This design comes from an exercise in tuning for small area and a short achievable clock period on the open sky130 flow, not from production work. Where RTL was checked, it was by simulation tests only, not by an equivalence proof against the original. The series may have gaps, and a smaller design here may also do less where the tests do not look. Only the layout flow was run in runs 2 to 6; the RTL was not checked for function there.

<file path="flow/config.mk">
export PLATFORM = sky130hd
export DESIGN_NAME = fifo
export DESIGN_NICKNAME = fifo
export VERILOG_FILES = /design/flow/design.v
export SDC_FILE = /design/flow/constraint.sdc
export NUM_CORES = 4
export LEC_CHECK = 0
export CAP_MARGIN = 20
export CORE_MARGIN = 2
export CORE_UTILIZATION = 50
export PLACE_DENSITY = 0.6
export SLEW_MARGIN = 20
</file>
<file path="flow/constraint.sdc">
create_clock -name core_clock -period 5.0 [get_ports {clk}]
set_input_delay 1.0000 -clock core_clock [delete_from_list [all_inputs] [get_ports {clk}]]
set_output_delay 1.0000 -clock core_clock [all_outputs]
set_load 0.01 [all_outputs]
</file>
<file path="flow/design.v">
module fifo (
    clk      ,  
    rst      ,  
    data_in  ,  
    rd_en    ,  
    wr_en    ,  
    data_out ,  
    empty    ,  
    full        
);
parameter DATA_WIDTH = 8;
parameter ADDR_WIDTH = 8;
parameter FIFO_DEPTH = (1 << ADDR_WIDTH);
input clk;
input rst;
input rd_en;
input wr_en;
input [DATA_WIDTH-1:0] data_in;
output full;
output empty;
output [DATA_WIDTH-1:0] data_out;
reg [DATA_WIDTH-1:0] mem [0:FIFO_DEPTH-1];
reg [ADDR_WIDTH-1:0] wr_pointer;
reg [ADDR_WIDTH-1:0] rd_pointer;
reg [ADDR_WIDTH:0] status_cnt;
reg [DATA_WIDTH-1:0] data_out;
assign full = (status_cnt == FIFO_DEPTH);
assign empty = (status_cnt == 0);
always @ (posedge clk)
begin : WRITE_POINTER
  if (rst) begin
    wr_pointer <= 0;
  end
  else if (wr_en & ~full) begin
    mem[wr_pointer] <= data_in;
    wr_pointer <= wr_pointer + 1;
  end
end
always @ (posedge clk)
begin : READ_POINTER
  if (rst) begin
    data_out <= 0;
    rd_pointer <= 0;
  end
  else if (rd_en & ~empty) begin
    data_out <= mem[rd_pointer];
    rd_pointer <= rd_pointer + 1;
  end
end
always @ (posedge clk)
begin : STATUS_COUNTER
  if (rst)
    status_cnt <= 0;
  else if (rd_en && !(wr_en && ~full) && (status_cnt != 0))
    status_cnt <= status_cnt - 1;
  else if (wr_en && !(rd_en && !empty) && (status_cnt != FIFO_DEPTH))
    status_cnt <= status_cnt + 1;
end
endmodule
</file>
<file path="flow/run.sh">
#!/bin/bash
# synth_recipe.tcl (not shown) runs the flow's synth.tcl, then flattens the netlist and writes it again
# the make line also repeats each setting of config.mk as NAME=value (left out here)
make -C /OpenROAD-flow-scripts/flow DESIGN_CONFIG=/design/flow/config.mk WORK_HOME=/design/flow/orfs CLKGATE_MAP_FILE= SYNTH_SCRIPT=/design/flow/synth_recipe.tcl finish
</file>
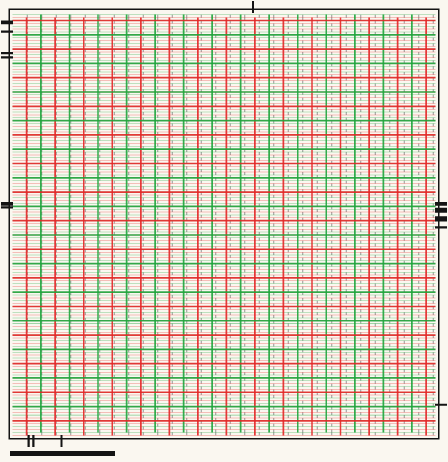
Figure 1: run 1, power grid.
The bar under the picture is 100 um long. Pins as bars on the die edge. Tap cells in gray.
Key: green = VDD; red = VSS
22 signal pins sit on the boundary. 29 straps on met5. 2160 tap cells.
overall die height: 407 um
DIE WIDTH: 407 um

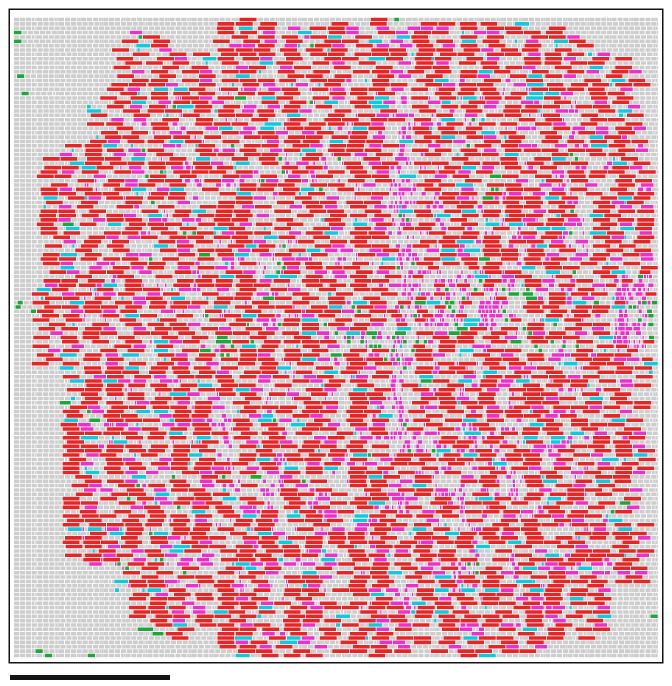
Figure 2: run 1, cell classes on the final placement.
The bar under the picture is 100 um long. Fill, decap, tap and diode cells in gray.
Key: magenta = combinational and other logic [cells 1498]; green = remaining buffers and delay cells [cells 155]; cyan = clock drivers and dummy loads [cells 385]; red = sequential cells [cells 2081]
design area: 91100 um2
core region area: 161000 um2
fin util: 56.6%
number of placement rows: 147

==> results.txt, run 1 <==
The run gives 0 as the residual overflow from global routing. Setup slack closes at 1.08 ns. sky130_fd_sc_hd__edfxtp_1 takes more of the synthesized area than any other cell. The combined area of all synthesized cells was 81300 um2. In the layout the commonest cells are 2048 x sky130_fd_sc_hd__edfxtp_1, 516 x sky130_fd_sc_hd__mux4_2, 317 x sky130_fd_sc_hd__nor2_1.

Registers take 62200 um2. Global routing met2 resource utilization: 38.1%. In this run the worst setup path terminates at data_out[7]$_SDFFE_PP0P_.

Across the run, the number of max-cap violations was 0. Of all nets on the critical path, the largest fanout is 67. Clock-pin slew was measured on the worst setup and hold paths at 0.06 ns.

The longest clock path from root to sink contains 3 buffers. The area growth from synthesis to layout is 12.1%. The tools report the post-synthesis net count as 3830.

The peak clock frequency supported by timing came out at 255 MHz. Headroom to the max-slew limit came out at 25.4%. In this run, the number of DRC markers left after iteration 0 of detailed routing was 5656. After synthesis, the share of cell area in mux cells is 16.2%.

The flow ran to the end and the layout has no timing, DRC or antenna violations. In this run the worst hold path is classified as flip-flop to flip-flop. Input and output buffers added on the ports amount to 21. In the global route stage, met1 resource usage came out at 38.5%. For this run, asynchronously set or reset flops after synthesis account for 0%.

For the total die area, the log shows 166000 um2. Hold path startpoint: status_cnt[5]$_SDFFE_PP0P_. The most congested layer reported by global routing is met1. The number of inverters outside the clock class in the layout was 11; the synthesized area per cell was 21.4 um2.

The number of clock sinks seen by CTS is 2081, and the effective utilization at floorplan is 50.5%. The worst path needs 3.92 ns of the cycle, external delays included. The tree is rooted in a sky130_fd_sc_hd__clkbuf_16. Capture instance of the worst register-to-register path: data_out[7]$_SDFFE_PP0P_. For the worst flop-to-flop path, the logic depth is 8. For met3 alone, demand over resource in global routing was 6.04%. The final layout contains routed wiring with a total length of 213 mm.
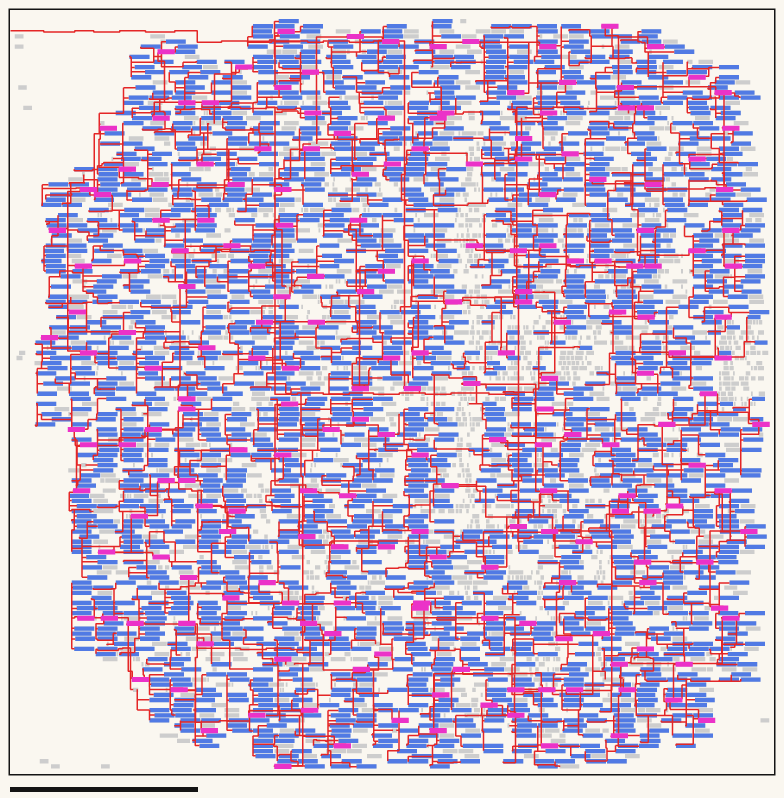
Figure 3: run 1, routed clock nets over the placement.
The bar under the picture is 100 um long.
Key: magenta = clock drivers [count 206]; red = clock wires [length 23.2 mm]; blue = flip-flops [count 2081]
There are 207 routed clock nets. Position of the flops: spread over the die.
later-pin clock latency in the skew report: 0.87 ns
worst-case clock skew: 0.0459 ns

[run 1: critical path, cell delays in order, from the launching register on]
cell and delay (ns):
sky130_fd_sc_hd__dfxtp_4 0.76, sky130_fd_sc_hd__buf_12 0.50, sky130_fd_sc_hd__mux4_2 0.60, sky130_fd_sc_hd__mux2i_1 0.31, sky130_fd_sc_hd__o22ai_1 0.25, sky130_fd_sc_hd__a31oi_1 0.36, sky130_fd_sc_hd__nand2_1 0.12, sky130_fd_sc_hd__a221oi_1 0.62
sky130_fd_sc_hd__o311ai_1 0.15
[run 1: sequential cells by signal (all words and copies together), names as in the netlist]
signal,flops
rd_pointer,8
mem,2048
data_out,8
status_cnt,9
wr_pointer,8
[run 1: through the flow]
| step | cell area (um2) | hold WS, ns | instances |
|---|---|---|---|
| after floorplan | 81300 | 0.456 | 3805 |
| after global placement | 84200 | 0.482 | 5890 |
| final | 91100 | 0.501 | 6283 |
| after detailed placement | 84200 | 0.498 | 5892 |
| after CTS | 91100 | 0.505 | 6277 |
| after global routing | 91100 | 0.519 | 6280 |
[run 1: metal layers]
layer | routed length [um] | part of all wire [%]
met1 | 89200 | 42
met3 | 20200 | 9.5
met5 | 49 | 0.023
met4 | 6410 | 3.0
met2 | 97100 | 46
==> run 1 -> run 2 <==
==> flow/design.v (replaced) <==
module fifo (
    clk      ,  
    rst      ,  
    data_in  ,  
    rd_en    ,  
    wr_en    ,  
    data_out ,  
    empty    ,  
    full        
);
input clk;
input rst;
input rd_en;
input wr_en;
input [7:0] data_in;
output full;
output empty;
output [7:0] data_out;
reg [7:0] data_out;
reg       full;
reg       empty;
reg [7:0] wr_ptr;
reg [7:0] rd_ptr;
reg       phase;
reg [7:0] q [0:255];
wire wr_acc = wr_en & ~full & ~rst;
wire rd_acc = rd_en & ~empty;
wire [7:0] wr_ptr_p1 = wr_ptr + 8'd1;
wire [7:0] rd_ptr_p1 = rd_ptr + 8'd1;
wire almost_full  = (wr_ptr_p1 == rd_ptr);    
wire almost_empty = (rd_ptr_p1 == wr_ptr);    
wire sel_cur  = ~full | rd_en;
wire sel_next = wr_acc & (~almost_full | rd_en);
wire [7:0] col_even = (wr_acc & ~wr_ptr[0]) ? (data_in ^ {8{phase}}) : 8'hff;
wire [7:0] col_odd  = (wr_acc &  wr_ptr[0]) ? (data_in ^ {8{phase}}) : 8'hff;
wire [15:0] wr_hi = 16'd1 << wr_ptr[7:4];
wire [15:0] wr_lo = 16'd1 << wr_ptr[3:0];
wire [15:0] wn_hi = 16'd1 << wr_ptr_p1[7:4];
wire [15:0] wn_lo = 16'd1 << wr_ptr_p1[3:0];
genvar k;
generate
  for (k = 0; k < 256; k = k + 1) begin : row
    wire r = (wr_hi[k >> 4] & wr_lo[k & 15] & sel_cur) |
             (wn_hi[k >> 4] & wn_lo[k & 15] & sel_next) |
             ((k == 0) & rst);
    wire [7:0] c = (k & 1) ? col_odd : col_even;
    always @(posedge clk)
      q[k] <= ~(({8{r}} & c) | q[k]);
  end
endgenerate
wire [15:0] rd_hi = 16'd1 << rd_ptr[7:4];
wire [15:0] rd_lo = 16'd1 << rd_ptr[3:0];
reg  [7:0] rd_data;
integer i;
always @* begin
  rd_data = 8'd0;
  for (i = 0; i < 256; i = i + 1)
    rd_data = rd_data | ({8{rd_hi[i >> 4] & rd_lo[i & 15]}} & q[i]);
end
always @(posedge clk) begin
  phase <= ~phase & ~rst;
  if (rst) begin
    wr_ptr   <= 8'd0;
    rd_ptr   <= 8'd0;
    data_out <= 8'd0;
    full     <= 1'b0;
    empty    <= 1'b1;
  end else begin
    if (wr_acc) wr_ptr <= wr_ptr_p1;
    if (rd_acc) begin
      rd_ptr   <= rd_ptr_p1;
      data_out <= rd_data ^ {8{phase}};
    end
    if (full)  full  <= ~rd_en;
    else       full  <= wr_acc & ~rd_acc & almost_full;
    if (empty) empty <= ~wr_en;
    else       empty <= rd_acc & ~wr_acc & almost_empty;
  end
end
endmodule
--- a/flow/config.mk
+++ b/flow/config.mk
@@ -7,6 +7,7 @@
 export LEC_CHECK = 0
 export CAP_MARGIN = 20
 export CORE_MARGIN = 2
-export CORE_UTILIZATION = 50
-export PLACE_DENSITY = 0.6
+export CORE_UTILIZATION = 60
+export PLACE_DENSITY = 0.7
+export SETUP_SLACK_MARGIN = 2.6
 export SLEW_MARGIN = 20
==> run 2 against run 1 <==
Compared with the run above: the flow now stops in global routing (5_1_grt); synthesized cell count grew 94%; synthesized area is 11% lower.
==> results.txt, run 2 <==
The logs give 98.9% for the total routing resource utilization after global routing and 127 for the number of core rows. Die width: 351 um. The number of buffers on the longest clock path is 3, and the number of clock sinks seen by CTS is 2075.

The flow did not finish. In this run, post-CTS repair resized a total of 2293 instances. The final weighted congestion of routability-driven global placement was 1.33. Buffers inserted during clock tree synthesis total 197. The number of placed instances, taps included, is 8792. The run gives 72300 um2 as the combined area of all synthesized cells. The wire length of the first global-routing pass is 856 mm, and the maximum number of pins on one net before global-route repair is 129. Averaged over all synthesized cells, the footprint is 9.78 um2.

The dominant register cell in the synthesized netlist was sky130_fd_sc_hd__dfxtp_1. Summing the sequential cell areas from Yosys gives 57.5% of the chip area. In this run, distinct cell masters in the synthesized netlist total 87. The global routing stage identified its most utilized layer as met2. The tools report the global routing met2 resource utilization as 110%. The number of warnings reported in the yosys synthesis log is 2, and the area fraction of the dominant cell type after synthesis is 57.5%.

For this run, asynchronously set or reset flops after synthesis account for 0%. Pin placement for this block handled 22 I/O pins. The logs give 0 for the quantity of hold-fixing buffers added after cts and 314 mm for the detailed placer's ending HPWL. Ranked by instance count, the synthesized netlist is headed by 2172 x sky130_fd_sc_hd__a21oi_1, 2075 x sky130_fd_sc_hd__dfxtp_1, 467 x sky130_fd_sc_hd__clkbuf_1.

The post-synthesis net count was 7410. The biggest area contributor in the post-synthesis netlist is sky130_fd_sc_hd__dfxtp_1. The count of buffers added on input and output ports is 21. The logs give 95.3% for the routing usage on met1 and 6082 for the residual overflow from global routing. The most used standard cell by instance count after synthesis was sky130_fd_sc_hd__a21oi_1. The tool reported: "[ERROR GRT-0116] Global routing finished with congestion. Check the congestion regions in the DRC Viewer". The clock root buffer was sky130_fd_sc_hd__clkbuf_16. For this configuration, the core starts out at a cell density of 60.4%. The tools report the via count of the first global-routing pass as 96900.

The tools report the total number of H-tree levels as 4. The number of flip-flops and latches in the synthesized netlist came out at 2075. The last stage reached is global routing (5_1_grt). For this run, global-route usage on met3 was measured as 90.8%. The synthesized netlist cell count was 7385. Sorting the synthesized cells by area gives the leading types as sky130_fd_sc_hd__dfxtp_1 57%, sky130_fd_sc_hd__a21oi_1 15%, sky130_fd_sc_hd__a22oi_1 4.6%, sky130_fd_sc_hd__nand3_1 2.9%, sky130_fd_sc_hd__clkbuf_1 2.4%. After clock tree synthesis, the setup repair step added 601 buffers. The synthesized design contains 0 enable-type register cells. The die boundary height was 351 um.
run 2: cell families after synthesis:
family,after synthesis,share of synthesized area (%)
xor+xnor,39,0.532
fa+ha+maj,13,0.225
flops,2075,57.5
mux,36,0.532
buf+inv,664,3.76
simple gates,1155,8.83
compound gates,3403,28.6
run 2: per-stage QoR:
stage | worst slack, ns | cell area [um2]
floorplan | 1.73 | 76200
global placement | 0.203 | 79400
detailed placement | 0.239 | 79400
CTS | 1.46 | 104000
run 2: how the worst min path moves through the flow:
stage | cells after the start | slack (ns) | end
4_1_cts | 1 | 0.40 | q[157][5]$_DFF_P_
3_5_place_dp | 1 | 0.39 | q[136][0]$_DFF_P_
3_3_place_gp | 1 | 0.39 | q[137][5]$_DFF_P_
2_1_floorplan | 1 | 0.38 | q[137][5]$_DFF_P_
## Run 3: files that changed since run 2, shown whole
==> flow/design.v <==
module fifo (
    clk      ,  
    rst      ,  
    data_in  ,  
    rd_en    ,  
    wr_en    ,  
    data_out ,  
    empty    ,  
    full        
);
input clk;
input rst;
input rd_en;
input wr_en;
input [7:0] data_in;
output full;
output empty;
output [7:0] data_out;
reg [7:0]  data_out;
reg        full;
reg        empty;
reg [7:0]  wr_ptr;
reg [7:0]  rd_ptr;
reg [15:0] rd_hi_n;    
reg [15:0] rd_lo_n;    
reg        phase;
reg [7:0] q [0:255];
wire wr_acc = wr_en & ~full & ~rst;
wire rd_acc = rd_en & ~empty;
wire [7:0] wr_ptr_p1 = wr_ptr + 8'd1;
wire [7:0] rd_ptr_p1 = rd_ptr + 8'd1;
wire almost_full  = (wr_ptr_p1 == rd_ptr);    
wire almost_empty = (rd_ptr_p1 == wr_ptr);    
wire sel_cur  = ~full | rd_en;
wire sel_next = wr_acc & (~almost_full | rd_en);
wire [7:0] col_even = (wr_acc & ~wr_ptr[0]) ? (data_in ^ {8{phase}}) : 8'hff;
wire [7:0] col_odd  = (wr_acc &  wr_ptr[0]) ? (data_in ^ {8{phase}}) : 8'hff;
wire [15:0] wr_hi = 16'd1 << wr_ptr[7:4];
wire [15:0] wr_lo = 16'd1 << wr_ptr[3:0];
wire [15:0] z_cur  = wr_lo & {16{sel_cur}};
wire [15:0] z_next = {wr_lo[14:0], 1'b0} & {16{sel_next}};
wire        z_wrap = wr_lo[15] & sel_next;
wire [15:0] z = z_cur | z_next;
genvar k, b, j;
generate
  for (k = 0; k < 256; k = k + 1) begin : row
    wire r;
    if ((k & 15) != 0) begin : mid
      g_and2 u_r (.a(wr_hi[k >> 4]), .b(z[k & 15]), .y(r));
    end else begin : first
      assign r = (wr_hi[k >> 4] & z[0]) |
                 (wr_hi[((k >> 4) + 15) & 15] & z_wrap) |
                 ((k == 0) & rst);
    end
    wire [7:0] c = (k & 1) ? col_odd : col_even;
    wire [7:0] d;
    for (b = 0; b < 8; b = b + 1) begin : cb
      g_a21oi u_c (.a1(r), .a2(c[b]), .b1(q[k][b]), .y(d[b]));
    end
    always @(posedge clk)
      q[k] <= d;
  end
endgenerate
wire [255:0] rsel;
generate
  for (k = 0; k < 256; k = k + 1) begin : rs
    g_nor2 u_s (.a(rd_hi_n[k >> 4]), .b(rd_lo_n[k & 15]), .y(rsel[k]));
  end
endgenerate
wire [7:0] rd_data;
generate
  for (b = 0; b < 8; b = b + 1) begin : rt
    wire [127:0] l1;   
    wire [31:0]  l2;   
    wire [7:0]   l3;   
    wire [1:0]   l4;   
    for (j = 0; j < 128; j = j + 1) begin : a
      g_a22oi u (.a1(rsel[2*j]), .a2(q[2*j][b]), .b1(rsel[2*j+1]), .b2(q[2*j+1][b]), .y(l1[j]));
    end
    for (j = 0; j < 32; j = j + 1) begin : n2
      g_nand4 u (.a(l1[4*j]), .b(l1[4*j+1]), .c(l1[4*j+2]), .d(l1[4*j+3]), .y(l2[j]));
    end
    for (j = 0; j < 8; j = j + 1) begin : n3
      g_nor4 u (.a(l2[4*j]), .b(l2[4*j+1]), .c(l2[4*j+2]), .d(l2[4*j+3]), .y(l3[j]));
    end
    for (j = 0; j < 2; j = j + 1) begin : n4
      g_nand4 u (.a(l3[4*j]), .b(l3[4*j+1]), .c(l3[4*j+2]), .d(l3[4*j+3]), .y(l4[j]));
    end
    assign rd_data[b] = l4[0] | l4[1];
  end
endgenerate
always @(posedge clk) begin
  phase <= ~phase & ~rst;
  if (rst) begin
    wr_ptr   <= 8'd0;
    rd_ptr   <= 8'd0;
    rd_hi_n  <= 16'hfffe;
    rd_lo_n  <= 16'hfffe;
    data_out <= 8'd0;
    full     <= 1'b0;
    empty    <= 1'b1;
  end else begin
    if (wr_acc) wr_ptr <= wr_ptr_p1;
    if (rd_acc) begin
      rd_ptr   <= rd_ptr_p1;
      rd_lo_n  <= {rd_lo_n[14:0], rd_lo_n[15]};
      if (~rd_lo_n[15]) rd_hi_n <= {rd_hi_n[14:0], rd_hi_n[15]};
      data_out <= rd_data ^ {8{phase}};
    end
    if (full)  full  <= ~rd_en;
    else       full  <= wr_acc & ~rd_acc & almost_full;
    if (empty) empty <= ~wr_en;
    else       empty <= rd_acc & ~wr_acc & almost_empty;
  end
end
endmodule
module g_and2 (input a, input b, output y);
  assign y = a & b;
endmodule
module g_nor2 (input a, input b, output y);
  assign y = ~(a | b);
endmodule
module g_a21oi (input a1, input a2, input b1, output y);
  assign y = ~((a1 & a2) | b1);
endmodule
module g_a22oi (input a1, input a2, input b1, input b2, output y);
  assign y = ~((a1 & a2) | (b1 & b2));
endmodule
module g_nand4 (input a, input b, input c, input d, output y);
  assign y = ~(a & b & c & d);
endmodule
module g_nor4 (input a, input b, input c, input d, output y);
  assign y = ~(a | b | c | d);
endmodule
==> flow/config.mk <==
export PLATFORM = sky130hd
export DESIGN_NAME = fifo
export DESIGN_NICKNAME = fifo
export VERILOG_FILES = /design/flow/design.v
export SDC_FILE = /design/flow/constraint.sdc
export NUM_CORES = 4
export LEC_CHECK = 0
export CAP_MARGIN = 20
export CORE_MARGIN = 2
export CORE_UTILIZATION = 50
export PLACE_DENSITY = 0.6
export SLEW_MARGIN = 20
export SYNTH_HIERARCHICAL = 1
export SYNTH_MINIMUM_KEEP_SIZE = 0
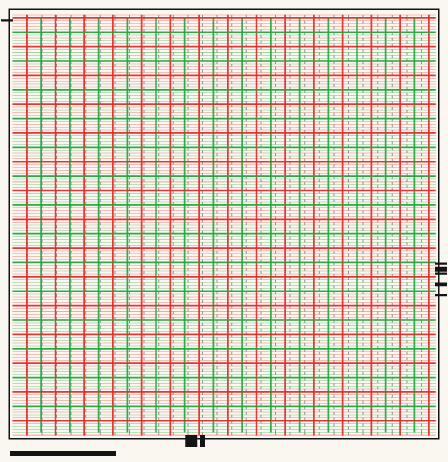
Figure 4: run 3, power grid.
The bar under the picture is 100 um long. Pins as bars on the die edge. Tap cells in gray.
Key: green = VDD; red = VSS
147 met1 rails follow the rows. 2072 tap cells. 22 signal pins sit on the boundary. 29 straps on met4. 29 straps on met5.
DIE WIDTH: 405 um
core region area: 159000 um2

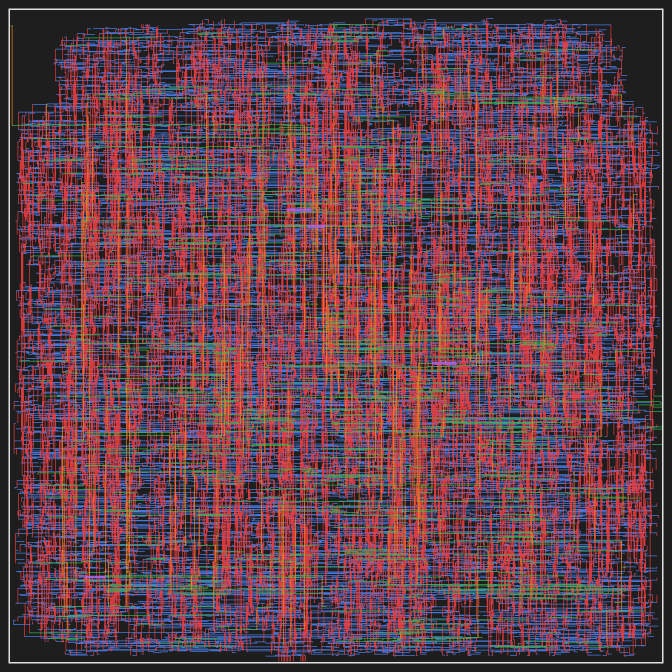
Figure 5: run 3, signal wires by layer.
Key: green = metal 3 [wire length 17100 um]; red = metal 2 [wire length 128 mm]; blue = metal 1 [wire length 127 mm]; orange = metal 4 [wire length 9650 um]; purple = metal 5 [wire length 47.8 um]
total routing usage reported by global routing: 33.9%
sum of routed wire length over all layers: 283 mm

==> run 3 against run 2 <==
Compared with the run above: now clean on timing, DRC and antenna; synthesized cell count is 13% lower; synthesized area is 11% higher.
==> results.txt, run 3 <==
The flow ran to the end and the layout has no timing, DRC or antenna violations. The quantity of hold-fixing buffers added after cts came out at 0. The initial utilization of the core area, before any placement, comes to 50.5%. Ranked by flip-flop count, first place goes to q. In this run the deepest clock path goes through 3 buffers. In the layout the commonest cells are 2091 x sky130_fd_sc_hd__dfxtp_1, 2048 x sky130_fd_sc_hd__a21oi_2, 1024 x sky130_fd_sc_hd__a22oi_2. 22 I/O pins were placed. Relative to the synthesized area, the layout overhead comes to 15.5%. In this run, synthesis produced a sequential element count of 2107. In this run the worst setup path terminates at data_out[6]$_SDFFE_PP0P_. The cell family contributing the most delay on the critical path is simple AND/OR/NAND/NOR gates. For the worst flop-to-flop path, the logic depth is 11.

Via count of the first global-routing pass: 56400. The signal on the critical path passes through buf_4, nor2_1, a22oi_2, nand4_1, nor4_2, nand4_1, buf_4, nor2_1, xnor2_1, nand2_1, a21oi_1. For the max capacitance violation total, the log shows 0. The hold path startpoint is q[14][6]$_DFF_P_. The share of synthesized area in the top cell type comes to 52.6%. The critical path crosses 11 cells after its start point. The wire length of the first global-routing pass came out at 407 mm. The smallest clock period supported by the final layout is computed as 3.97 ns.

Leading area contributor after synthesis: sky130_fd_sc_hd__dfxtp_1. For this design, the sink count on the clock tree is 2107. During placement, the flow inserted port buffers numbering 21. In the synthesized netlist the async set-or-reset flop fraction comes to 0%. Final weighted congestion of routability-driven global placement: 0.889.

The top layer reached by signal wires was met5. Sorting the synthesized cells by area gives the leading types as sky130_fd_sc_hd__dfxtp_1 53%, sky130_fd_sc_hd__a21oi_2 22%, sky130_fd_sc_hd__a22oi_2 16%, sky130_fd_sc_hd__nand4_1 2.2%, sky130_fd_sc_hd__and2_1 1.9%. Ranked by instance count, the synthesized netlist is headed by 2107 x sky130_fd_sc_hd__dfxtp_1, 2048 x sky130_fd_sc_hd__a21oi_2, 1024 x sky130_fd_sc_hd__a22oi_2. Clock latency on the worst-skew pair, taken at its later pin, is 0.87 ns. After routing the design area is 92600 um2. The post-cts resize count was 0; the worst-case headroom to the max-slew limit was 24.6%.
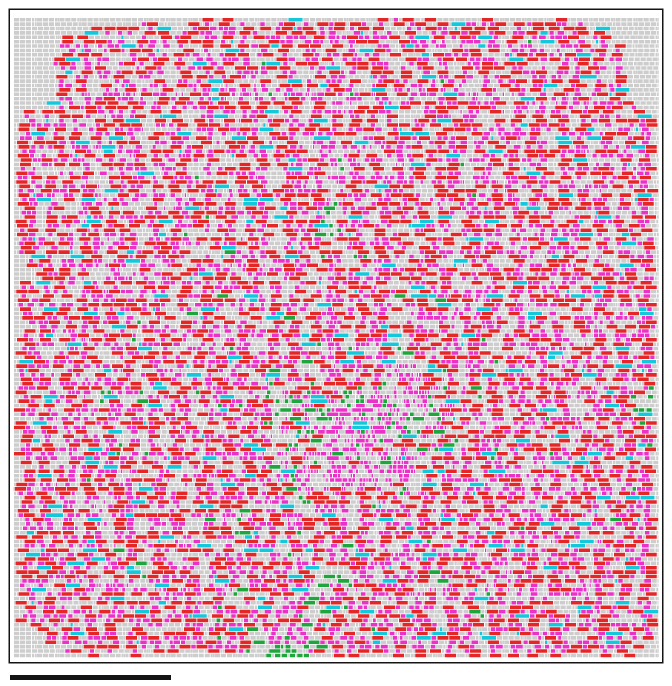
Figure 6: run 3, cell classes on the final placement.
The bar under the picture is 100 um long. Fill, decap, tap and diode cells in gray.
Key: red = sequential cells [cells 2107]; green = remaining buffers and delay cells [cells 205]; magenta = combinational and other logic [cells 4289]; cyan = clock drivers and dummy loads [cells 398]
number of placement rows: 146
fin util: 58.3%

run 3: metrics by stage:
step / TNS, ns / utilization, % / hold slack [ns] / setup WS [ns] / cells
final: 0 / 58.3 / 0.431 / 1.03 / 9077
after CTS: 0 / 58.3 / 0.434 / 1.24 / 9071
after global placement: 0 / 53.7 / 0.421 / 0.462 / 8673
after global routing: 0 / 58.3 / 0.438 / 1.11 / 9071
after floorplan: -1114.73 / - / 0.416 / -0.555 / 6435
after detailed placement: 0 / 53.7 / 0.425 / 0.418 / 8673
run 3: cells by family after synthesis:
kind of cell	Yosys count	share of synthesized area [%]
AOI/OAI and AO/OA	3152	39.0
adders and majority gates	7	0.109
buffers and inverters	44	0.211
DFF	2107	52.6
xor gates and xnor gates	37	0.404
muxes	2	0.0250
and+or+nand+nor	1086	7.71
run 3: layer usage:
metal,GRT usage (%),vias up
li1,-,25500
met1,47.2,29800
met2,53.5,1945
met3,5.09,466
met4,11.7,8
met5,0,-
==> run 3 -> run 4 <==
==> flow/flow/run.sh (new file) <==
#!/bin/bash
# Standard flow, with one step added after synthesis: the single-gate cells
# that synthesis mapped to drive strength 2 are set back to drive strength 1
# (timing repair later upsizes the ones that need it).
set -euo pipefail
R=orfs/results/sky130hd/fifo/base
bash standard.sh synth > log_synth.txt 2>&1
cat > downsize.tcl <<TCL
read_db $R/1_synth.odb
set db [ord::get_db]
set block [ord::get_db_block]
set n 0
foreach pair {{a21oi_2 a21oi_1} {a22oi_2 a22oi_1}} {
  set from sky130_fd_sc_hd__[lindex \$pair 0]
  set to [\$db findMaster sky130_fd_sc_hd__[lindex \$pair 1]]
  foreach inst [\$block getInsts] {
    if {[[\$inst getMaster] getName] eq \$from} {
      \$inst swapMaster \$to
      incr n
    }
  }
}
puts "downsized \$n instances"
write_db $R/1_synth.odb
TCL
openroad -no_init -exit downsize.tcl > log_downsize.txt 2>&1
touch $R/1_synth.sdc
bash standard.sh finish > log_finish.txt 2>&1
==> flow/standard.sh (new file) <==
#!/bin/bash
# synth_recipe.tcl (not shown) runs the flow's synth.tcl, then flattens the netlist and writes it again
# the make line also repeats each setting of config.mk as NAME=value (left out here)
make -C /OpenROAD-flow-scripts/flow DESIGN_CONFIG=/design/flow/config.mk WORK_HOME=/design/flow/orfs CLKGATE_MAP_FILE= SYNTH_SCRIPT=/design/flow/synth_recipe.tcl "${@:-finish}"
removed: flow/run.sh
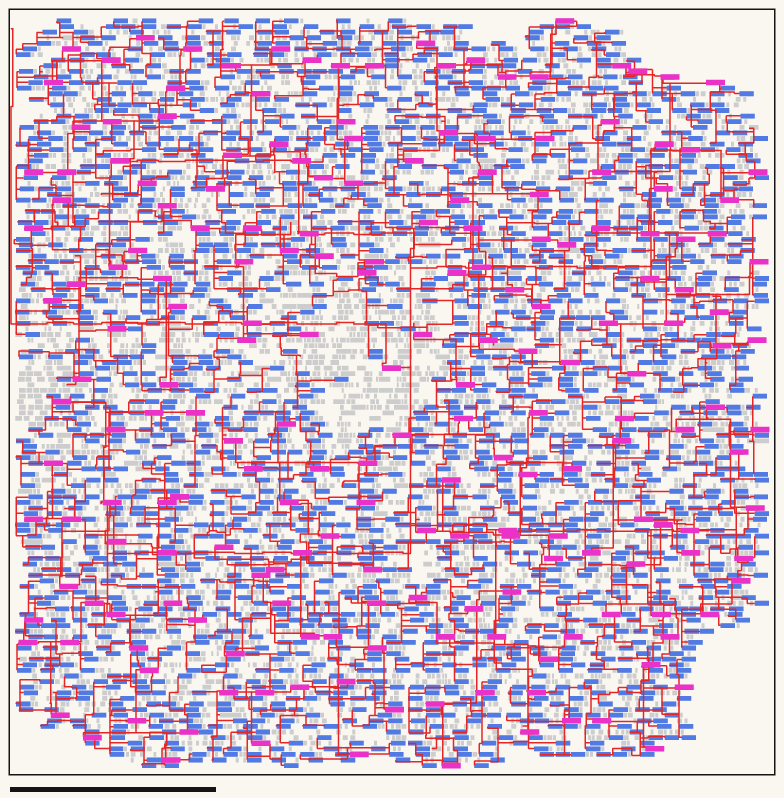
Figure 7: run 4, routed clock nets over the placement.
The bar under the picture is 100 um long.
Key: blue = flip-flops [count 2107]; magenta = clock drivers [count 203]; red = clock wires [length 22.8 mm]
Position of the flops: spread over the die. There are 204 routed clock nets.
worst-case clock skew: 0.0309 ns

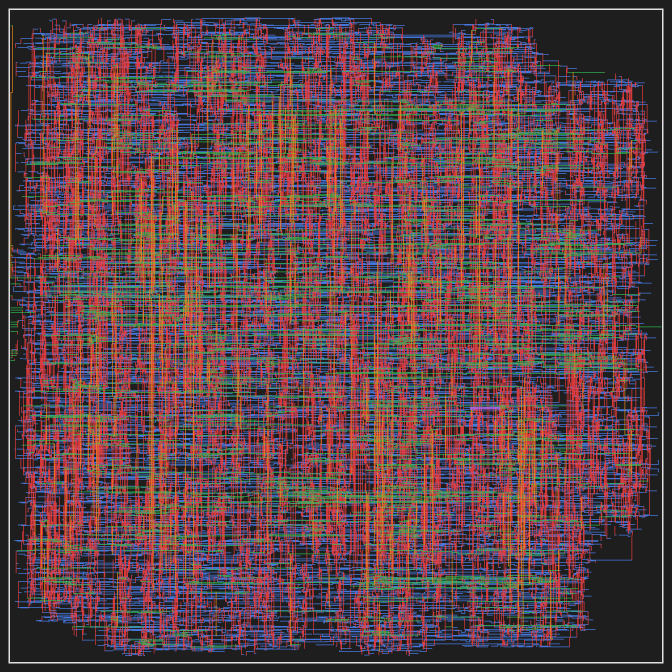
Figure 8: run 4, signal wires by layer.
Key: orange = metal 4 [wire length 10900 um]; blue = metal 1 [wire length 110 mm]; purple = metal 5 [wire length 15.6 um]; green = metal 3 [wire length 27.6 mm]; red = metal 2 [wire length 109 mm]
overall via count from detail_route: 58200
average wire per standard cell: 29.6 um

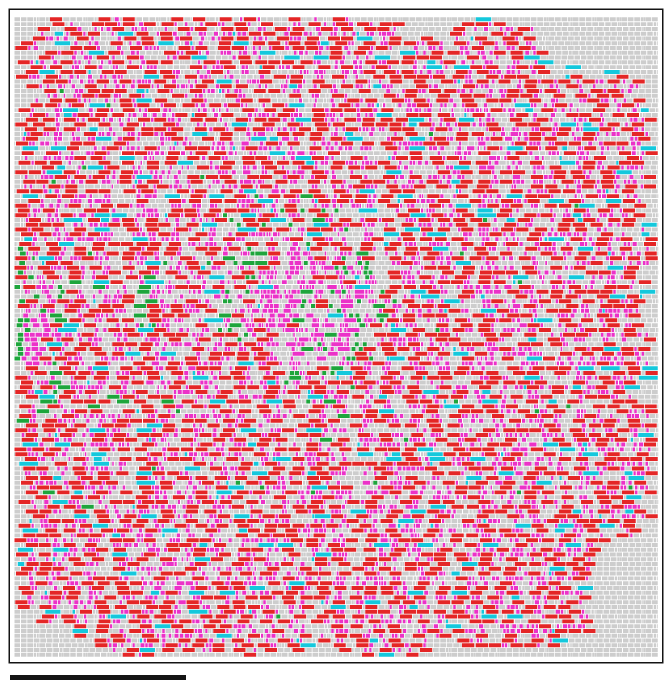
Figure 9: run 4, cell classes on the final placement.
The bar under the picture is 100 um long. Fill, decap, tap and diode cells in gray.
Key: magenta = combinational and other logic [cells 4289]; red = sequential cells [cells 2107]; cyan = clock drivers and dummy loads [cells 370]; green = remaining buffers and delay cells [cells 165]
Seq area share: 53.7%
fin util: 58.8%
core region area: 134000 um2
design area: 78500 um2
number of placement rows: 134

==> run 4 against run 3 <==
Compared with the run above: routed wire length decreased by 8.7%; via count increased by 0.91%; first-iteration DRC count increased by 70%; final cell count decreased by 4.1%; sequential share of layout area increased by 8.2 points; non-clock buffer count decreased by 40; critical path type unchanged; critical endpoint is now data_out[1]$_SDFFE_PP0P_; largest cell class unchanged.
==> results.txt, run 4 <==
The run finished with no timing, DRC or antenna violations. Across the run, the number of max-cap violations was 0. The post-cts resize count is 0, and the total number of H-tree levels is 4. The post-synthesis net count was 6454; the post-CTS setup buffer count was 0. After routing, the total negative slack on setup checks comes to 0 ns. For the combined area of all synthesized cells, the log shows 67400 um2. Ranked by flip-flop count, first place goes to q.

Summed over all nets, the half-perimeter wirelength after detailed placement is 160 mm. Entering global routing, the biggest net connects 69 pins. Once the floorplan was initialized, standard cells occupied 50.4% of the core. Prior to clock tree synthesis, the placed netlist has a worst setup slack of 0.555 ns.

The final hold slack was 0.405 ns; the relative area change from synthesis to final layout was 16.5%. The tools report the total detailed-routing wirelength as 258 mm. The number of cells on the worst reg-to-reg path works out to 9.

In the final layout, the registers with the most flip-flops are q: 2048 flops, rd_hi_n: 16 flops, rd_lo_n: 16 flops. The die covers 138000 um2. After detailed placement, the total cell area comes to 71700 um2. Clock-pin slew was measured on the worst setup and hold paths at 0.06 ns. The number of placed instances with taps included was 8329; the number of warnings reported in the yosys synthesis log was 9.

For the quantity of hold-fixing buffers added after cts, the log shows 0.
run 4: worst max-delay path, cell delays in order, from the launching register on:
cell	delay [ns]
sky130_fd_sc_hd__dfxtp_1	0.97
sky130_fd_sc_hd__nor2_1	0.40
sky130_fd_sc_hd__a22oi_1	0.32
sky130_fd_sc_hd__nand4_1	0.22
sky130_fd_sc_hd__nor4_2	0.79
sky130_fd_sc_hd__nand4_1	0.61
sky130_fd_sc_hd__nor2_1	0.56
sky130_fd_sc_hd__xnor2_1	0.17
sky130_fd_sc_hd__nand2_1	0.09
sky130_fd_sc_hd__a21oi_1	0.17
run 4: routing by layer:
layer | wire [um] | track usage (%) | vias to the layer above
met2 | 109000 | 52.7 | 3566
li1 | - | - | 25400
met5 | 15 | 0 | -
met3 | 27600 | 7.81 | 579
met4 | 10900 | 14.7 | 2
met1 | 110000 | 51.9 | 28600
run 4: final cells by class:
cell class                      count  share of cell area (%)
Antenna cell                        8                  0.0255
Clock buffer                      303                    7.72
Clock inverter                     67                   0.956
Inverter                            5                  0.0239
Multi-Input combinational cell   4284                    32.4
Sequential cell                  2107                    53.7
Tap cell                         1768                    2.82
Timing Repair Buffer              165                    2.31
Figure 10. Power grid (run 4).
The bar under the picture is 100 um long. Pins as bars on the die edge. Tap cells in gray.
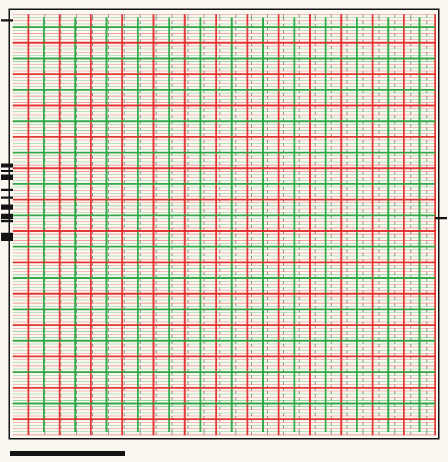

==> run 4 -> run 5 <==
--- a/flow/config.mk
+++ b/flow/config.mk
@@ -7,8 +7,11 @@
 export LEC_CHECK = 0
 export CAP_MARGIN = 20
 export CORE_MARGIN = 2
-export CORE_UTILIZATION = 50
-export PLACE_DENSITY = 0.6
+export CORE_UTILIZATION = 55
+export CTS_BUF_LIST = sky130_fd_sc_hd__clkbuf_8
+export CTS_CLUSTER_SIZE = 30
+export PLACE_DENSITY = 0.65
+export SETUP_SLACK_MARGIN = 2.6
 export SLEW_MARGIN = 20
 export SYNTH_HIERARCHICAL = 1
 export SYNTH_MINIMUM_KEEP_SIZE = 0
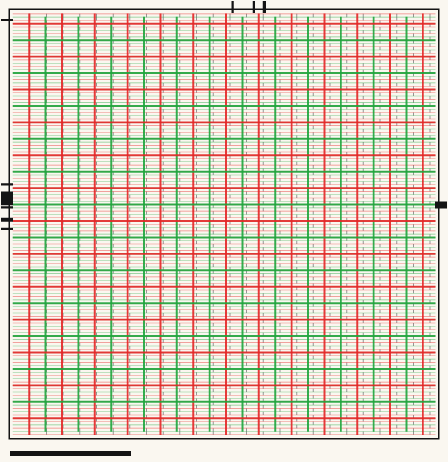
Figure 11: run 5, power grid.
The bar under the picture is 100 um long. Pins as bars on the die edge. Tap cells in gray.
Key: green = VDD; red = VSS
1625 tap cells. 25 straps on met4. 22 signal pins sit on the boundary. 129 met1 rails follow the rows. The core has 128 rows.
overall die height: 354 um
DIE WIDTH: 354 um
core region area: 122000 um2

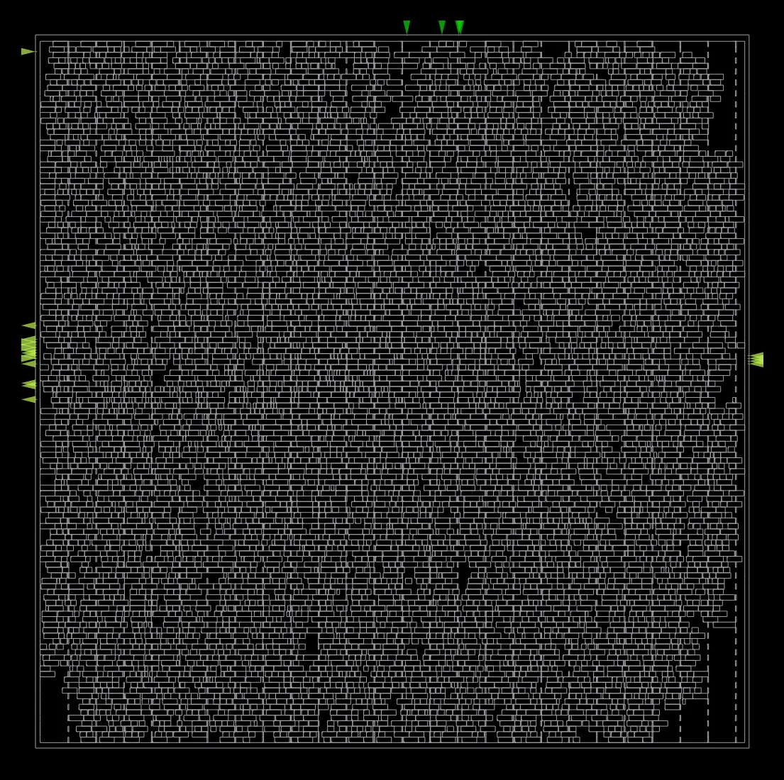
Figure 12: run 5, placed standard cells.
fill count: 8201
Seq area share: 46.3%

==> run 5 against run 4 <==
Compared with the run above: global-route usage up 7.1 points; hold slack better by 0.0090 ns; critical path type unchanged; cell area up 16%; routed wire length up 10%; highest routed layer unchanged; still clean on timing, DRC and antenna; sequential share of layout area down 7.4 points; via count up 6.4%.
==> results.txt, run 5 <==
For this run, the top clock speed supported by timing is 301 MHz. Relative to the synthesized area, the layout overhead comes to 35.7%. The number of flip-flops in the largest register was 2048.

The number of buffer cells added on primary ports came out at 21. In this run the post-CTS setup repair buffer count came out at 141. The largest individual stage delay along the critical path comes from the cell sky130_fd_sc_hd__nand4_1. Measured in cells, the most critical reg-to-reg path has a length of 10.

Post-cts resize count: 2631. In this run the count of I/O pins placed on the die edge is 22. The category of cells accounting for the largest share of critical-path delay was simple AND/OR/NAND/NOR gates. After legalization and detailed placement, the total HPWL measured 156 mm.

For this configuration, the core starts out at a cell density of 55.4%. The critical path crosses 10 cells after its start point.

The critical path goes through buf_6, nor2_4, a22oi_1, nand4_1, nor4_4, nand4_1, nor2_2, xnor2_1, nand2_1, a21oi_1. The via count of the first global-routing pass came out at 60100. The top cell types in the final layout, fill and taps aside, are 2056 x sky130_fd_sc_hd__dfxtp_1, 2032 x sky130_fd_sc_hd__a21oi_2, 916 x sky130_fd_sc_hd__a22oi_1. The logs give 6435 for the synthesized netlist cell count and 8426 for the number of DRC violations after detailed-routing iteration 0.

Counting every sink on the clock net gives 2107. Critical path's largest stage delay: 0.65 ns. Entering global routing, the biggest net connects 81 pins. The max capacitance violation total was 0; the biggest fanout along the worst timing path was 8. The synthesized area per cell is 10.5 um2.

Measured on the finished design, the core utilization comes to 75.1%. For this run the aggregate overflow at the end of global routing stands at 0. For the final weighted congestion of routability-driven global placement, the log shows 0.901. The total via count in the routed design was 61900.

Counting stages on the worst path, the most repeated cell is sky130_fd_sc_hd__nand4_1. The hold path startpoint is q[145][4]$_DFF_P_. The path class of the tightest hold or removal check is flip-flop to flip-flop. The detail-routed net length per standard cell was 31.8 um; the clock transition at the registers of the reported paths was 0.06 ns.

The largest registers in the layout are q: 2048 flops, rd_hi_n: 16 flops, rd_lo_n: 16 flops. For the post-synthesis net count, the log shows 6454. For this block, the routed nets add up to 284 mm of wire. Buffers inserted to repair hold after CTS numbered 0.

Wire length of the first global-routing pass: 403 mm. Headroom to the max-slew limit came out at 17.2%. The run finished with no timing, DRC or antenna violations.

The run gives 43.2% as the total routing resource utilization after global routing. In this run the clock root is driven by a sky130_fd_sc_hd__clkbuf_8. The number of warnings reported in the yosys synthesis log is 9, and the total buffers and inverters traversed by the critical path is 1.
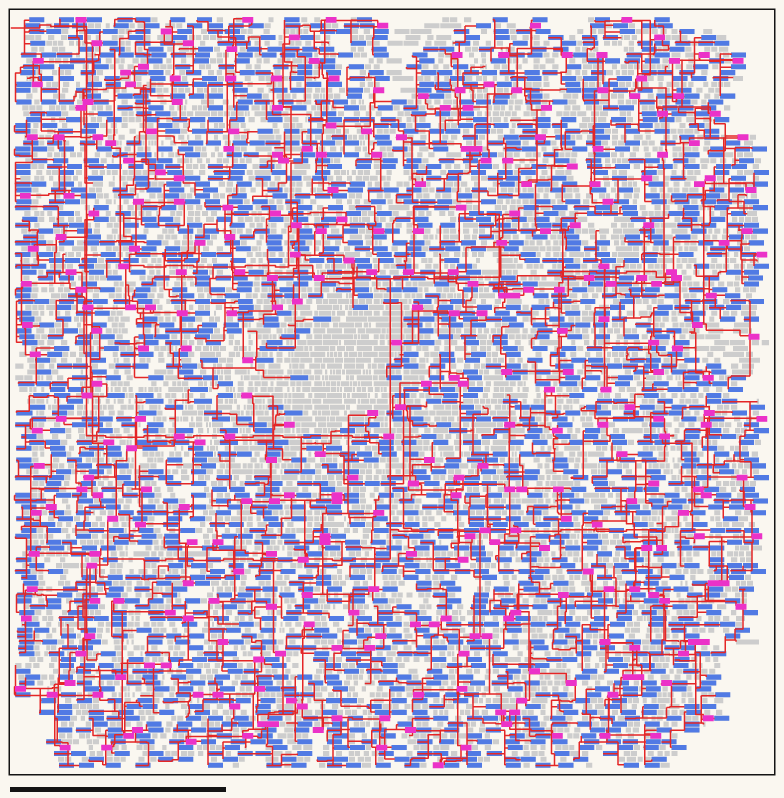
Figure 13: run 5, routed clock nets over the placement.
The bar under the picture is 100 um long.
Key: magenta = clock drivers [count 337]; red = clock wires [length 24.1 mm]; blue = flip-flops [count 2107]
Position of the flops: spread over the die. There are 338 routed clock nets.
later-pin clock latency in the skew report: 1.04 ns

## run 5: through the flow
stage	setup WS, ns	area [um2]	hold slack [ns]	cells
4_1_cts	2.14	89400	0.408	8891
3_5_place_dp	0.602	71900	0.399	8165
5_1_grt	1.86	91400	0.422	8940
3_3_place_gp	0.549	71700	0.396	8157
2_1_floorplan	2.11	68300	0.389	6435
6_report	1.68	91400	0.414	8945
## run 5: cell type report
cell class	instances	area (um2)
Inverter	5	33.8
Multi-Input combinational cell	4297	35800
Fill cell	8201	30300
Clock inverter	139	793
Antenna cell	8	20.0
Timing Repair Buffer	343	4660
Tap cell	1625	2030
Sequential cell	2107	42300
Clock buffer	421	5790
## run 5: path summary, 6_finish.rpt
path	endpoint	slack (ns)
worst min-delay path	q[145][4]$_DFF_P_	0.41
worst max register to register	data_out[5]$_SDFFE_PP0P_	1.68
worst min register to register	q[145][4]$_DFF_P_	0.41
worst max-delay path	data_out[5]$_SDFFE_PP0P_	1.68
## run 5: routing by layer
layer / wire length, um / global-route usage [%]
met5: 133 / 0.226
met4: 22200 / 30.0
met3: 33800 / 12.5
met2: 121000 / 63.1
met1: 108000 / 55.2
==> run 5 -> run 6 <==
--- a/flow/design.v
+++ b/flow/design.v
@@ -19,24 +19,30 @@
 reg [7:0]  data_out;
 reg        full;
 reg        empty;
-reg [7:0]  wr_ptr;
+reg [7:0]  wr_ptr;     
+reg [7:0]  arr_ptr;    
 reg [7:0]  rd_ptr;
 reg [15:0] rd_hi_n;    
 reg [15:0] rd_lo_n;    
 reg        phase;
+reg        pend_v;
+reg [7:0]  pend_d;
 reg [7:0] q [0:255];
-wire wr_acc = wr_en & ~full & ~rst;
+wire wr_acc = wr_en & ~full;
 wire rd_acc = rd_en & ~empty;
-wire [7:0] wr_ptr_p1 = wr_ptr + 8'd1;
-wire [7:0] rd_ptr_p1 = rd_ptr + 8'd1;
+wire [7:0] wr_ptr_p1  = wr_ptr + 8'd1;
+wire [7:0] rd_ptr_p1  = rd_ptr + 8'd1;
+wire [7:0] arr_ptr_p1 = arr_ptr + 8'd1;
 wire almost_full  = (wr_ptr_p1 == rd_ptr);    
 wire almost_empty = (rd_ptr_p1 == wr_ptr);    
-wire sel_cur  = ~full | rd_en;
-wire sel_next = wr_acc & (~almost_full | rd_en);
-wire [7:0] col_even = (wr_acc & ~wr_ptr[0]) ? (data_in ^ {8{phase}}) : 8'hff;
-wire [7:0] col_odd  = (wr_acc &  wr_ptr[0]) ? (data_in ^ {8{phase}}) : 8'hff;
-wire [15:0] wr_hi = 16'd1 << wr_ptr[7:4];
-wire [15:0] wr_lo = 16'd1 << wr_ptr[3:0];
+wire rd_pend      = pend_v & (arr_ptr == rd_ptr);
+wire sel_cur  = pend_v | ~full;
+wire sel_next = pend_v & ~full;
+wire [7:0] col_data = pend_d ^ {8{phase}};
+wire [7:0] col_even = (pend_v & ~arr_ptr[0]) ? col_data : 8'hff;
+wire [7:0] col_odd  = (pend_v &  arr_ptr[0]) ? col_data : 8'hff;
+wire [15:0] wr_hi = 16'd1 << arr_ptr[7:4];
+wire [15:0] wr_lo = 16'd1 << arr_ptr[3:0];
 wire [15:0] z_cur  = wr_lo & {16{sel_cur}};
 wire [15:0] z_next = {wr_lo[14:0], 1'b0} & {16{sel_next}};
 wire        z_wrap = wr_lo[15] & sel_next;
@@ -49,8 +55,7 @@
       g_and2 u_r (.a(wr_hi[k >> 4]), .b(z[k & 15]), .y(r));
     end else begin : first
       assign r = (wr_hi[k >> 4] & z[0]) |
-                 (wr_hi[((k >> 4) + 15) & 15] & z_wrap) |
-                 ((k == 0) & rst);
+                 (wr_hi[((k >> 4) + 15) & 15] & z_wrap);
     end
     wire [7:0] c = (k & 1) ? col_odd : col_even;
     wire [7:0] d;
@@ -89,23 +94,31 @@
     assign rd_data[b] = l4[0] | l4[1];
   end
 endgenerate
+wire [7:0] rd_val = rd_pend ? pend_d : (rd_data ^ {8{phase}});
 always @(posedge clk) begin
   phase <= ~phase & ~rst;
   if (rst) begin
     wr_ptr   <= 8'd0;
+    arr_ptr  <= 8'd0;
     rd_ptr   <= 8'd0;
     rd_hi_n  <= 16'hfffe;
     rd_lo_n  <= 16'hfffe;
     data_out <= 8'd0;
     full     <= 1'b0;
     empty    <= 1'b1;
+    pend_v   <= 1'b0;
   end else begin
-    if (wr_acc) wr_ptr <= wr_ptr_p1;
+    pend_v <= wr_acc;
+    if (wr_acc) begin
+      pend_d <= data_in;
+      wr_ptr <= wr_ptr_p1;
+    end
+    if (pend_v) arr_ptr <= arr_ptr_p1;
     if (rd_acc) begin
       rd_ptr   <= rd_ptr_p1;
       rd_lo_n  <= {rd_lo_n[14:0], rd_lo_n[15]};
       if (~rd_lo_n[15]) rd_hi_n <= {rd_hi_n[14:0], rd_hi_n[15]};
-      data_out <= rd_data ^ {8{phase}};
+      data_out <= rd_val;
     end
     if (full)  full  <= ~rd_en;
     else       full  <= wr_acc & ~rd_acc & almost_full;
--- a/flow/config.mk
+++ b/flow/config.mk
@@ -7,10 +7,8 @@
 export LEC_CHECK = 0
 export CAP_MARGIN = 20
 export CORE_MARGIN = 2
-export CORE_UTILIZATION = 55
-export CTS_BUF_LIST = sky130_fd_sc_hd__clkbuf_8
-export CTS_CLUSTER_SIZE = 30
-export PLACE_DENSITY = 0.65
+export CORE_UTILIZATION = 50
+export PLACE_DENSITY = 0.6
 export SETUP_SLACK_MARGIN = 2.6
 export SLEW_MARGIN = 20
 export SYNTH_HIERARCHICAL = 1
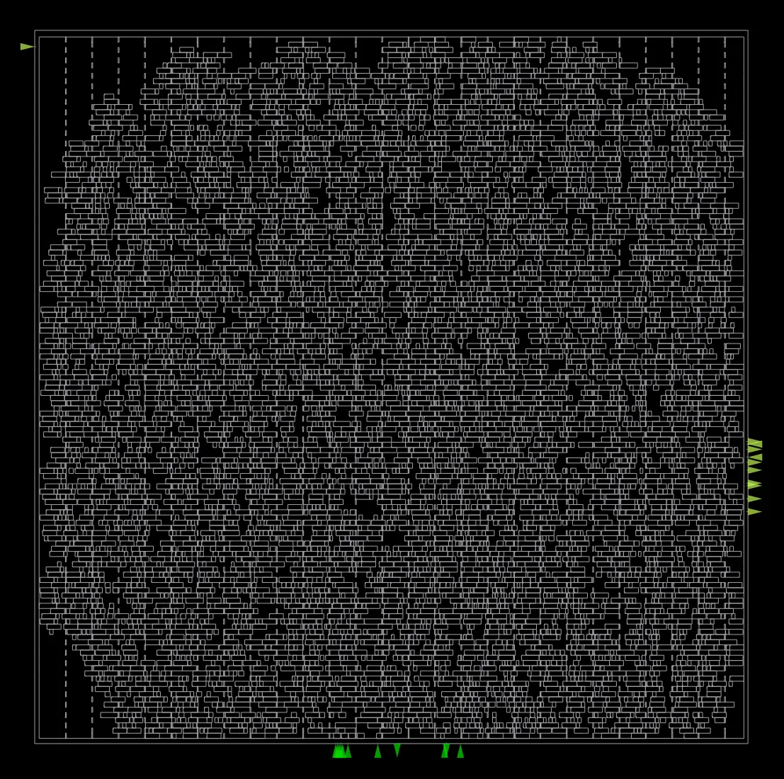
Figure 14: run 6, placed standard cells.
fill count: 11300
number of placement rows: 135

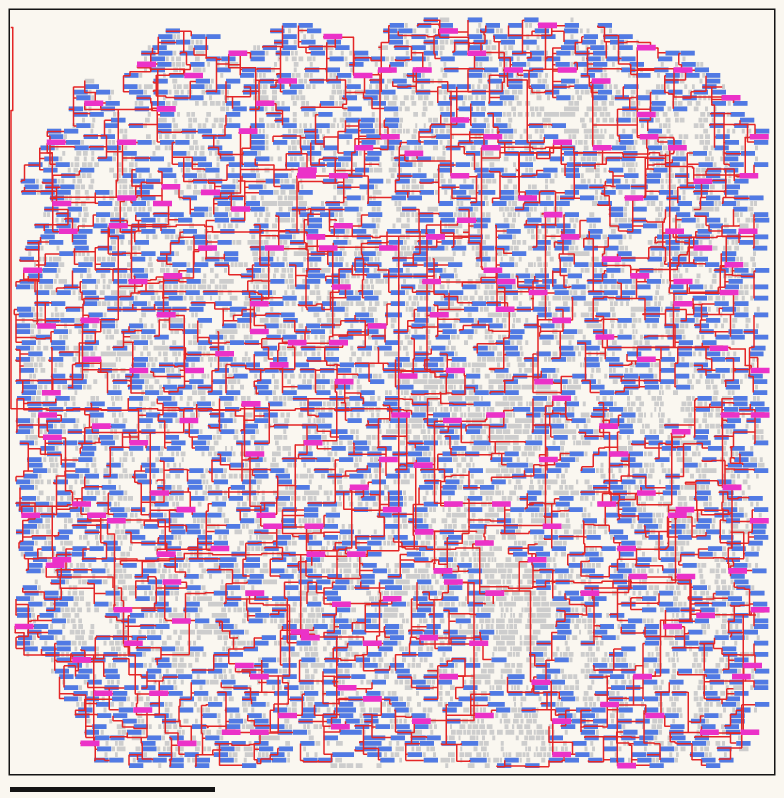
Figure 15: run 6, routed clock nets over the placement.
The bar under the picture is 100 um long.
Key: red = clock wires [length 22.9 mm]; magenta = clock drivers [count 204]; blue = flip-flops [count 2124]
There are 205 routed clock nets.
worst-case clock skew: 0.0327 ns

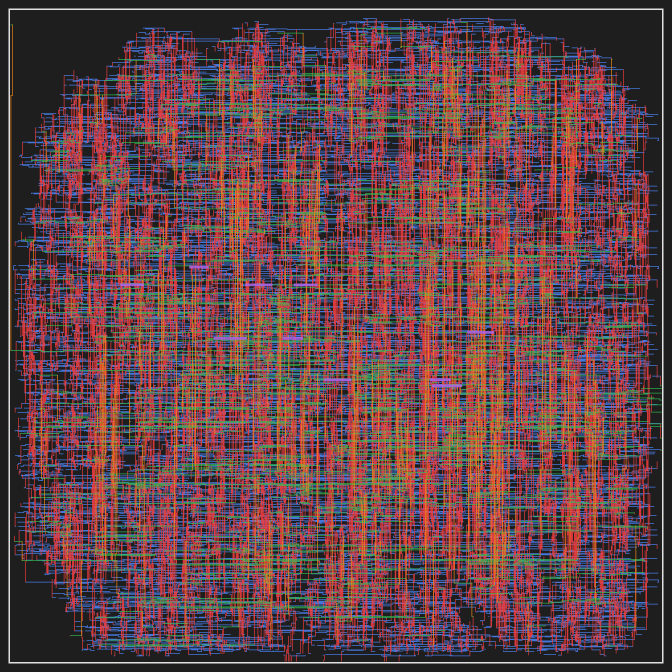
Figure 16: run 6, signal wires by layer.
Key: blue = metal 1 [wire length 109 mm]; orange = metal 4 [wire length 14400 um]; purple = metal 5 [wire length 128 um]; red = metal 2 [wire length 116 mm]; green = metal 3 [wire length 25.6 mm]
overall via count from detail_route: 59100
sum of routed wire length over all layers: 264 mm
total routing usage reported by global routing: 36.3%
average wire per standard cell: 30.0 um

==> run 6 against run 5 <==
Compared with the run above: still clean on timing, DRC and antenna; fmax is 10% higher; hold slack got worse by 0.010 ns; flip-flop and latch count rose by 17; count of clock-buffer cells in the layout shrank 119; non-clock buffer count shrank 127; first-iteration DRC count is 4.2% lower; via count down 4.6%; synthesized area up 1.2%; critical endpoint is now data_out[7]$_SDFFE_PP0P_; highest routed layer unchanged.
==> results.txt, run 6 <==
The effective utilization at floorplan was 50.4%; the biggest fanout along the worst timing path was 8. The die covers 139000 um2. The final weighted congestion of routability-driven global placement is 0.935.

At the worst endpoint, the arrival time is 3.74 ns. Register ranked first by flip-flop count: q. After clock tree synthesis, the repair step resized 440 gates.

The total buffers and inverters traversed by the critical path is 1, and the non-clock buffer contribution to total cell area is 3.26%. Data on the critical path is required at its endpoint by 5.73 ns. The number of buffers on the longest clock path was 3. The final antenna diode count is 19. The run finished with no timing, DRC or antenna violations. In this run the tightest slew margin relative to its limit is 30.2%.

The mapped netlist covers 68200 um2. The number of hold buffers added after CTS was 0. Multi-input gates account for 33.1% of the area. Clock tree synthesis found a total of 2124 sinks. Once detailed placement completed, the half-perimeter wirelength came to 157 mm. The synthesized netlist cell count came out at 6474.

In the final layout, flip-flops and latches take up 52.5% of the cell area. The floorplan step set the die height to 373 um. The number of clock buffers inserted by TritonCTS was 204; the total negative slack for setup checks was 0 ns. Relative to the synthesized area, the layout overhead comes to 19.4%. The first global-routing pass estimated 380 mm of wire.

The via count of the first global-routing pass is 55700, and the number of clock buffers in the layout is 302. The die width is 373 um, and the instance area at placement is 71400 um2. Category of cells accounting for the largest share of critical-path delay: simple AND/OR/NAND/NOR gates. Max capacitance violation total: 0. The clock transition at the registers of the reported paths works out to 0.07 ns. The tools report the residual overflow from global routing as 0.

The critical path goes through buf_12, nor2_1, a22oi_1, nand4_1, nor4_4, nand4_1, nor2_2, xnor2_1, mux2i_1, a211oi_1. The tools report the utilization after layout as 60.1%. The clock root buffer is sky130_fd_sc_hd__clkbuf_16. The path class of the tightest hold or removal check is flip-flop to flip-flop. After floorplanning, the core was sized to cover 135000 um2. Entering global routing, the biggest net connects 99 pins. The clock insertion delay at the later pin of the skew report came out at 0.84 ns. Once layout is done, the placed cells without fillers occupy 81400 um2.

Among the stages of the critical path, the cell type that occurs most often is sky130_fd_sc_hd__nand4_1. In this run, the number of DRC markers left after iteration 0 of detailed routing was 8069. The logs give 4289 for the layout multi-input combinational cell count and 6494 for the post-synthesis net count. The tightest hold path in the finished design has a slack of 0.404 ns. The slowest stage cell on the critical path is sky130_fd_sc_hd__nor4_4.

The layout has 216 buffers outside the clock class. Summing all multi-input logic gate instances after layout gives 26900 um2. The tools report the number of well taps as 1781. The share of final layout cell area taken by clock buffers and inverters came out at 8.17%. The Yosys step of the flow raised 9 warnings.

22 I/O pins were placed. The cell kind with the greatest summed area is sequential cells. Leaving out fill and tap cells, the most frequent cells in the layout are 2065 x sky130_fd_sc_hd__dfxtp_1, 2054 x sky130_fd_sc_hd__a21oi_1, 960 x sky130_fd_sc_hd__a22oi_1. Number of inverters outside the clock class in the layout: 23. The total number of H-tree levels is 4.

In the final layout, flip-flops and latches occupy 42800 um2.
run 6: path summary, 6_finish.rpt:
check,start,endpoint,slack [ns],depth (start not counted)
max,rd_lo_n[12]$_SDFFE_PP1P_,data_out[7]$_SDFFE_PP0P_,1.99,10
min,q[41][2]$_DFF_P_,q[41][2]$_DFF_P_,0.40,1
max reg2reg,rd_lo_n[12]$_SDFFE_PP1P_,data_out[7]$_SDFFE_PP0P_,1.99,10
min reg2reg,q[41][2]$_DFF_P_,q[41][2]$_DFF_P_,0.40,1
run 6: per-stage QoR:
stage / instances / setup WS (ns)
floorplan: 6474 / 1.95
global placement: 8304 / 1.04
detailed placement: 8306 / 1.04
CTS: 8796 / 2.16
global route: 8799 / 2.03
finish: 8816 / 1.99
run 6: metal layers:
layer / vias to the layer above / global-route usage (%) / wire length [um]
li1: 25700 / - / -
met1: 29000 / 49.3 / 109000
met2: 3551 / 55.5 / 116000
met3: 803 / 6.79 / 25600
met4: 20 / 17.9 / 14400
met5: - / 0 / 127
Figure 17. Cell classes on the final placement (run 6).
The bar under the picture is 100 um long. Fill, decap, tap and diode cells in gray.
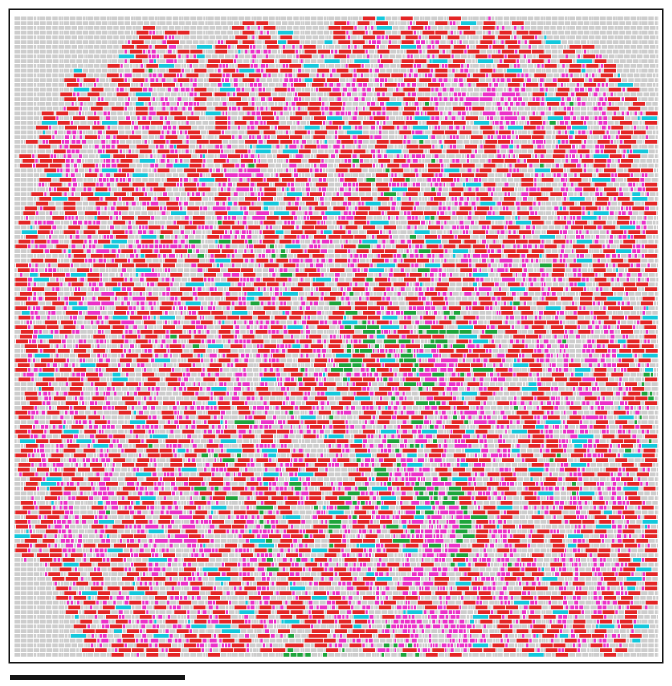

==> run 6 -> run 7 <==
--- a/flow/design.v
+++ b/flow/design.v
@@ -77,21 +77,25 @@
   for (b = 0; b < 8; b = b + 1) begin : rt
     wire [127:0] l1;   
     wire [31:0]  l2;   
-    wire [7:0]   l3;   
-    wire [1:0]   l4;   
+    wire [15:0]  l3;   
+    wire [3:0]   l4;   
+    wire [1:0]   l5;   
     for (j = 0; j < 128; j = j + 1) begin : a
       g_a22oi u (.a1(rsel[2*j]), .a2(q[2*j][b]), .b1(rsel[2*j+1]), .b2(q[2*j+1][b]), .y(l1[j]));
     end
     for (j = 0; j < 32; j = j + 1) begin : n2
       g_nand4 u (.a(l1[4*j]), .b(l1[4*j+1]), .c(l1[4*j+2]), .d(l1[4*j+3]), .y(l2[j]));
     end
-    for (j = 0; j < 8; j = j + 1) begin : n3
-      g_nor4 u (.a(l2[4*j]), .b(l2[4*j+1]), .c(l2[4*j+2]), .d(l2[4*j+3]), .y(l3[j]));
+    for (j = 0; j < 16; j = j + 1) begin : n3
+      g_nor2 u (.a(l2[2*j]), .b(l2[2*j+1]), .y(l3[j]));
     end
-    for (j = 0; j < 2; j = j + 1) begin : n4
+    for (j = 0; j < 4; j = j + 1) begin : n4
       g_nand4 u (.a(l3[4*j]), .b(l3[4*j+1]), .c(l3[4*j+2]), .d(l3[4*j+3]), .y(l4[j]));
     end
-    assign rd_data[b] = l4[0] | l4[1];
+    for (j = 0; j < 2; j = j + 1) begin : n5
+      g_nor2 u (.a(l4[2*j]), .b(l4[2*j+1]), .y(l5[j]));
+    end
+    g_nand2 u6 (.a(l5[0]), .b(l5[1]), .y(rd_data[b]));
   end
 endgenerate
 wire [7:0] rd_val = rd_pend ? pend_d : (rd_data ^ {8{phase}});
@@ -142,6 +146,6 @@
 module g_nand4 (input a, input b, input c, input d, output y);
   assign y = ~(a & b & c & d);
 endmodule
-module g_nor4 (input a, input b, input c, input d, output y);
-  assign y = ~(a | b | c | d);
+module g_nand2 (input a, input b, output y);
+  assign y = ~(a & b);
 endmodule
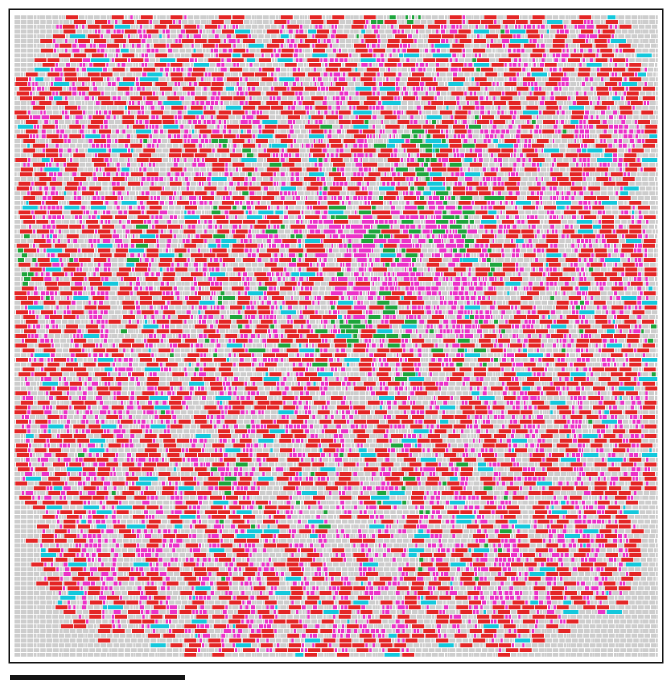
Figure 18: run 7, cell classes on the final placement.
The bar under the picture is 100 um long. Fill, decap, tap and diode cells in gray.
Key: red = sequential cells [cells 2124]; green = remaining buffers and delay cells [cells 234]; magenta = combinational and other logic [cells 4421]; cyan = clock drivers and dummy loads [cells 375]
design area: 82400 um2
core region area: 135000 um2
fin util: 61.0%
Seq area share: 51.9%

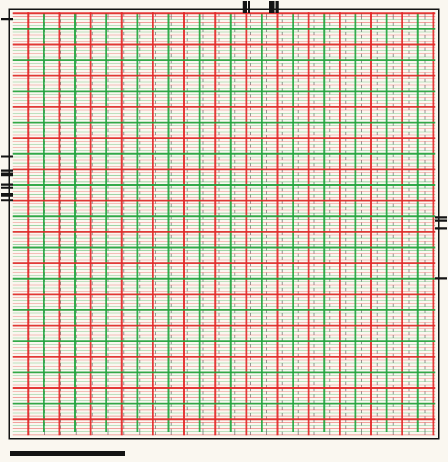
Figure 19: run 7, power grid.
The bar under the picture is 100 um long. Pins as bars on the die edge. Tap cells in gray.
Key: red = VSS; green = VDD
27 straps on met5. 136 met1 rails follow the rows. The core has 135 rows.
overall die height: 373 um
DIE WIDTH: 373 um

==> run 7 against run 6 <==
Compared with the run above: still clean on timing, DRC and antenna; routed wire length increased by 6.5%; synthesized cell count increased by 1.5%; fmax increased by 3.2%; hold slack improved by 0.0017 ns; critical endpoint is now data_out[2]$_SDFFE_PP0P_; critical path depth increased by 1; final cell count increased by 1.7%.
==> results.txt, run 7 <==
For the finished layout, the period the worst path requires is 2.92 ns. The most congested layer reported by global routing was met2. From synthesis to final layout, the design area changed by 21.2%.

After detailed placement, the total cell area comes to 71300 um2. During I/O placement, the number of pins put on the boundary was 22. The logs give 0.85 ns for the clock insertion delay at the later pin of the skew report and 0 for the max capacitance violation total. The register with the most flip-flops in the final layout is q. The initial utilization of the core area, before any placement, comes to 50.3%. The setup skew after layout was 0.0265 ns. Row generation in the floorplan step produced 135 rows. The arrival time reported for the critical path endpoint is 3.64 ns. In the global route stage, met3 resource usage came out at 8.42%. In the global route stage, met1 resource usage came out at 51.9%.

The multi-input combinational cells in the finished layout cover a total of 27300 um2. The routed design has 282 mm of wire. The slowest stage of the critical path is the sky130_fd_sc_hd__nand4_1 cell.

The tightest min-delay check is of the flip-flop to flip-flop type. For the routed wire length on met3, the log shows 30.6 mm. The top layer reached by signal wires was met5. The number of flip-flops in the largest register was 2048. Before CTS, the worst setup slack after placement is 1.17 ns.

The number of fill cells in the layout was 11200; the detailed placer's ending HPWL was 160 mm. In the final layout, the registers with the most flip-flops are q: 2048 flops, rd_hi_n: 16 flops, rd_lo_n: 16 flops. The run gives 58.0% as the global routing met2 resource utilization. The clock transition at the registers of the reported paths is 0.06 ns. The critical path's largest stage delay is 0.44 ns. Walking the worst path, the cells encountered are buf_12, nor2_1, a22oi_1, nand4_1, nor2_2, nand4_1, nor2_1, nand2_1, xnor2_2, nor3_1, a211o_1. The worst pin sits at a relative slew slack of 24.9%. The clock passes through at most 3 buffers. The first global-routing pass estimated 397 mm of wire. The detailed route wirelength on metal2 was 121 mm.

The number of gates resized after CTS was 550. The flow ran to the end and the layout has no timing, DRC or antenna violations.

The total die area is 139000 um2. The total negative slack for setup checks is 0 ns. The logs give 56000 for the via count of the first global-routing pass and 91 for the maximum number of pins on one net before global-route repair.
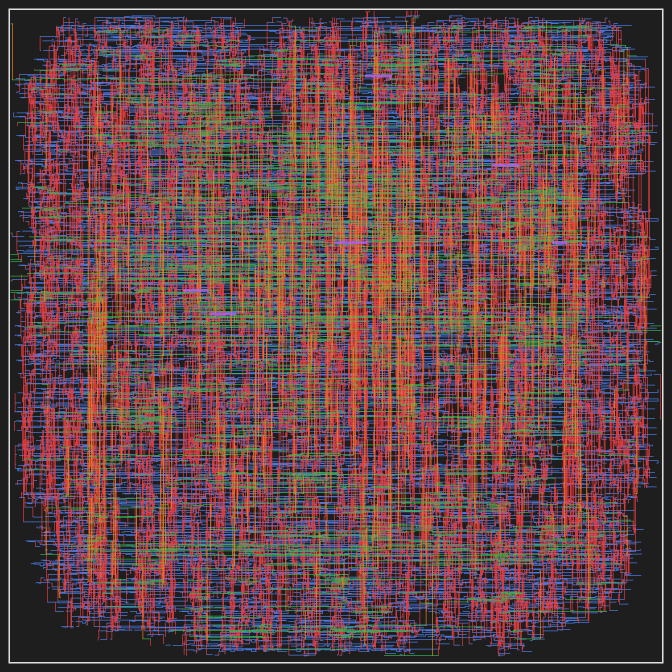
Figure 20: run 7, signal wires by layer.
Key: red = metal 2 [wire length 121 mm]; purple = metal 5 [wire length 78.2 um]; green = metal 3 [wire length 30.6 mm]; blue = metal 1 [wire length 112 mm]; orange = metal 4 [wire length 17300 um]
average wire per standard cell: 31.4 um
total routing usage reported by global routing: 38.6%

## run 7: stage by stage
step                      instances
final                          8962
after global routing           8946
after CTS                      8923
after detailed placement       8410
after global placement         8410
after floorplan                6573
## run 7: path summary, 6_finish.rpt
path	from	slack [ns]	endpoint	cells after the start
min reg2reg	q[70][2]$_DFF_P_	0.41	q[70][2]$_DFF_P_	1
max	rd_lo_n[14]$_SDFFE_PP1P_	2.08	data_out[2]$_SDFFE_PP0P_	11
max reg2reg	rd_lo_n[14]$_SDFFE_PP1P_	2.08	data_out[2]$_SDFFE_PP0P_	11
min	q[70][2]$_DFF_P_	0.41	q[70][2]$_DFF_P_	1
## run 7: cell type report
type | count | area share [%]
diodes | 27 | 0.0820
multi-input cells | 4397 | 33.1
flip-flops and latches | 2124 | 51.9
repair buffers | 234 | 3.45
repair inverters | 1 | 0.00608
clock inverters | 67 | 1.04
clock buffers | 308 | 7.49
inverters | 23 | 0.169
well taps | 1781 | 2.71
==> run 7 -> run 8 <==
--- a/flow/design.v
+++ b/flow/design.v
@@ -66,13 +66,18 @@
       q[k] <= d;
   end
 endgenerate
+wire       take_arr = rd_acc & ~rst & ~rd_pend;
+wire [7:0] d_early  = take_arr ? {8{phase}} :
+                      rst      ? 8'd0 :
+                      rd_acc   ? pend_d : data_out;
 wire [255:0] rsel;
 generate
   for (k = 0; k < 256; k = k + 1) begin : rs
     g_nor2 u_s (.a(rd_hi_n[k >> 4]), .b(rd_lo_n[k & 15]), .y(rsel[k]));
   end
 endgenerate
-wire [7:0] rd_data;
+wire [7:0] rd_hit;
+wire [7:0] data_out_d;
 generate
   for (b = 0; b < 8; b = b + 1) begin : rt
     wire [127:0] l1;   
@@ -95,10 +100,12 @@
     for (j = 0; j < 2; j = j + 1) begin : n5
       g_nor2 u (.a(l4[2*j]), .b(l4[2*j+1]), .y(l5[j]));
     end
-    g_nand2 u6 (.a(l5[0]), .b(l5[1]), .y(rd_data[b]));
+    g_a21oi u6 (.a1(l5[0]), .a2(l5[1]), .b1(~take_arr), .y(rd_hit[b]));
+    g_xor2 u7 (.a(rd_hit[b]), .b(d_early[b]), .y(data_out_d[b]));
   end
 endgenerate
-wire [7:0] rd_val = rd_pend ? pend_d : (rd_data ^ {8{phase}});
+always @(posedge clk)
+  data_out <= data_out_d;
 always @(posedge clk) begin
   phase <= ~phase & ~rst;
   if (rst) begin
@@ -107,7 +114,6 @@
     rd_ptr   <= 8'd0;
     rd_hi_n  <= 16'hfffe;
     rd_lo_n  <= 16'hfffe;
-    data_out <= 8'd0;
     full     <= 1'b0;
     empty    <= 1'b1;
     pend_v   <= 1'b0;
@@ -122,7 +128,6 @@
       rd_ptr   <= rd_ptr_p1;
       rd_lo_n  <= {rd_lo_n[14:0], rd_lo_n[15]};
       if (~rd_lo_n[15]) rd_hi_n <= {rd_hi_n[14:0], rd_hi_n[15]};
-      data_out <= rd_val;
     end
     if (full)  full  <= ~rd_en;
     else       full  <= wr_acc & ~rd_acc & almost_full;
@@ -149,3 +154,6 @@
 module g_nand2 (input a, input b, output y);
   assign y = ~(a & b);
 endmodule
+module g_xor2 (input a, input b, output y);
+  assign y = a ^ b;
+endmodule
--- a/flow/flow/run.sh
+++ b/flow/flow/run.sh
@@ -25,4 +25,6 @@
 TCL
 openroad -no_init -exit downsize.tcl > log_downsize.txt 2>&1
 touch $R/1_synth.sdc
+# input and output ports get a buf_4 rather than the smallest buffer
+export BUFFER_PORTS_ARGS="-buffer_cell sky130_fd_sc_hd__buf_4"
 bash standard.sh finish > log_finish.txt 2>&1
==> run 8 against run 7 <==
Compared with the run above: cell area is 0.20% lower; synthesized cell count is 0.17% higher; non-clock buffer count is 21 lower; critical endpoint is now data_out[0]$_DFF_P_; largest cell class unchanged; highest routed layer unchanged.
==> results.txt, run 8 <==
The finished cells cover 82200 um2. Global routing used 50.9% of the available met1 tracks. The number of buffers on the longest clock path is 3, and the via count of the first global-routing pass is 56200.

The logs give 92 for the post-CTS setup buffer count and 0 for the quantity of hold-fixing buffers added after cts. The detailed router finished its first iteration with 8739 violations. The logs give 0.950 for the final weighted congestion of routability-driven global placement and 2.32 ns for the setup slack after layout. For the sequential cell area, the log shows 42700 um2.

The run finished with no timing, DRC or antenna violations. The tools report the instance area at placement as 71100 um2. Input and output buffers added on the ports amount to 21.

Synthesis produced a netlist with a net count of 6604. Clock transition at the registers of the reported paths: 0.06 ns. Adding up every negative setup slack in the final design gives 0 ns. In the final routing, the length of wire on met1 measures 112 mm. After floorplanning, the core was sized to cover 135000 um2.

At the worst endpoint, the arrival time is 3.39 ns. After global routing, the most crowded layer is met2. In this run the worst path has a maximum fanout of 8. The first global-routing pass estimated 384 mm of wire.

The post-cts resize count is 547. The smallest clock period supported by the final layout is computed as 2.68 ns.

In this run the core area contains 135 standard-cell rows. Leaving out fill and tap cells, the most frequent cells in the layout are 2066 x sky130_fd_sc_hd__dfxtp_1, 2063 x sky130_fd_sc_hd__a21oi_1, 897 x sky130_fd_sc_hd__a22oi_1. The register ranked first by flip-flop count is q. The count of pins on the block boundary is 22. The register with the most flip-flops in the layout has 2048 of them. The logs give 6584 for the synthesized netlist cell count and 31.7 mm for the routed wire length on met3. Cell with the most instances on the worst path: sky130_fd_sc_hd__nor2_4. Timing analysis after detailed placement gives a worst setup slack of 1.30 ns.

Once the floorplan was initialized, standard cells occupied 50.3% of the core. The worst pin sits at a relative slew slack of 42.2%.

In the final layout, the registers with the most flip-flops are q: 2048 flops, rd_hi_n: 16 flops, rd_lo_n: 16 flops. From synthesis to final layout, the design area changed by 21.1%.
==> run 8: worst paths after layout <==
path,startpoint,endpoint,slack [ns],depth (start not counted)
worst max-delay path,rd_hi_n[2]$_SDFFE_PP1P_,data_out[0]$_DFF_P_,2.32,10
worst min register to register,q[134][7]$_DFF_P_,q[134][7]$_DFF_P_,0.41,1
worst min-delay path,data_in[2],pend_d[2]$_DFFE_PP_,0.35,1
worst max register to register,rd_hi_n[2]$_SDFFE_PP1P_,data_out[0]$_DFF_P_,2.32,10
==> run 8: layout make-up <==
type | count | share of cell area, %
clock inverter | 80 | 1.10
timing repair inverter | 1 | 0.00609
tap | 1781 | 2.71
antenna | 20 | 0.0609
sequential | 2124 | 52.0
clock buffer | 301 | 7.46
multi-input combinational | 4403 | 33.2
timing repair buffer | 213 | 3.35
inverter | 24 | 0.174
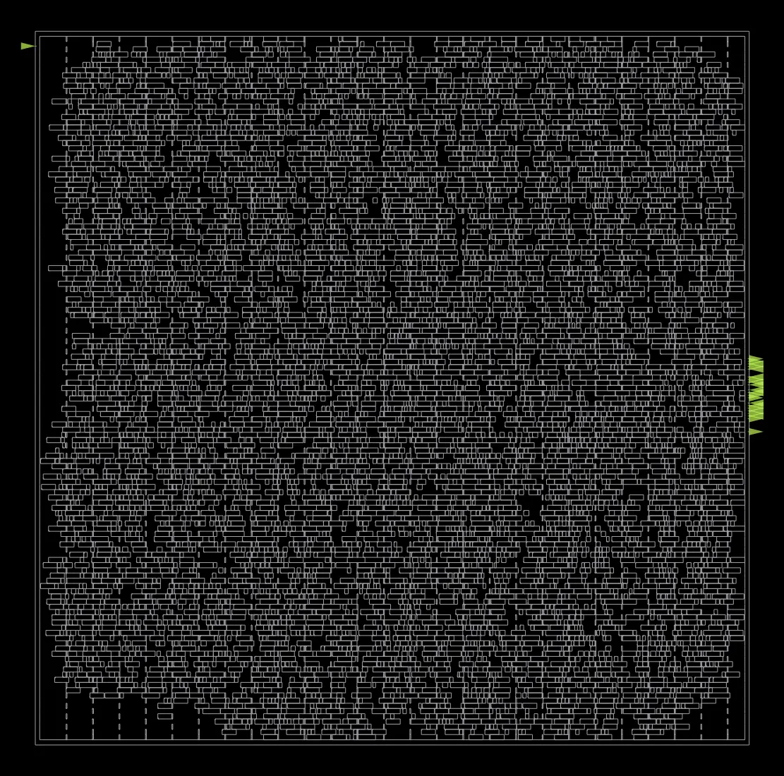
Figure 21: run 8, placed standard cells.
Tap Count: 1781
fin util: 60.8%
Seq cells: 2124
Final Instance Count excl. Fillers: 8947
Seq area share: 52.0%

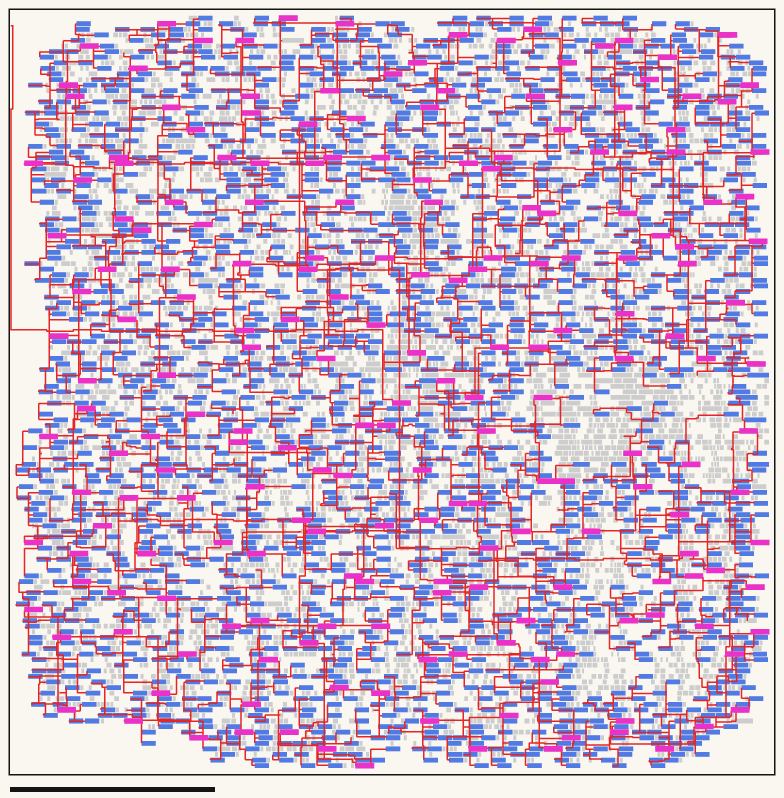
Figure 22: run 8, routed clock nets over the placement.
The bar under the picture is 100 um long.
Key: magenta = clock drivers [count 208]; red = clock wires [length 23.3 mm]; blue = flip-flops [count 2124]
Position of the flops: spread over the die. There are 209 routed clock nets.
worst-case clock skew: 0.0346 ns

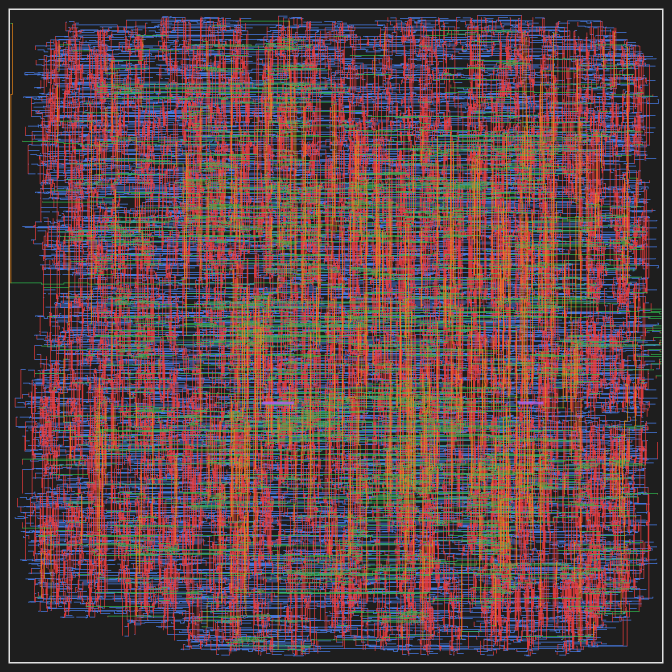
Figure 23: run 8, signal wires by layer.
Key: red = metal 2 [wire length 116 mm]; orange = metal 4 [wire length 15100 um]; green = metal 3 [wire length 31.7 mm]; purple = metal 5 [wire length 29.4 um]; blue = metal 1 [wire length 112 mm]
average wire per standard cell: 30.8 um
total routing usage reported by global routing: 37.4%
overall via count from detail_route: 60100
sum of routed wire length over all layers: 275 mm

==> run 8 -> run 9 <==
--- a/flow/design.v
+++ b/flow/design.v
@@ -24,6 +24,8 @@
 reg [7:0]  rd_ptr;
 reg [15:0] rd_hi_n;    
 reg [15:0] rd_lo_n;    
+reg [15:0] rd_hi_n1, rd_hi_n2, rd_hi_n3;
+reg [15:0] rd_lo_n1, rd_lo_n2, rd_lo_n3;
 reg        phase;
 reg        pend_v;
 reg [7:0]  pend_d;
@@ -47,12 +49,14 @@
 wire [15:0] z_next = {wr_lo[14:0], 1'b0} & {16{sel_next}};
 wire        z_wrap = wr_lo[15] & sel_next;
 wire [15:0] z = z_cur | z_next;
+wire [15:0] z_n = ~z;
+wire [15:0] wr_hi_n = ~wr_hi;
 genvar k, b, j;
 generate
   for (k = 0; k < 256; k = k + 1) begin : row
     wire r;
     if ((k & 15) != 0) begin : mid
-      g_and2 u_r (.a(wr_hi[k >> 4]), .b(z[k & 15]), .y(r));
+      g_nor2 u_r (.a(wr_hi_n[k >> 4]), .b(z_n[k & 15]), .y(r));
     end else begin : first
       assign r = (wr_hi[k >> 4] & z[0]) |
                  (wr_hi[((k >> 4) + 15) & 15] & z_wrap);
@@ -73,7 +77,11 @@
 wire [255:0] rsel;
 generate
   for (k = 0; k < 256; k = k + 1) begin : rs
-    g_nor2 u_s (.a(rd_hi_n[k >> 4]), .b(rd_lo_n[k & 15]), .y(rsel[k]));
+    wire hn = (((k & 15) >> 2) == 0) ? rd_hi_n[k >> 4]  : (((k & 15) >> 2) == 1) ? rd_hi_n1[k >> 4] :
+              (((k & 15) >> 2) == 2) ? rd_hi_n2[k >> 4] : rd_hi_n3[k >> 4];
+    wire ln = ((k >> 6) == 0) ? rd_lo_n[k & 15]  : ((k >> 6) == 1) ? rd_lo_n1[k & 15] :
+              ((k >> 6) == 2) ? rd_lo_n2[k & 15] : rd_lo_n3[k & 15];
+    g_nor2 u_s (.a(hn), .b(ln), .y(rsel[k]));
   end
 endgenerate
 wire [7:0] rd_hit;
@@ -106,14 +114,31 @@
 endgenerate
 always @(posedge clk)
   data_out <= data_out_d;
+wire [15:0] rd_lo_n_d = rst ? 16'hfffe : rd_acc ? {rd_lo_n[14:0], rd_lo_n[15]} : rd_lo_n;
+wire [15:0] rd_hi_n_d = rst ? 16'hfffe : (rd_acc & ~rd_lo_n[15]) ? {rd_hi_n[14:0], rd_hi_n[15]} : rd_hi_n;
+wire [15:0] rd_lo_n_d1, rd_lo_n_d2, rd_lo_n_d3, rd_hi_n_d1, rd_hi_n_d2, rd_hi_n_d3;
+g_buf16 u_bl1 (.a(rd_lo_n_d), .y(rd_lo_n_d1));
+g_buf16 u_bl2 (.a(rd_lo_n_d), .y(rd_lo_n_d2));
+g_buf16 u_bl3 (.a(rd_lo_n_d), .y(rd_lo_n_d3));
+g_buf16 u_bh1 (.a(rd_hi_n_d), .y(rd_hi_n_d1));
+g_buf16 u_bh2 (.a(rd_hi_n_d), .y(rd_hi_n_d2));
+g_buf16 u_bh3 (.a(rd_hi_n_d), .y(rd_hi_n_d3));
+always @(posedge clk) begin
+  rd_lo_n  <= rd_lo_n_d;
+  rd_hi_n  <= rd_hi_n_d;
+  rd_lo_n1 <= rd_lo_n_d1;
+  rd_lo_n2 <= rd_lo_n_d2;
+  rd_lo_n3 <= rd_lo_n_d3;
+  rd_hi_n1 <= rd_hi_n_d1;
+  rd_hi_n2 <= rd_hi_n_d2;
+  rd_hi_n3 <= rd_hi_n_d3;
+end
 always @(posedge clk) begin
   phase <= ~phase & ~rst;
   if (rst) begin
     wr_ptr   <= 8'd0;
     arr_ptr  <= 8'd0;
     rd_ptr   <= 8'd0;
-    rd_hi_n  <= 16'hfffe;
-    rd_lo_n  <= 16'hfffe;
     full     <= 1'b0;
     empty    <= 1'b1;
     pend_v   <= 1'b0;
@@ -126,8 +151,6 @@
     if (pend_v) arr_ptr <= arr_ptr_p1;
     if (rd_acc) begin
       rd_ptr   <= rd_ptr_p1;
-      rd_lo_n  <= {rd_lo_n[14:0], rd_lo_n[15]};
-      if (~rd_lo_n[15]) rd_hi_n <= {rd_hi_n[14:0], rd_hi_n[15]};
     end
     if (full)  full  <= ~rd_en;
     else       full  <= wr_acc & ~rd_acc & almost_full;
@@ -135,9 +158,6 @@
     else       empty <= rd_acc & ~wr_acc & almost_empty;
   end
 end
-endmodule
-module g_and2 (input a, input b, output y);
-  assign y = a & b;
 endmodule
 module g_nor2 (input a, input b, output y);
   assign y = ~(a | b);
@@ -151,9 +171,9 @@
 module g_nand4 (input a, input b, input c, input d, output y);
   assign y = ~(a & b & c & d);
 endmodule
-module g_nand2 (input a, input b, output y);
-  assign y = ~(a & b);
-endmodule
 module g_xor2 (input a, input b, output y);
   assign y = a ^ b;
 endmodule
+module g_buf16 (input [15:0] a, output [15:0] y);
+  assign y = a;
+endmodule
--- a/flow/config.mk
+++ b/flow/config.mk
@@ -8,6 +8,8 @@
 export CAP_MARGIN = 20
 export CORE_MARGIN = 2
 export CORE_UTILIZATION = 50
+export CTS_CLUSTER_DIAMETER = 80
+export CTS_CLUSTER_SIZE = 25
 export PLACE_DENSITY = 0.6
 export SETUP_SLACK_MARGIN = 2.6
 export SLEW_MARGIN = 20
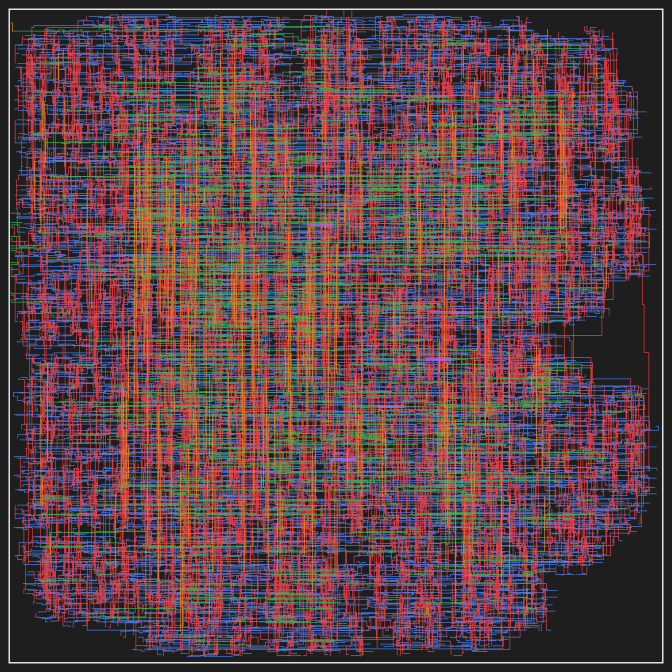
Figure 24: run 9, signal wires by layer.
Key: blue = metal 1 [wire length 110 mm]; orange = metal 4 [wire length 11600 um]; green = metal 3 [wire length 27.8 mm]; purple = metal 5 [wire length 64.4 um]; red = metal 2 [wire length 110 mm]
average wire per standard cell: 29.6 um
total routing usage reported by global routing: 35.1%
sum of routed wire length over all layers: 259 mm
overall via count from detail_route: 57900

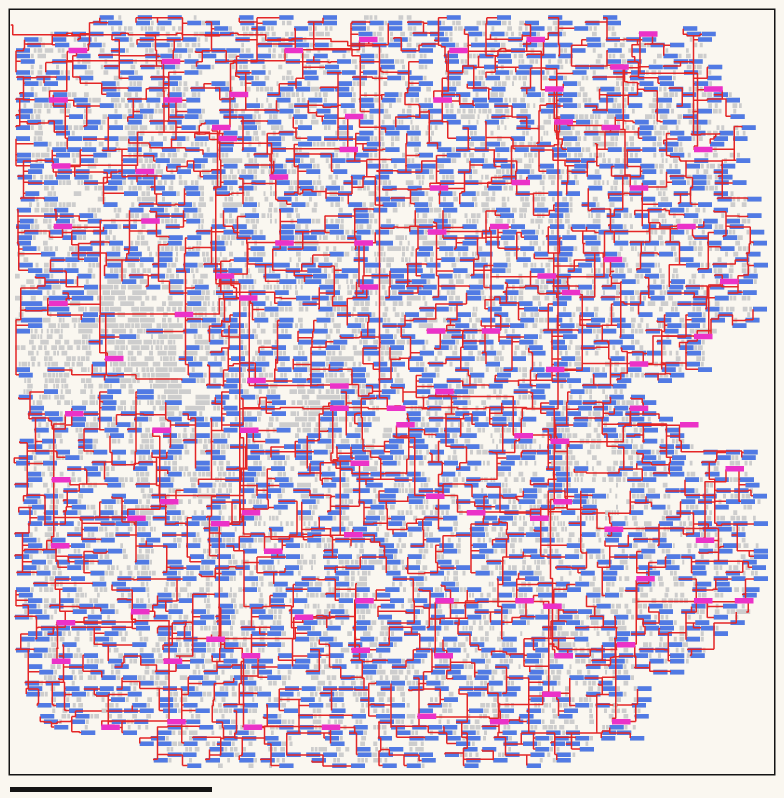
Figure 25: run 9, routed clock nets over the placement.
The bar under the picture is 100 um long.
Key: red = clock wires [length 21.4 mm]; magenta = clock drivers [count 104]; blue = flip-flops [count 2220]
Position of the flops: spread over the die. There are 105 routed clock nets.
worst-case clock skew: 0.0329 ns
later-pin clock latency in the skew report: 0.76 ns

==> run 9 against run 8 <==
Compared with the run above: critical endpoint is now data_out[5]$_DFF_P_; via count down 3.7%; clock skew down 0.0016 ns; hold slack better by 0.065 ns; routed wire length down 6.0%; flip-flop and latch count up 96; sequential share of layout area up 4.7 points; register-to-register slack better by 0.12 ns; non-clock buffer count down 102.
==> results.txt, run 9 <==
The flow ran to the end and the layout has no timing, DRC or antenna violations. After global routing the overflow that remains totals 0. The maximum number of pins on one net before global-route repair was 129. Capture instance of the worst register-to-register path: data_out[5]$_DFF_P_.

The tools report the wire length of the first global-routing pass as 371 mm. The worst hold path begins at q[142][1]$_DFF_P_. The tightest hold path in the finished design has a slack of 0.411 ns. Clock-pin slew was measured on the worst setup and hold paths at 0.10 ns.

Fill cells in the final layout number 11800. The setup slack after layout was 2.44 ns; the die width was 378 um. The worst register-to-register path has a depth of 8. In this run the critical register-to-register path is launched from rd_lo_n[4]$_DFF_P_.

The peak clock frequency supported by timing was 390 MHz. The sequential cells in the finished layout cover a total of 44800 um2. The setup check on the worst reg-to-reg path leaves a slack of 2.44 ns. In this run the tool buffered the top-level ports with 21 buffer cells. Leaving out fill and tap cells, the most frequent cells in the layout are 2120 x sky130_fd_sc_hd__dfxtp_1, 2057 x sky130_fd_sc_hd__a21oi_1, 970 x sky130_fd_sc_hd__a22oi_1. The minimum clock period is 2.56 ns, and the quantity of hold-fixing buffers added after cts is 0.

Counting flops per register, the top entry is q. The run gives 53800 as the via count of the first global-routing pass. CTS built an H-tree with a depth of 3. Adding up every negative setup slack in the final design gives 0 ns. In this run the clock root is driven by a sky130_fd_sc_hd__clkbuf_16.

The number of cells on the worst hold path was 1. For the worst setup path, the data required time is 5.62 ns. The area of the multi-input gates was 27100 um2; the max capacitance violation total was 0. Once layout is done, the placed cells without fillers occupy 78900 um2.

Detailed placement ended at an HPWL of 156 mm. In this design, the stage delay of the slowest critical-path cell is 0.44 ns.
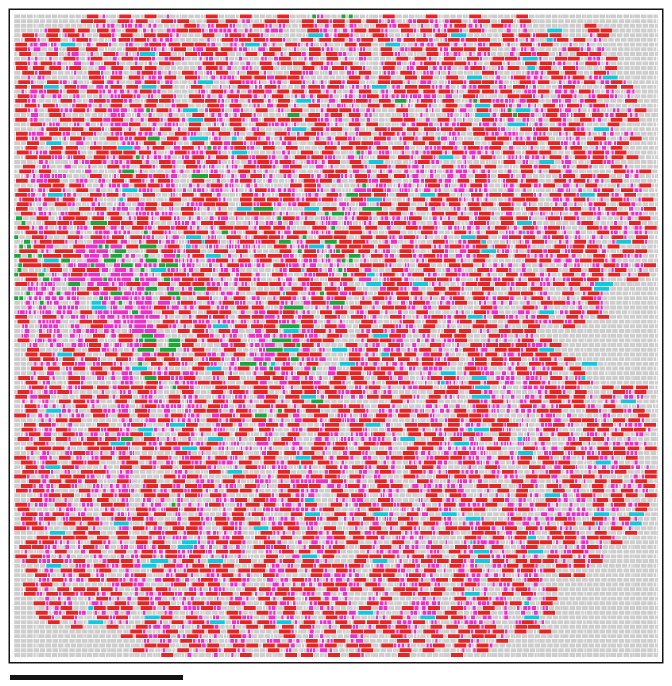
Figure 26: run 9, cell classes on the final placement.
The bar under the picture is 100 um long. Fill, decap, tap and diode cells in gray.
Key: cyan = clock drivers and dummy loads [cells 143]; red = sequential cells [cells 2220]; green = remaining buffers and delay cells [cells 111]; magenta = combinational and other logic [cells 4401]
core region area: 139000 um2
fin util: 56.8%
number of placement rows: 137

[run 9: cell count changes in the layout (fill, tap and decap cells not counted), sizes merged, moves of 13 or more]
| cell | change |
|---|---|
| and2 | -240 |
| buf | -99 |
| clkbuf | -185 |
| clkinv | -46 |
| clkinvlp | -13 |
| dfxtp | +96 |
| diode | -18 |
| nor2 | +239 |
[run 9: timing repair]
| item | 4_1_cts | 5_1_grt |
|---|---|---|
| gates cloned | 8 | 2 |
| resized for setup | 614 | 254 |
| buffers inserted | 32 | 9 |
| setup endpoints to repair | 2070 | 1665 |
| endpoints found under the hold margin | 0 | 0 |
| pin swaps | 51 | 68 |
[run 9: layer usage]
layer	wire length [um]	track usage, %	share of wire, %	vias to the layer above
li1	-	-	-	25600
met1	110000	49.8	42	28600
met2	110000	51.5	42	3148
met3	27800	7.64	11	557
met4	11600	14.6	4.5	10
met5	64	0	0.025	-
[run 9: layout make-up]
type	count	area share, %
Antenna cell	2	0.00634
Clock buffer	119	3.57
Clock inverter	24	0.414
Inverter	5	0.0285
Multi-Input combinational cell	4395	34.4
Sequential cell	2220	56.7
Tap cell	1876	2.97
Timing Repair Buffer	111	1.92
Timing Repair inverter	1	0.00634

[re-timing with driven ports]
The flow's constraints put no driver on any port. The routed layouts listed below were extracted and timed again, unchanged, in two steps. Step 1 sets driving cells, clkbuf_16 on the clock port and buf_2 on the other inputs (assumed; they add their load-dependent delay and slew). Step 2 adds t to the input delays and takes it off the output delays; t is the mean of the earliest and latest rising clock arrival at the registers after step 1. Input paths then give back, and output paths get back, about the clock's delay inside the block. a / b / c = ideal / step 1 / step 2; a / b = the first two.
run	t, ns	setup WS [ns]	worst hold slack (ns)	worst register clock-pin slew, ns	pins driven straight from the clock port
run 1	0.935	1.082 / 1.082 / 0.393	0.501 / 0.501 / 0.501	0.07 / 0.07	1
run 3	0.946	1.035 / 1.035 / 0.371	0.431 / 0.431 / 0.431	0.07 / 0.07	1
run 4	0.907	0.616 / 0.616 / 0.490	0.405 / 0.405 / 0.405	0.07 / 0.07	1
run 5	1.103	1.677 / 1.677 / 1.061	0.414 / 0.414 / 0.414	0.07 / 0.07	1
run 6	0.897	1.988 / 1.988 / 1.988	0.404 / 0.404 / 0.404	0.07 / 0.07	1
run 7	0.922	2.081 / 2.081 / 1.760	0.406 / 0.406 / 0.406	0.07 / 0.07	1
run 8	0.907	2.322 / 2.322 / 2.059	0.345 / 0.301 / 0.406	0.07 / 0.07	1
run 9	0.837	2.438 / 2.438 / 1.890	0.411 / 0.345 / 0.411	0.10 / 0.10	1
After both steps setup and hold are still met in every run listed. For run 1, which loses most, drivers alone change the setup slack by 0.000 ns; drivers and shift together by -0.689 ns.
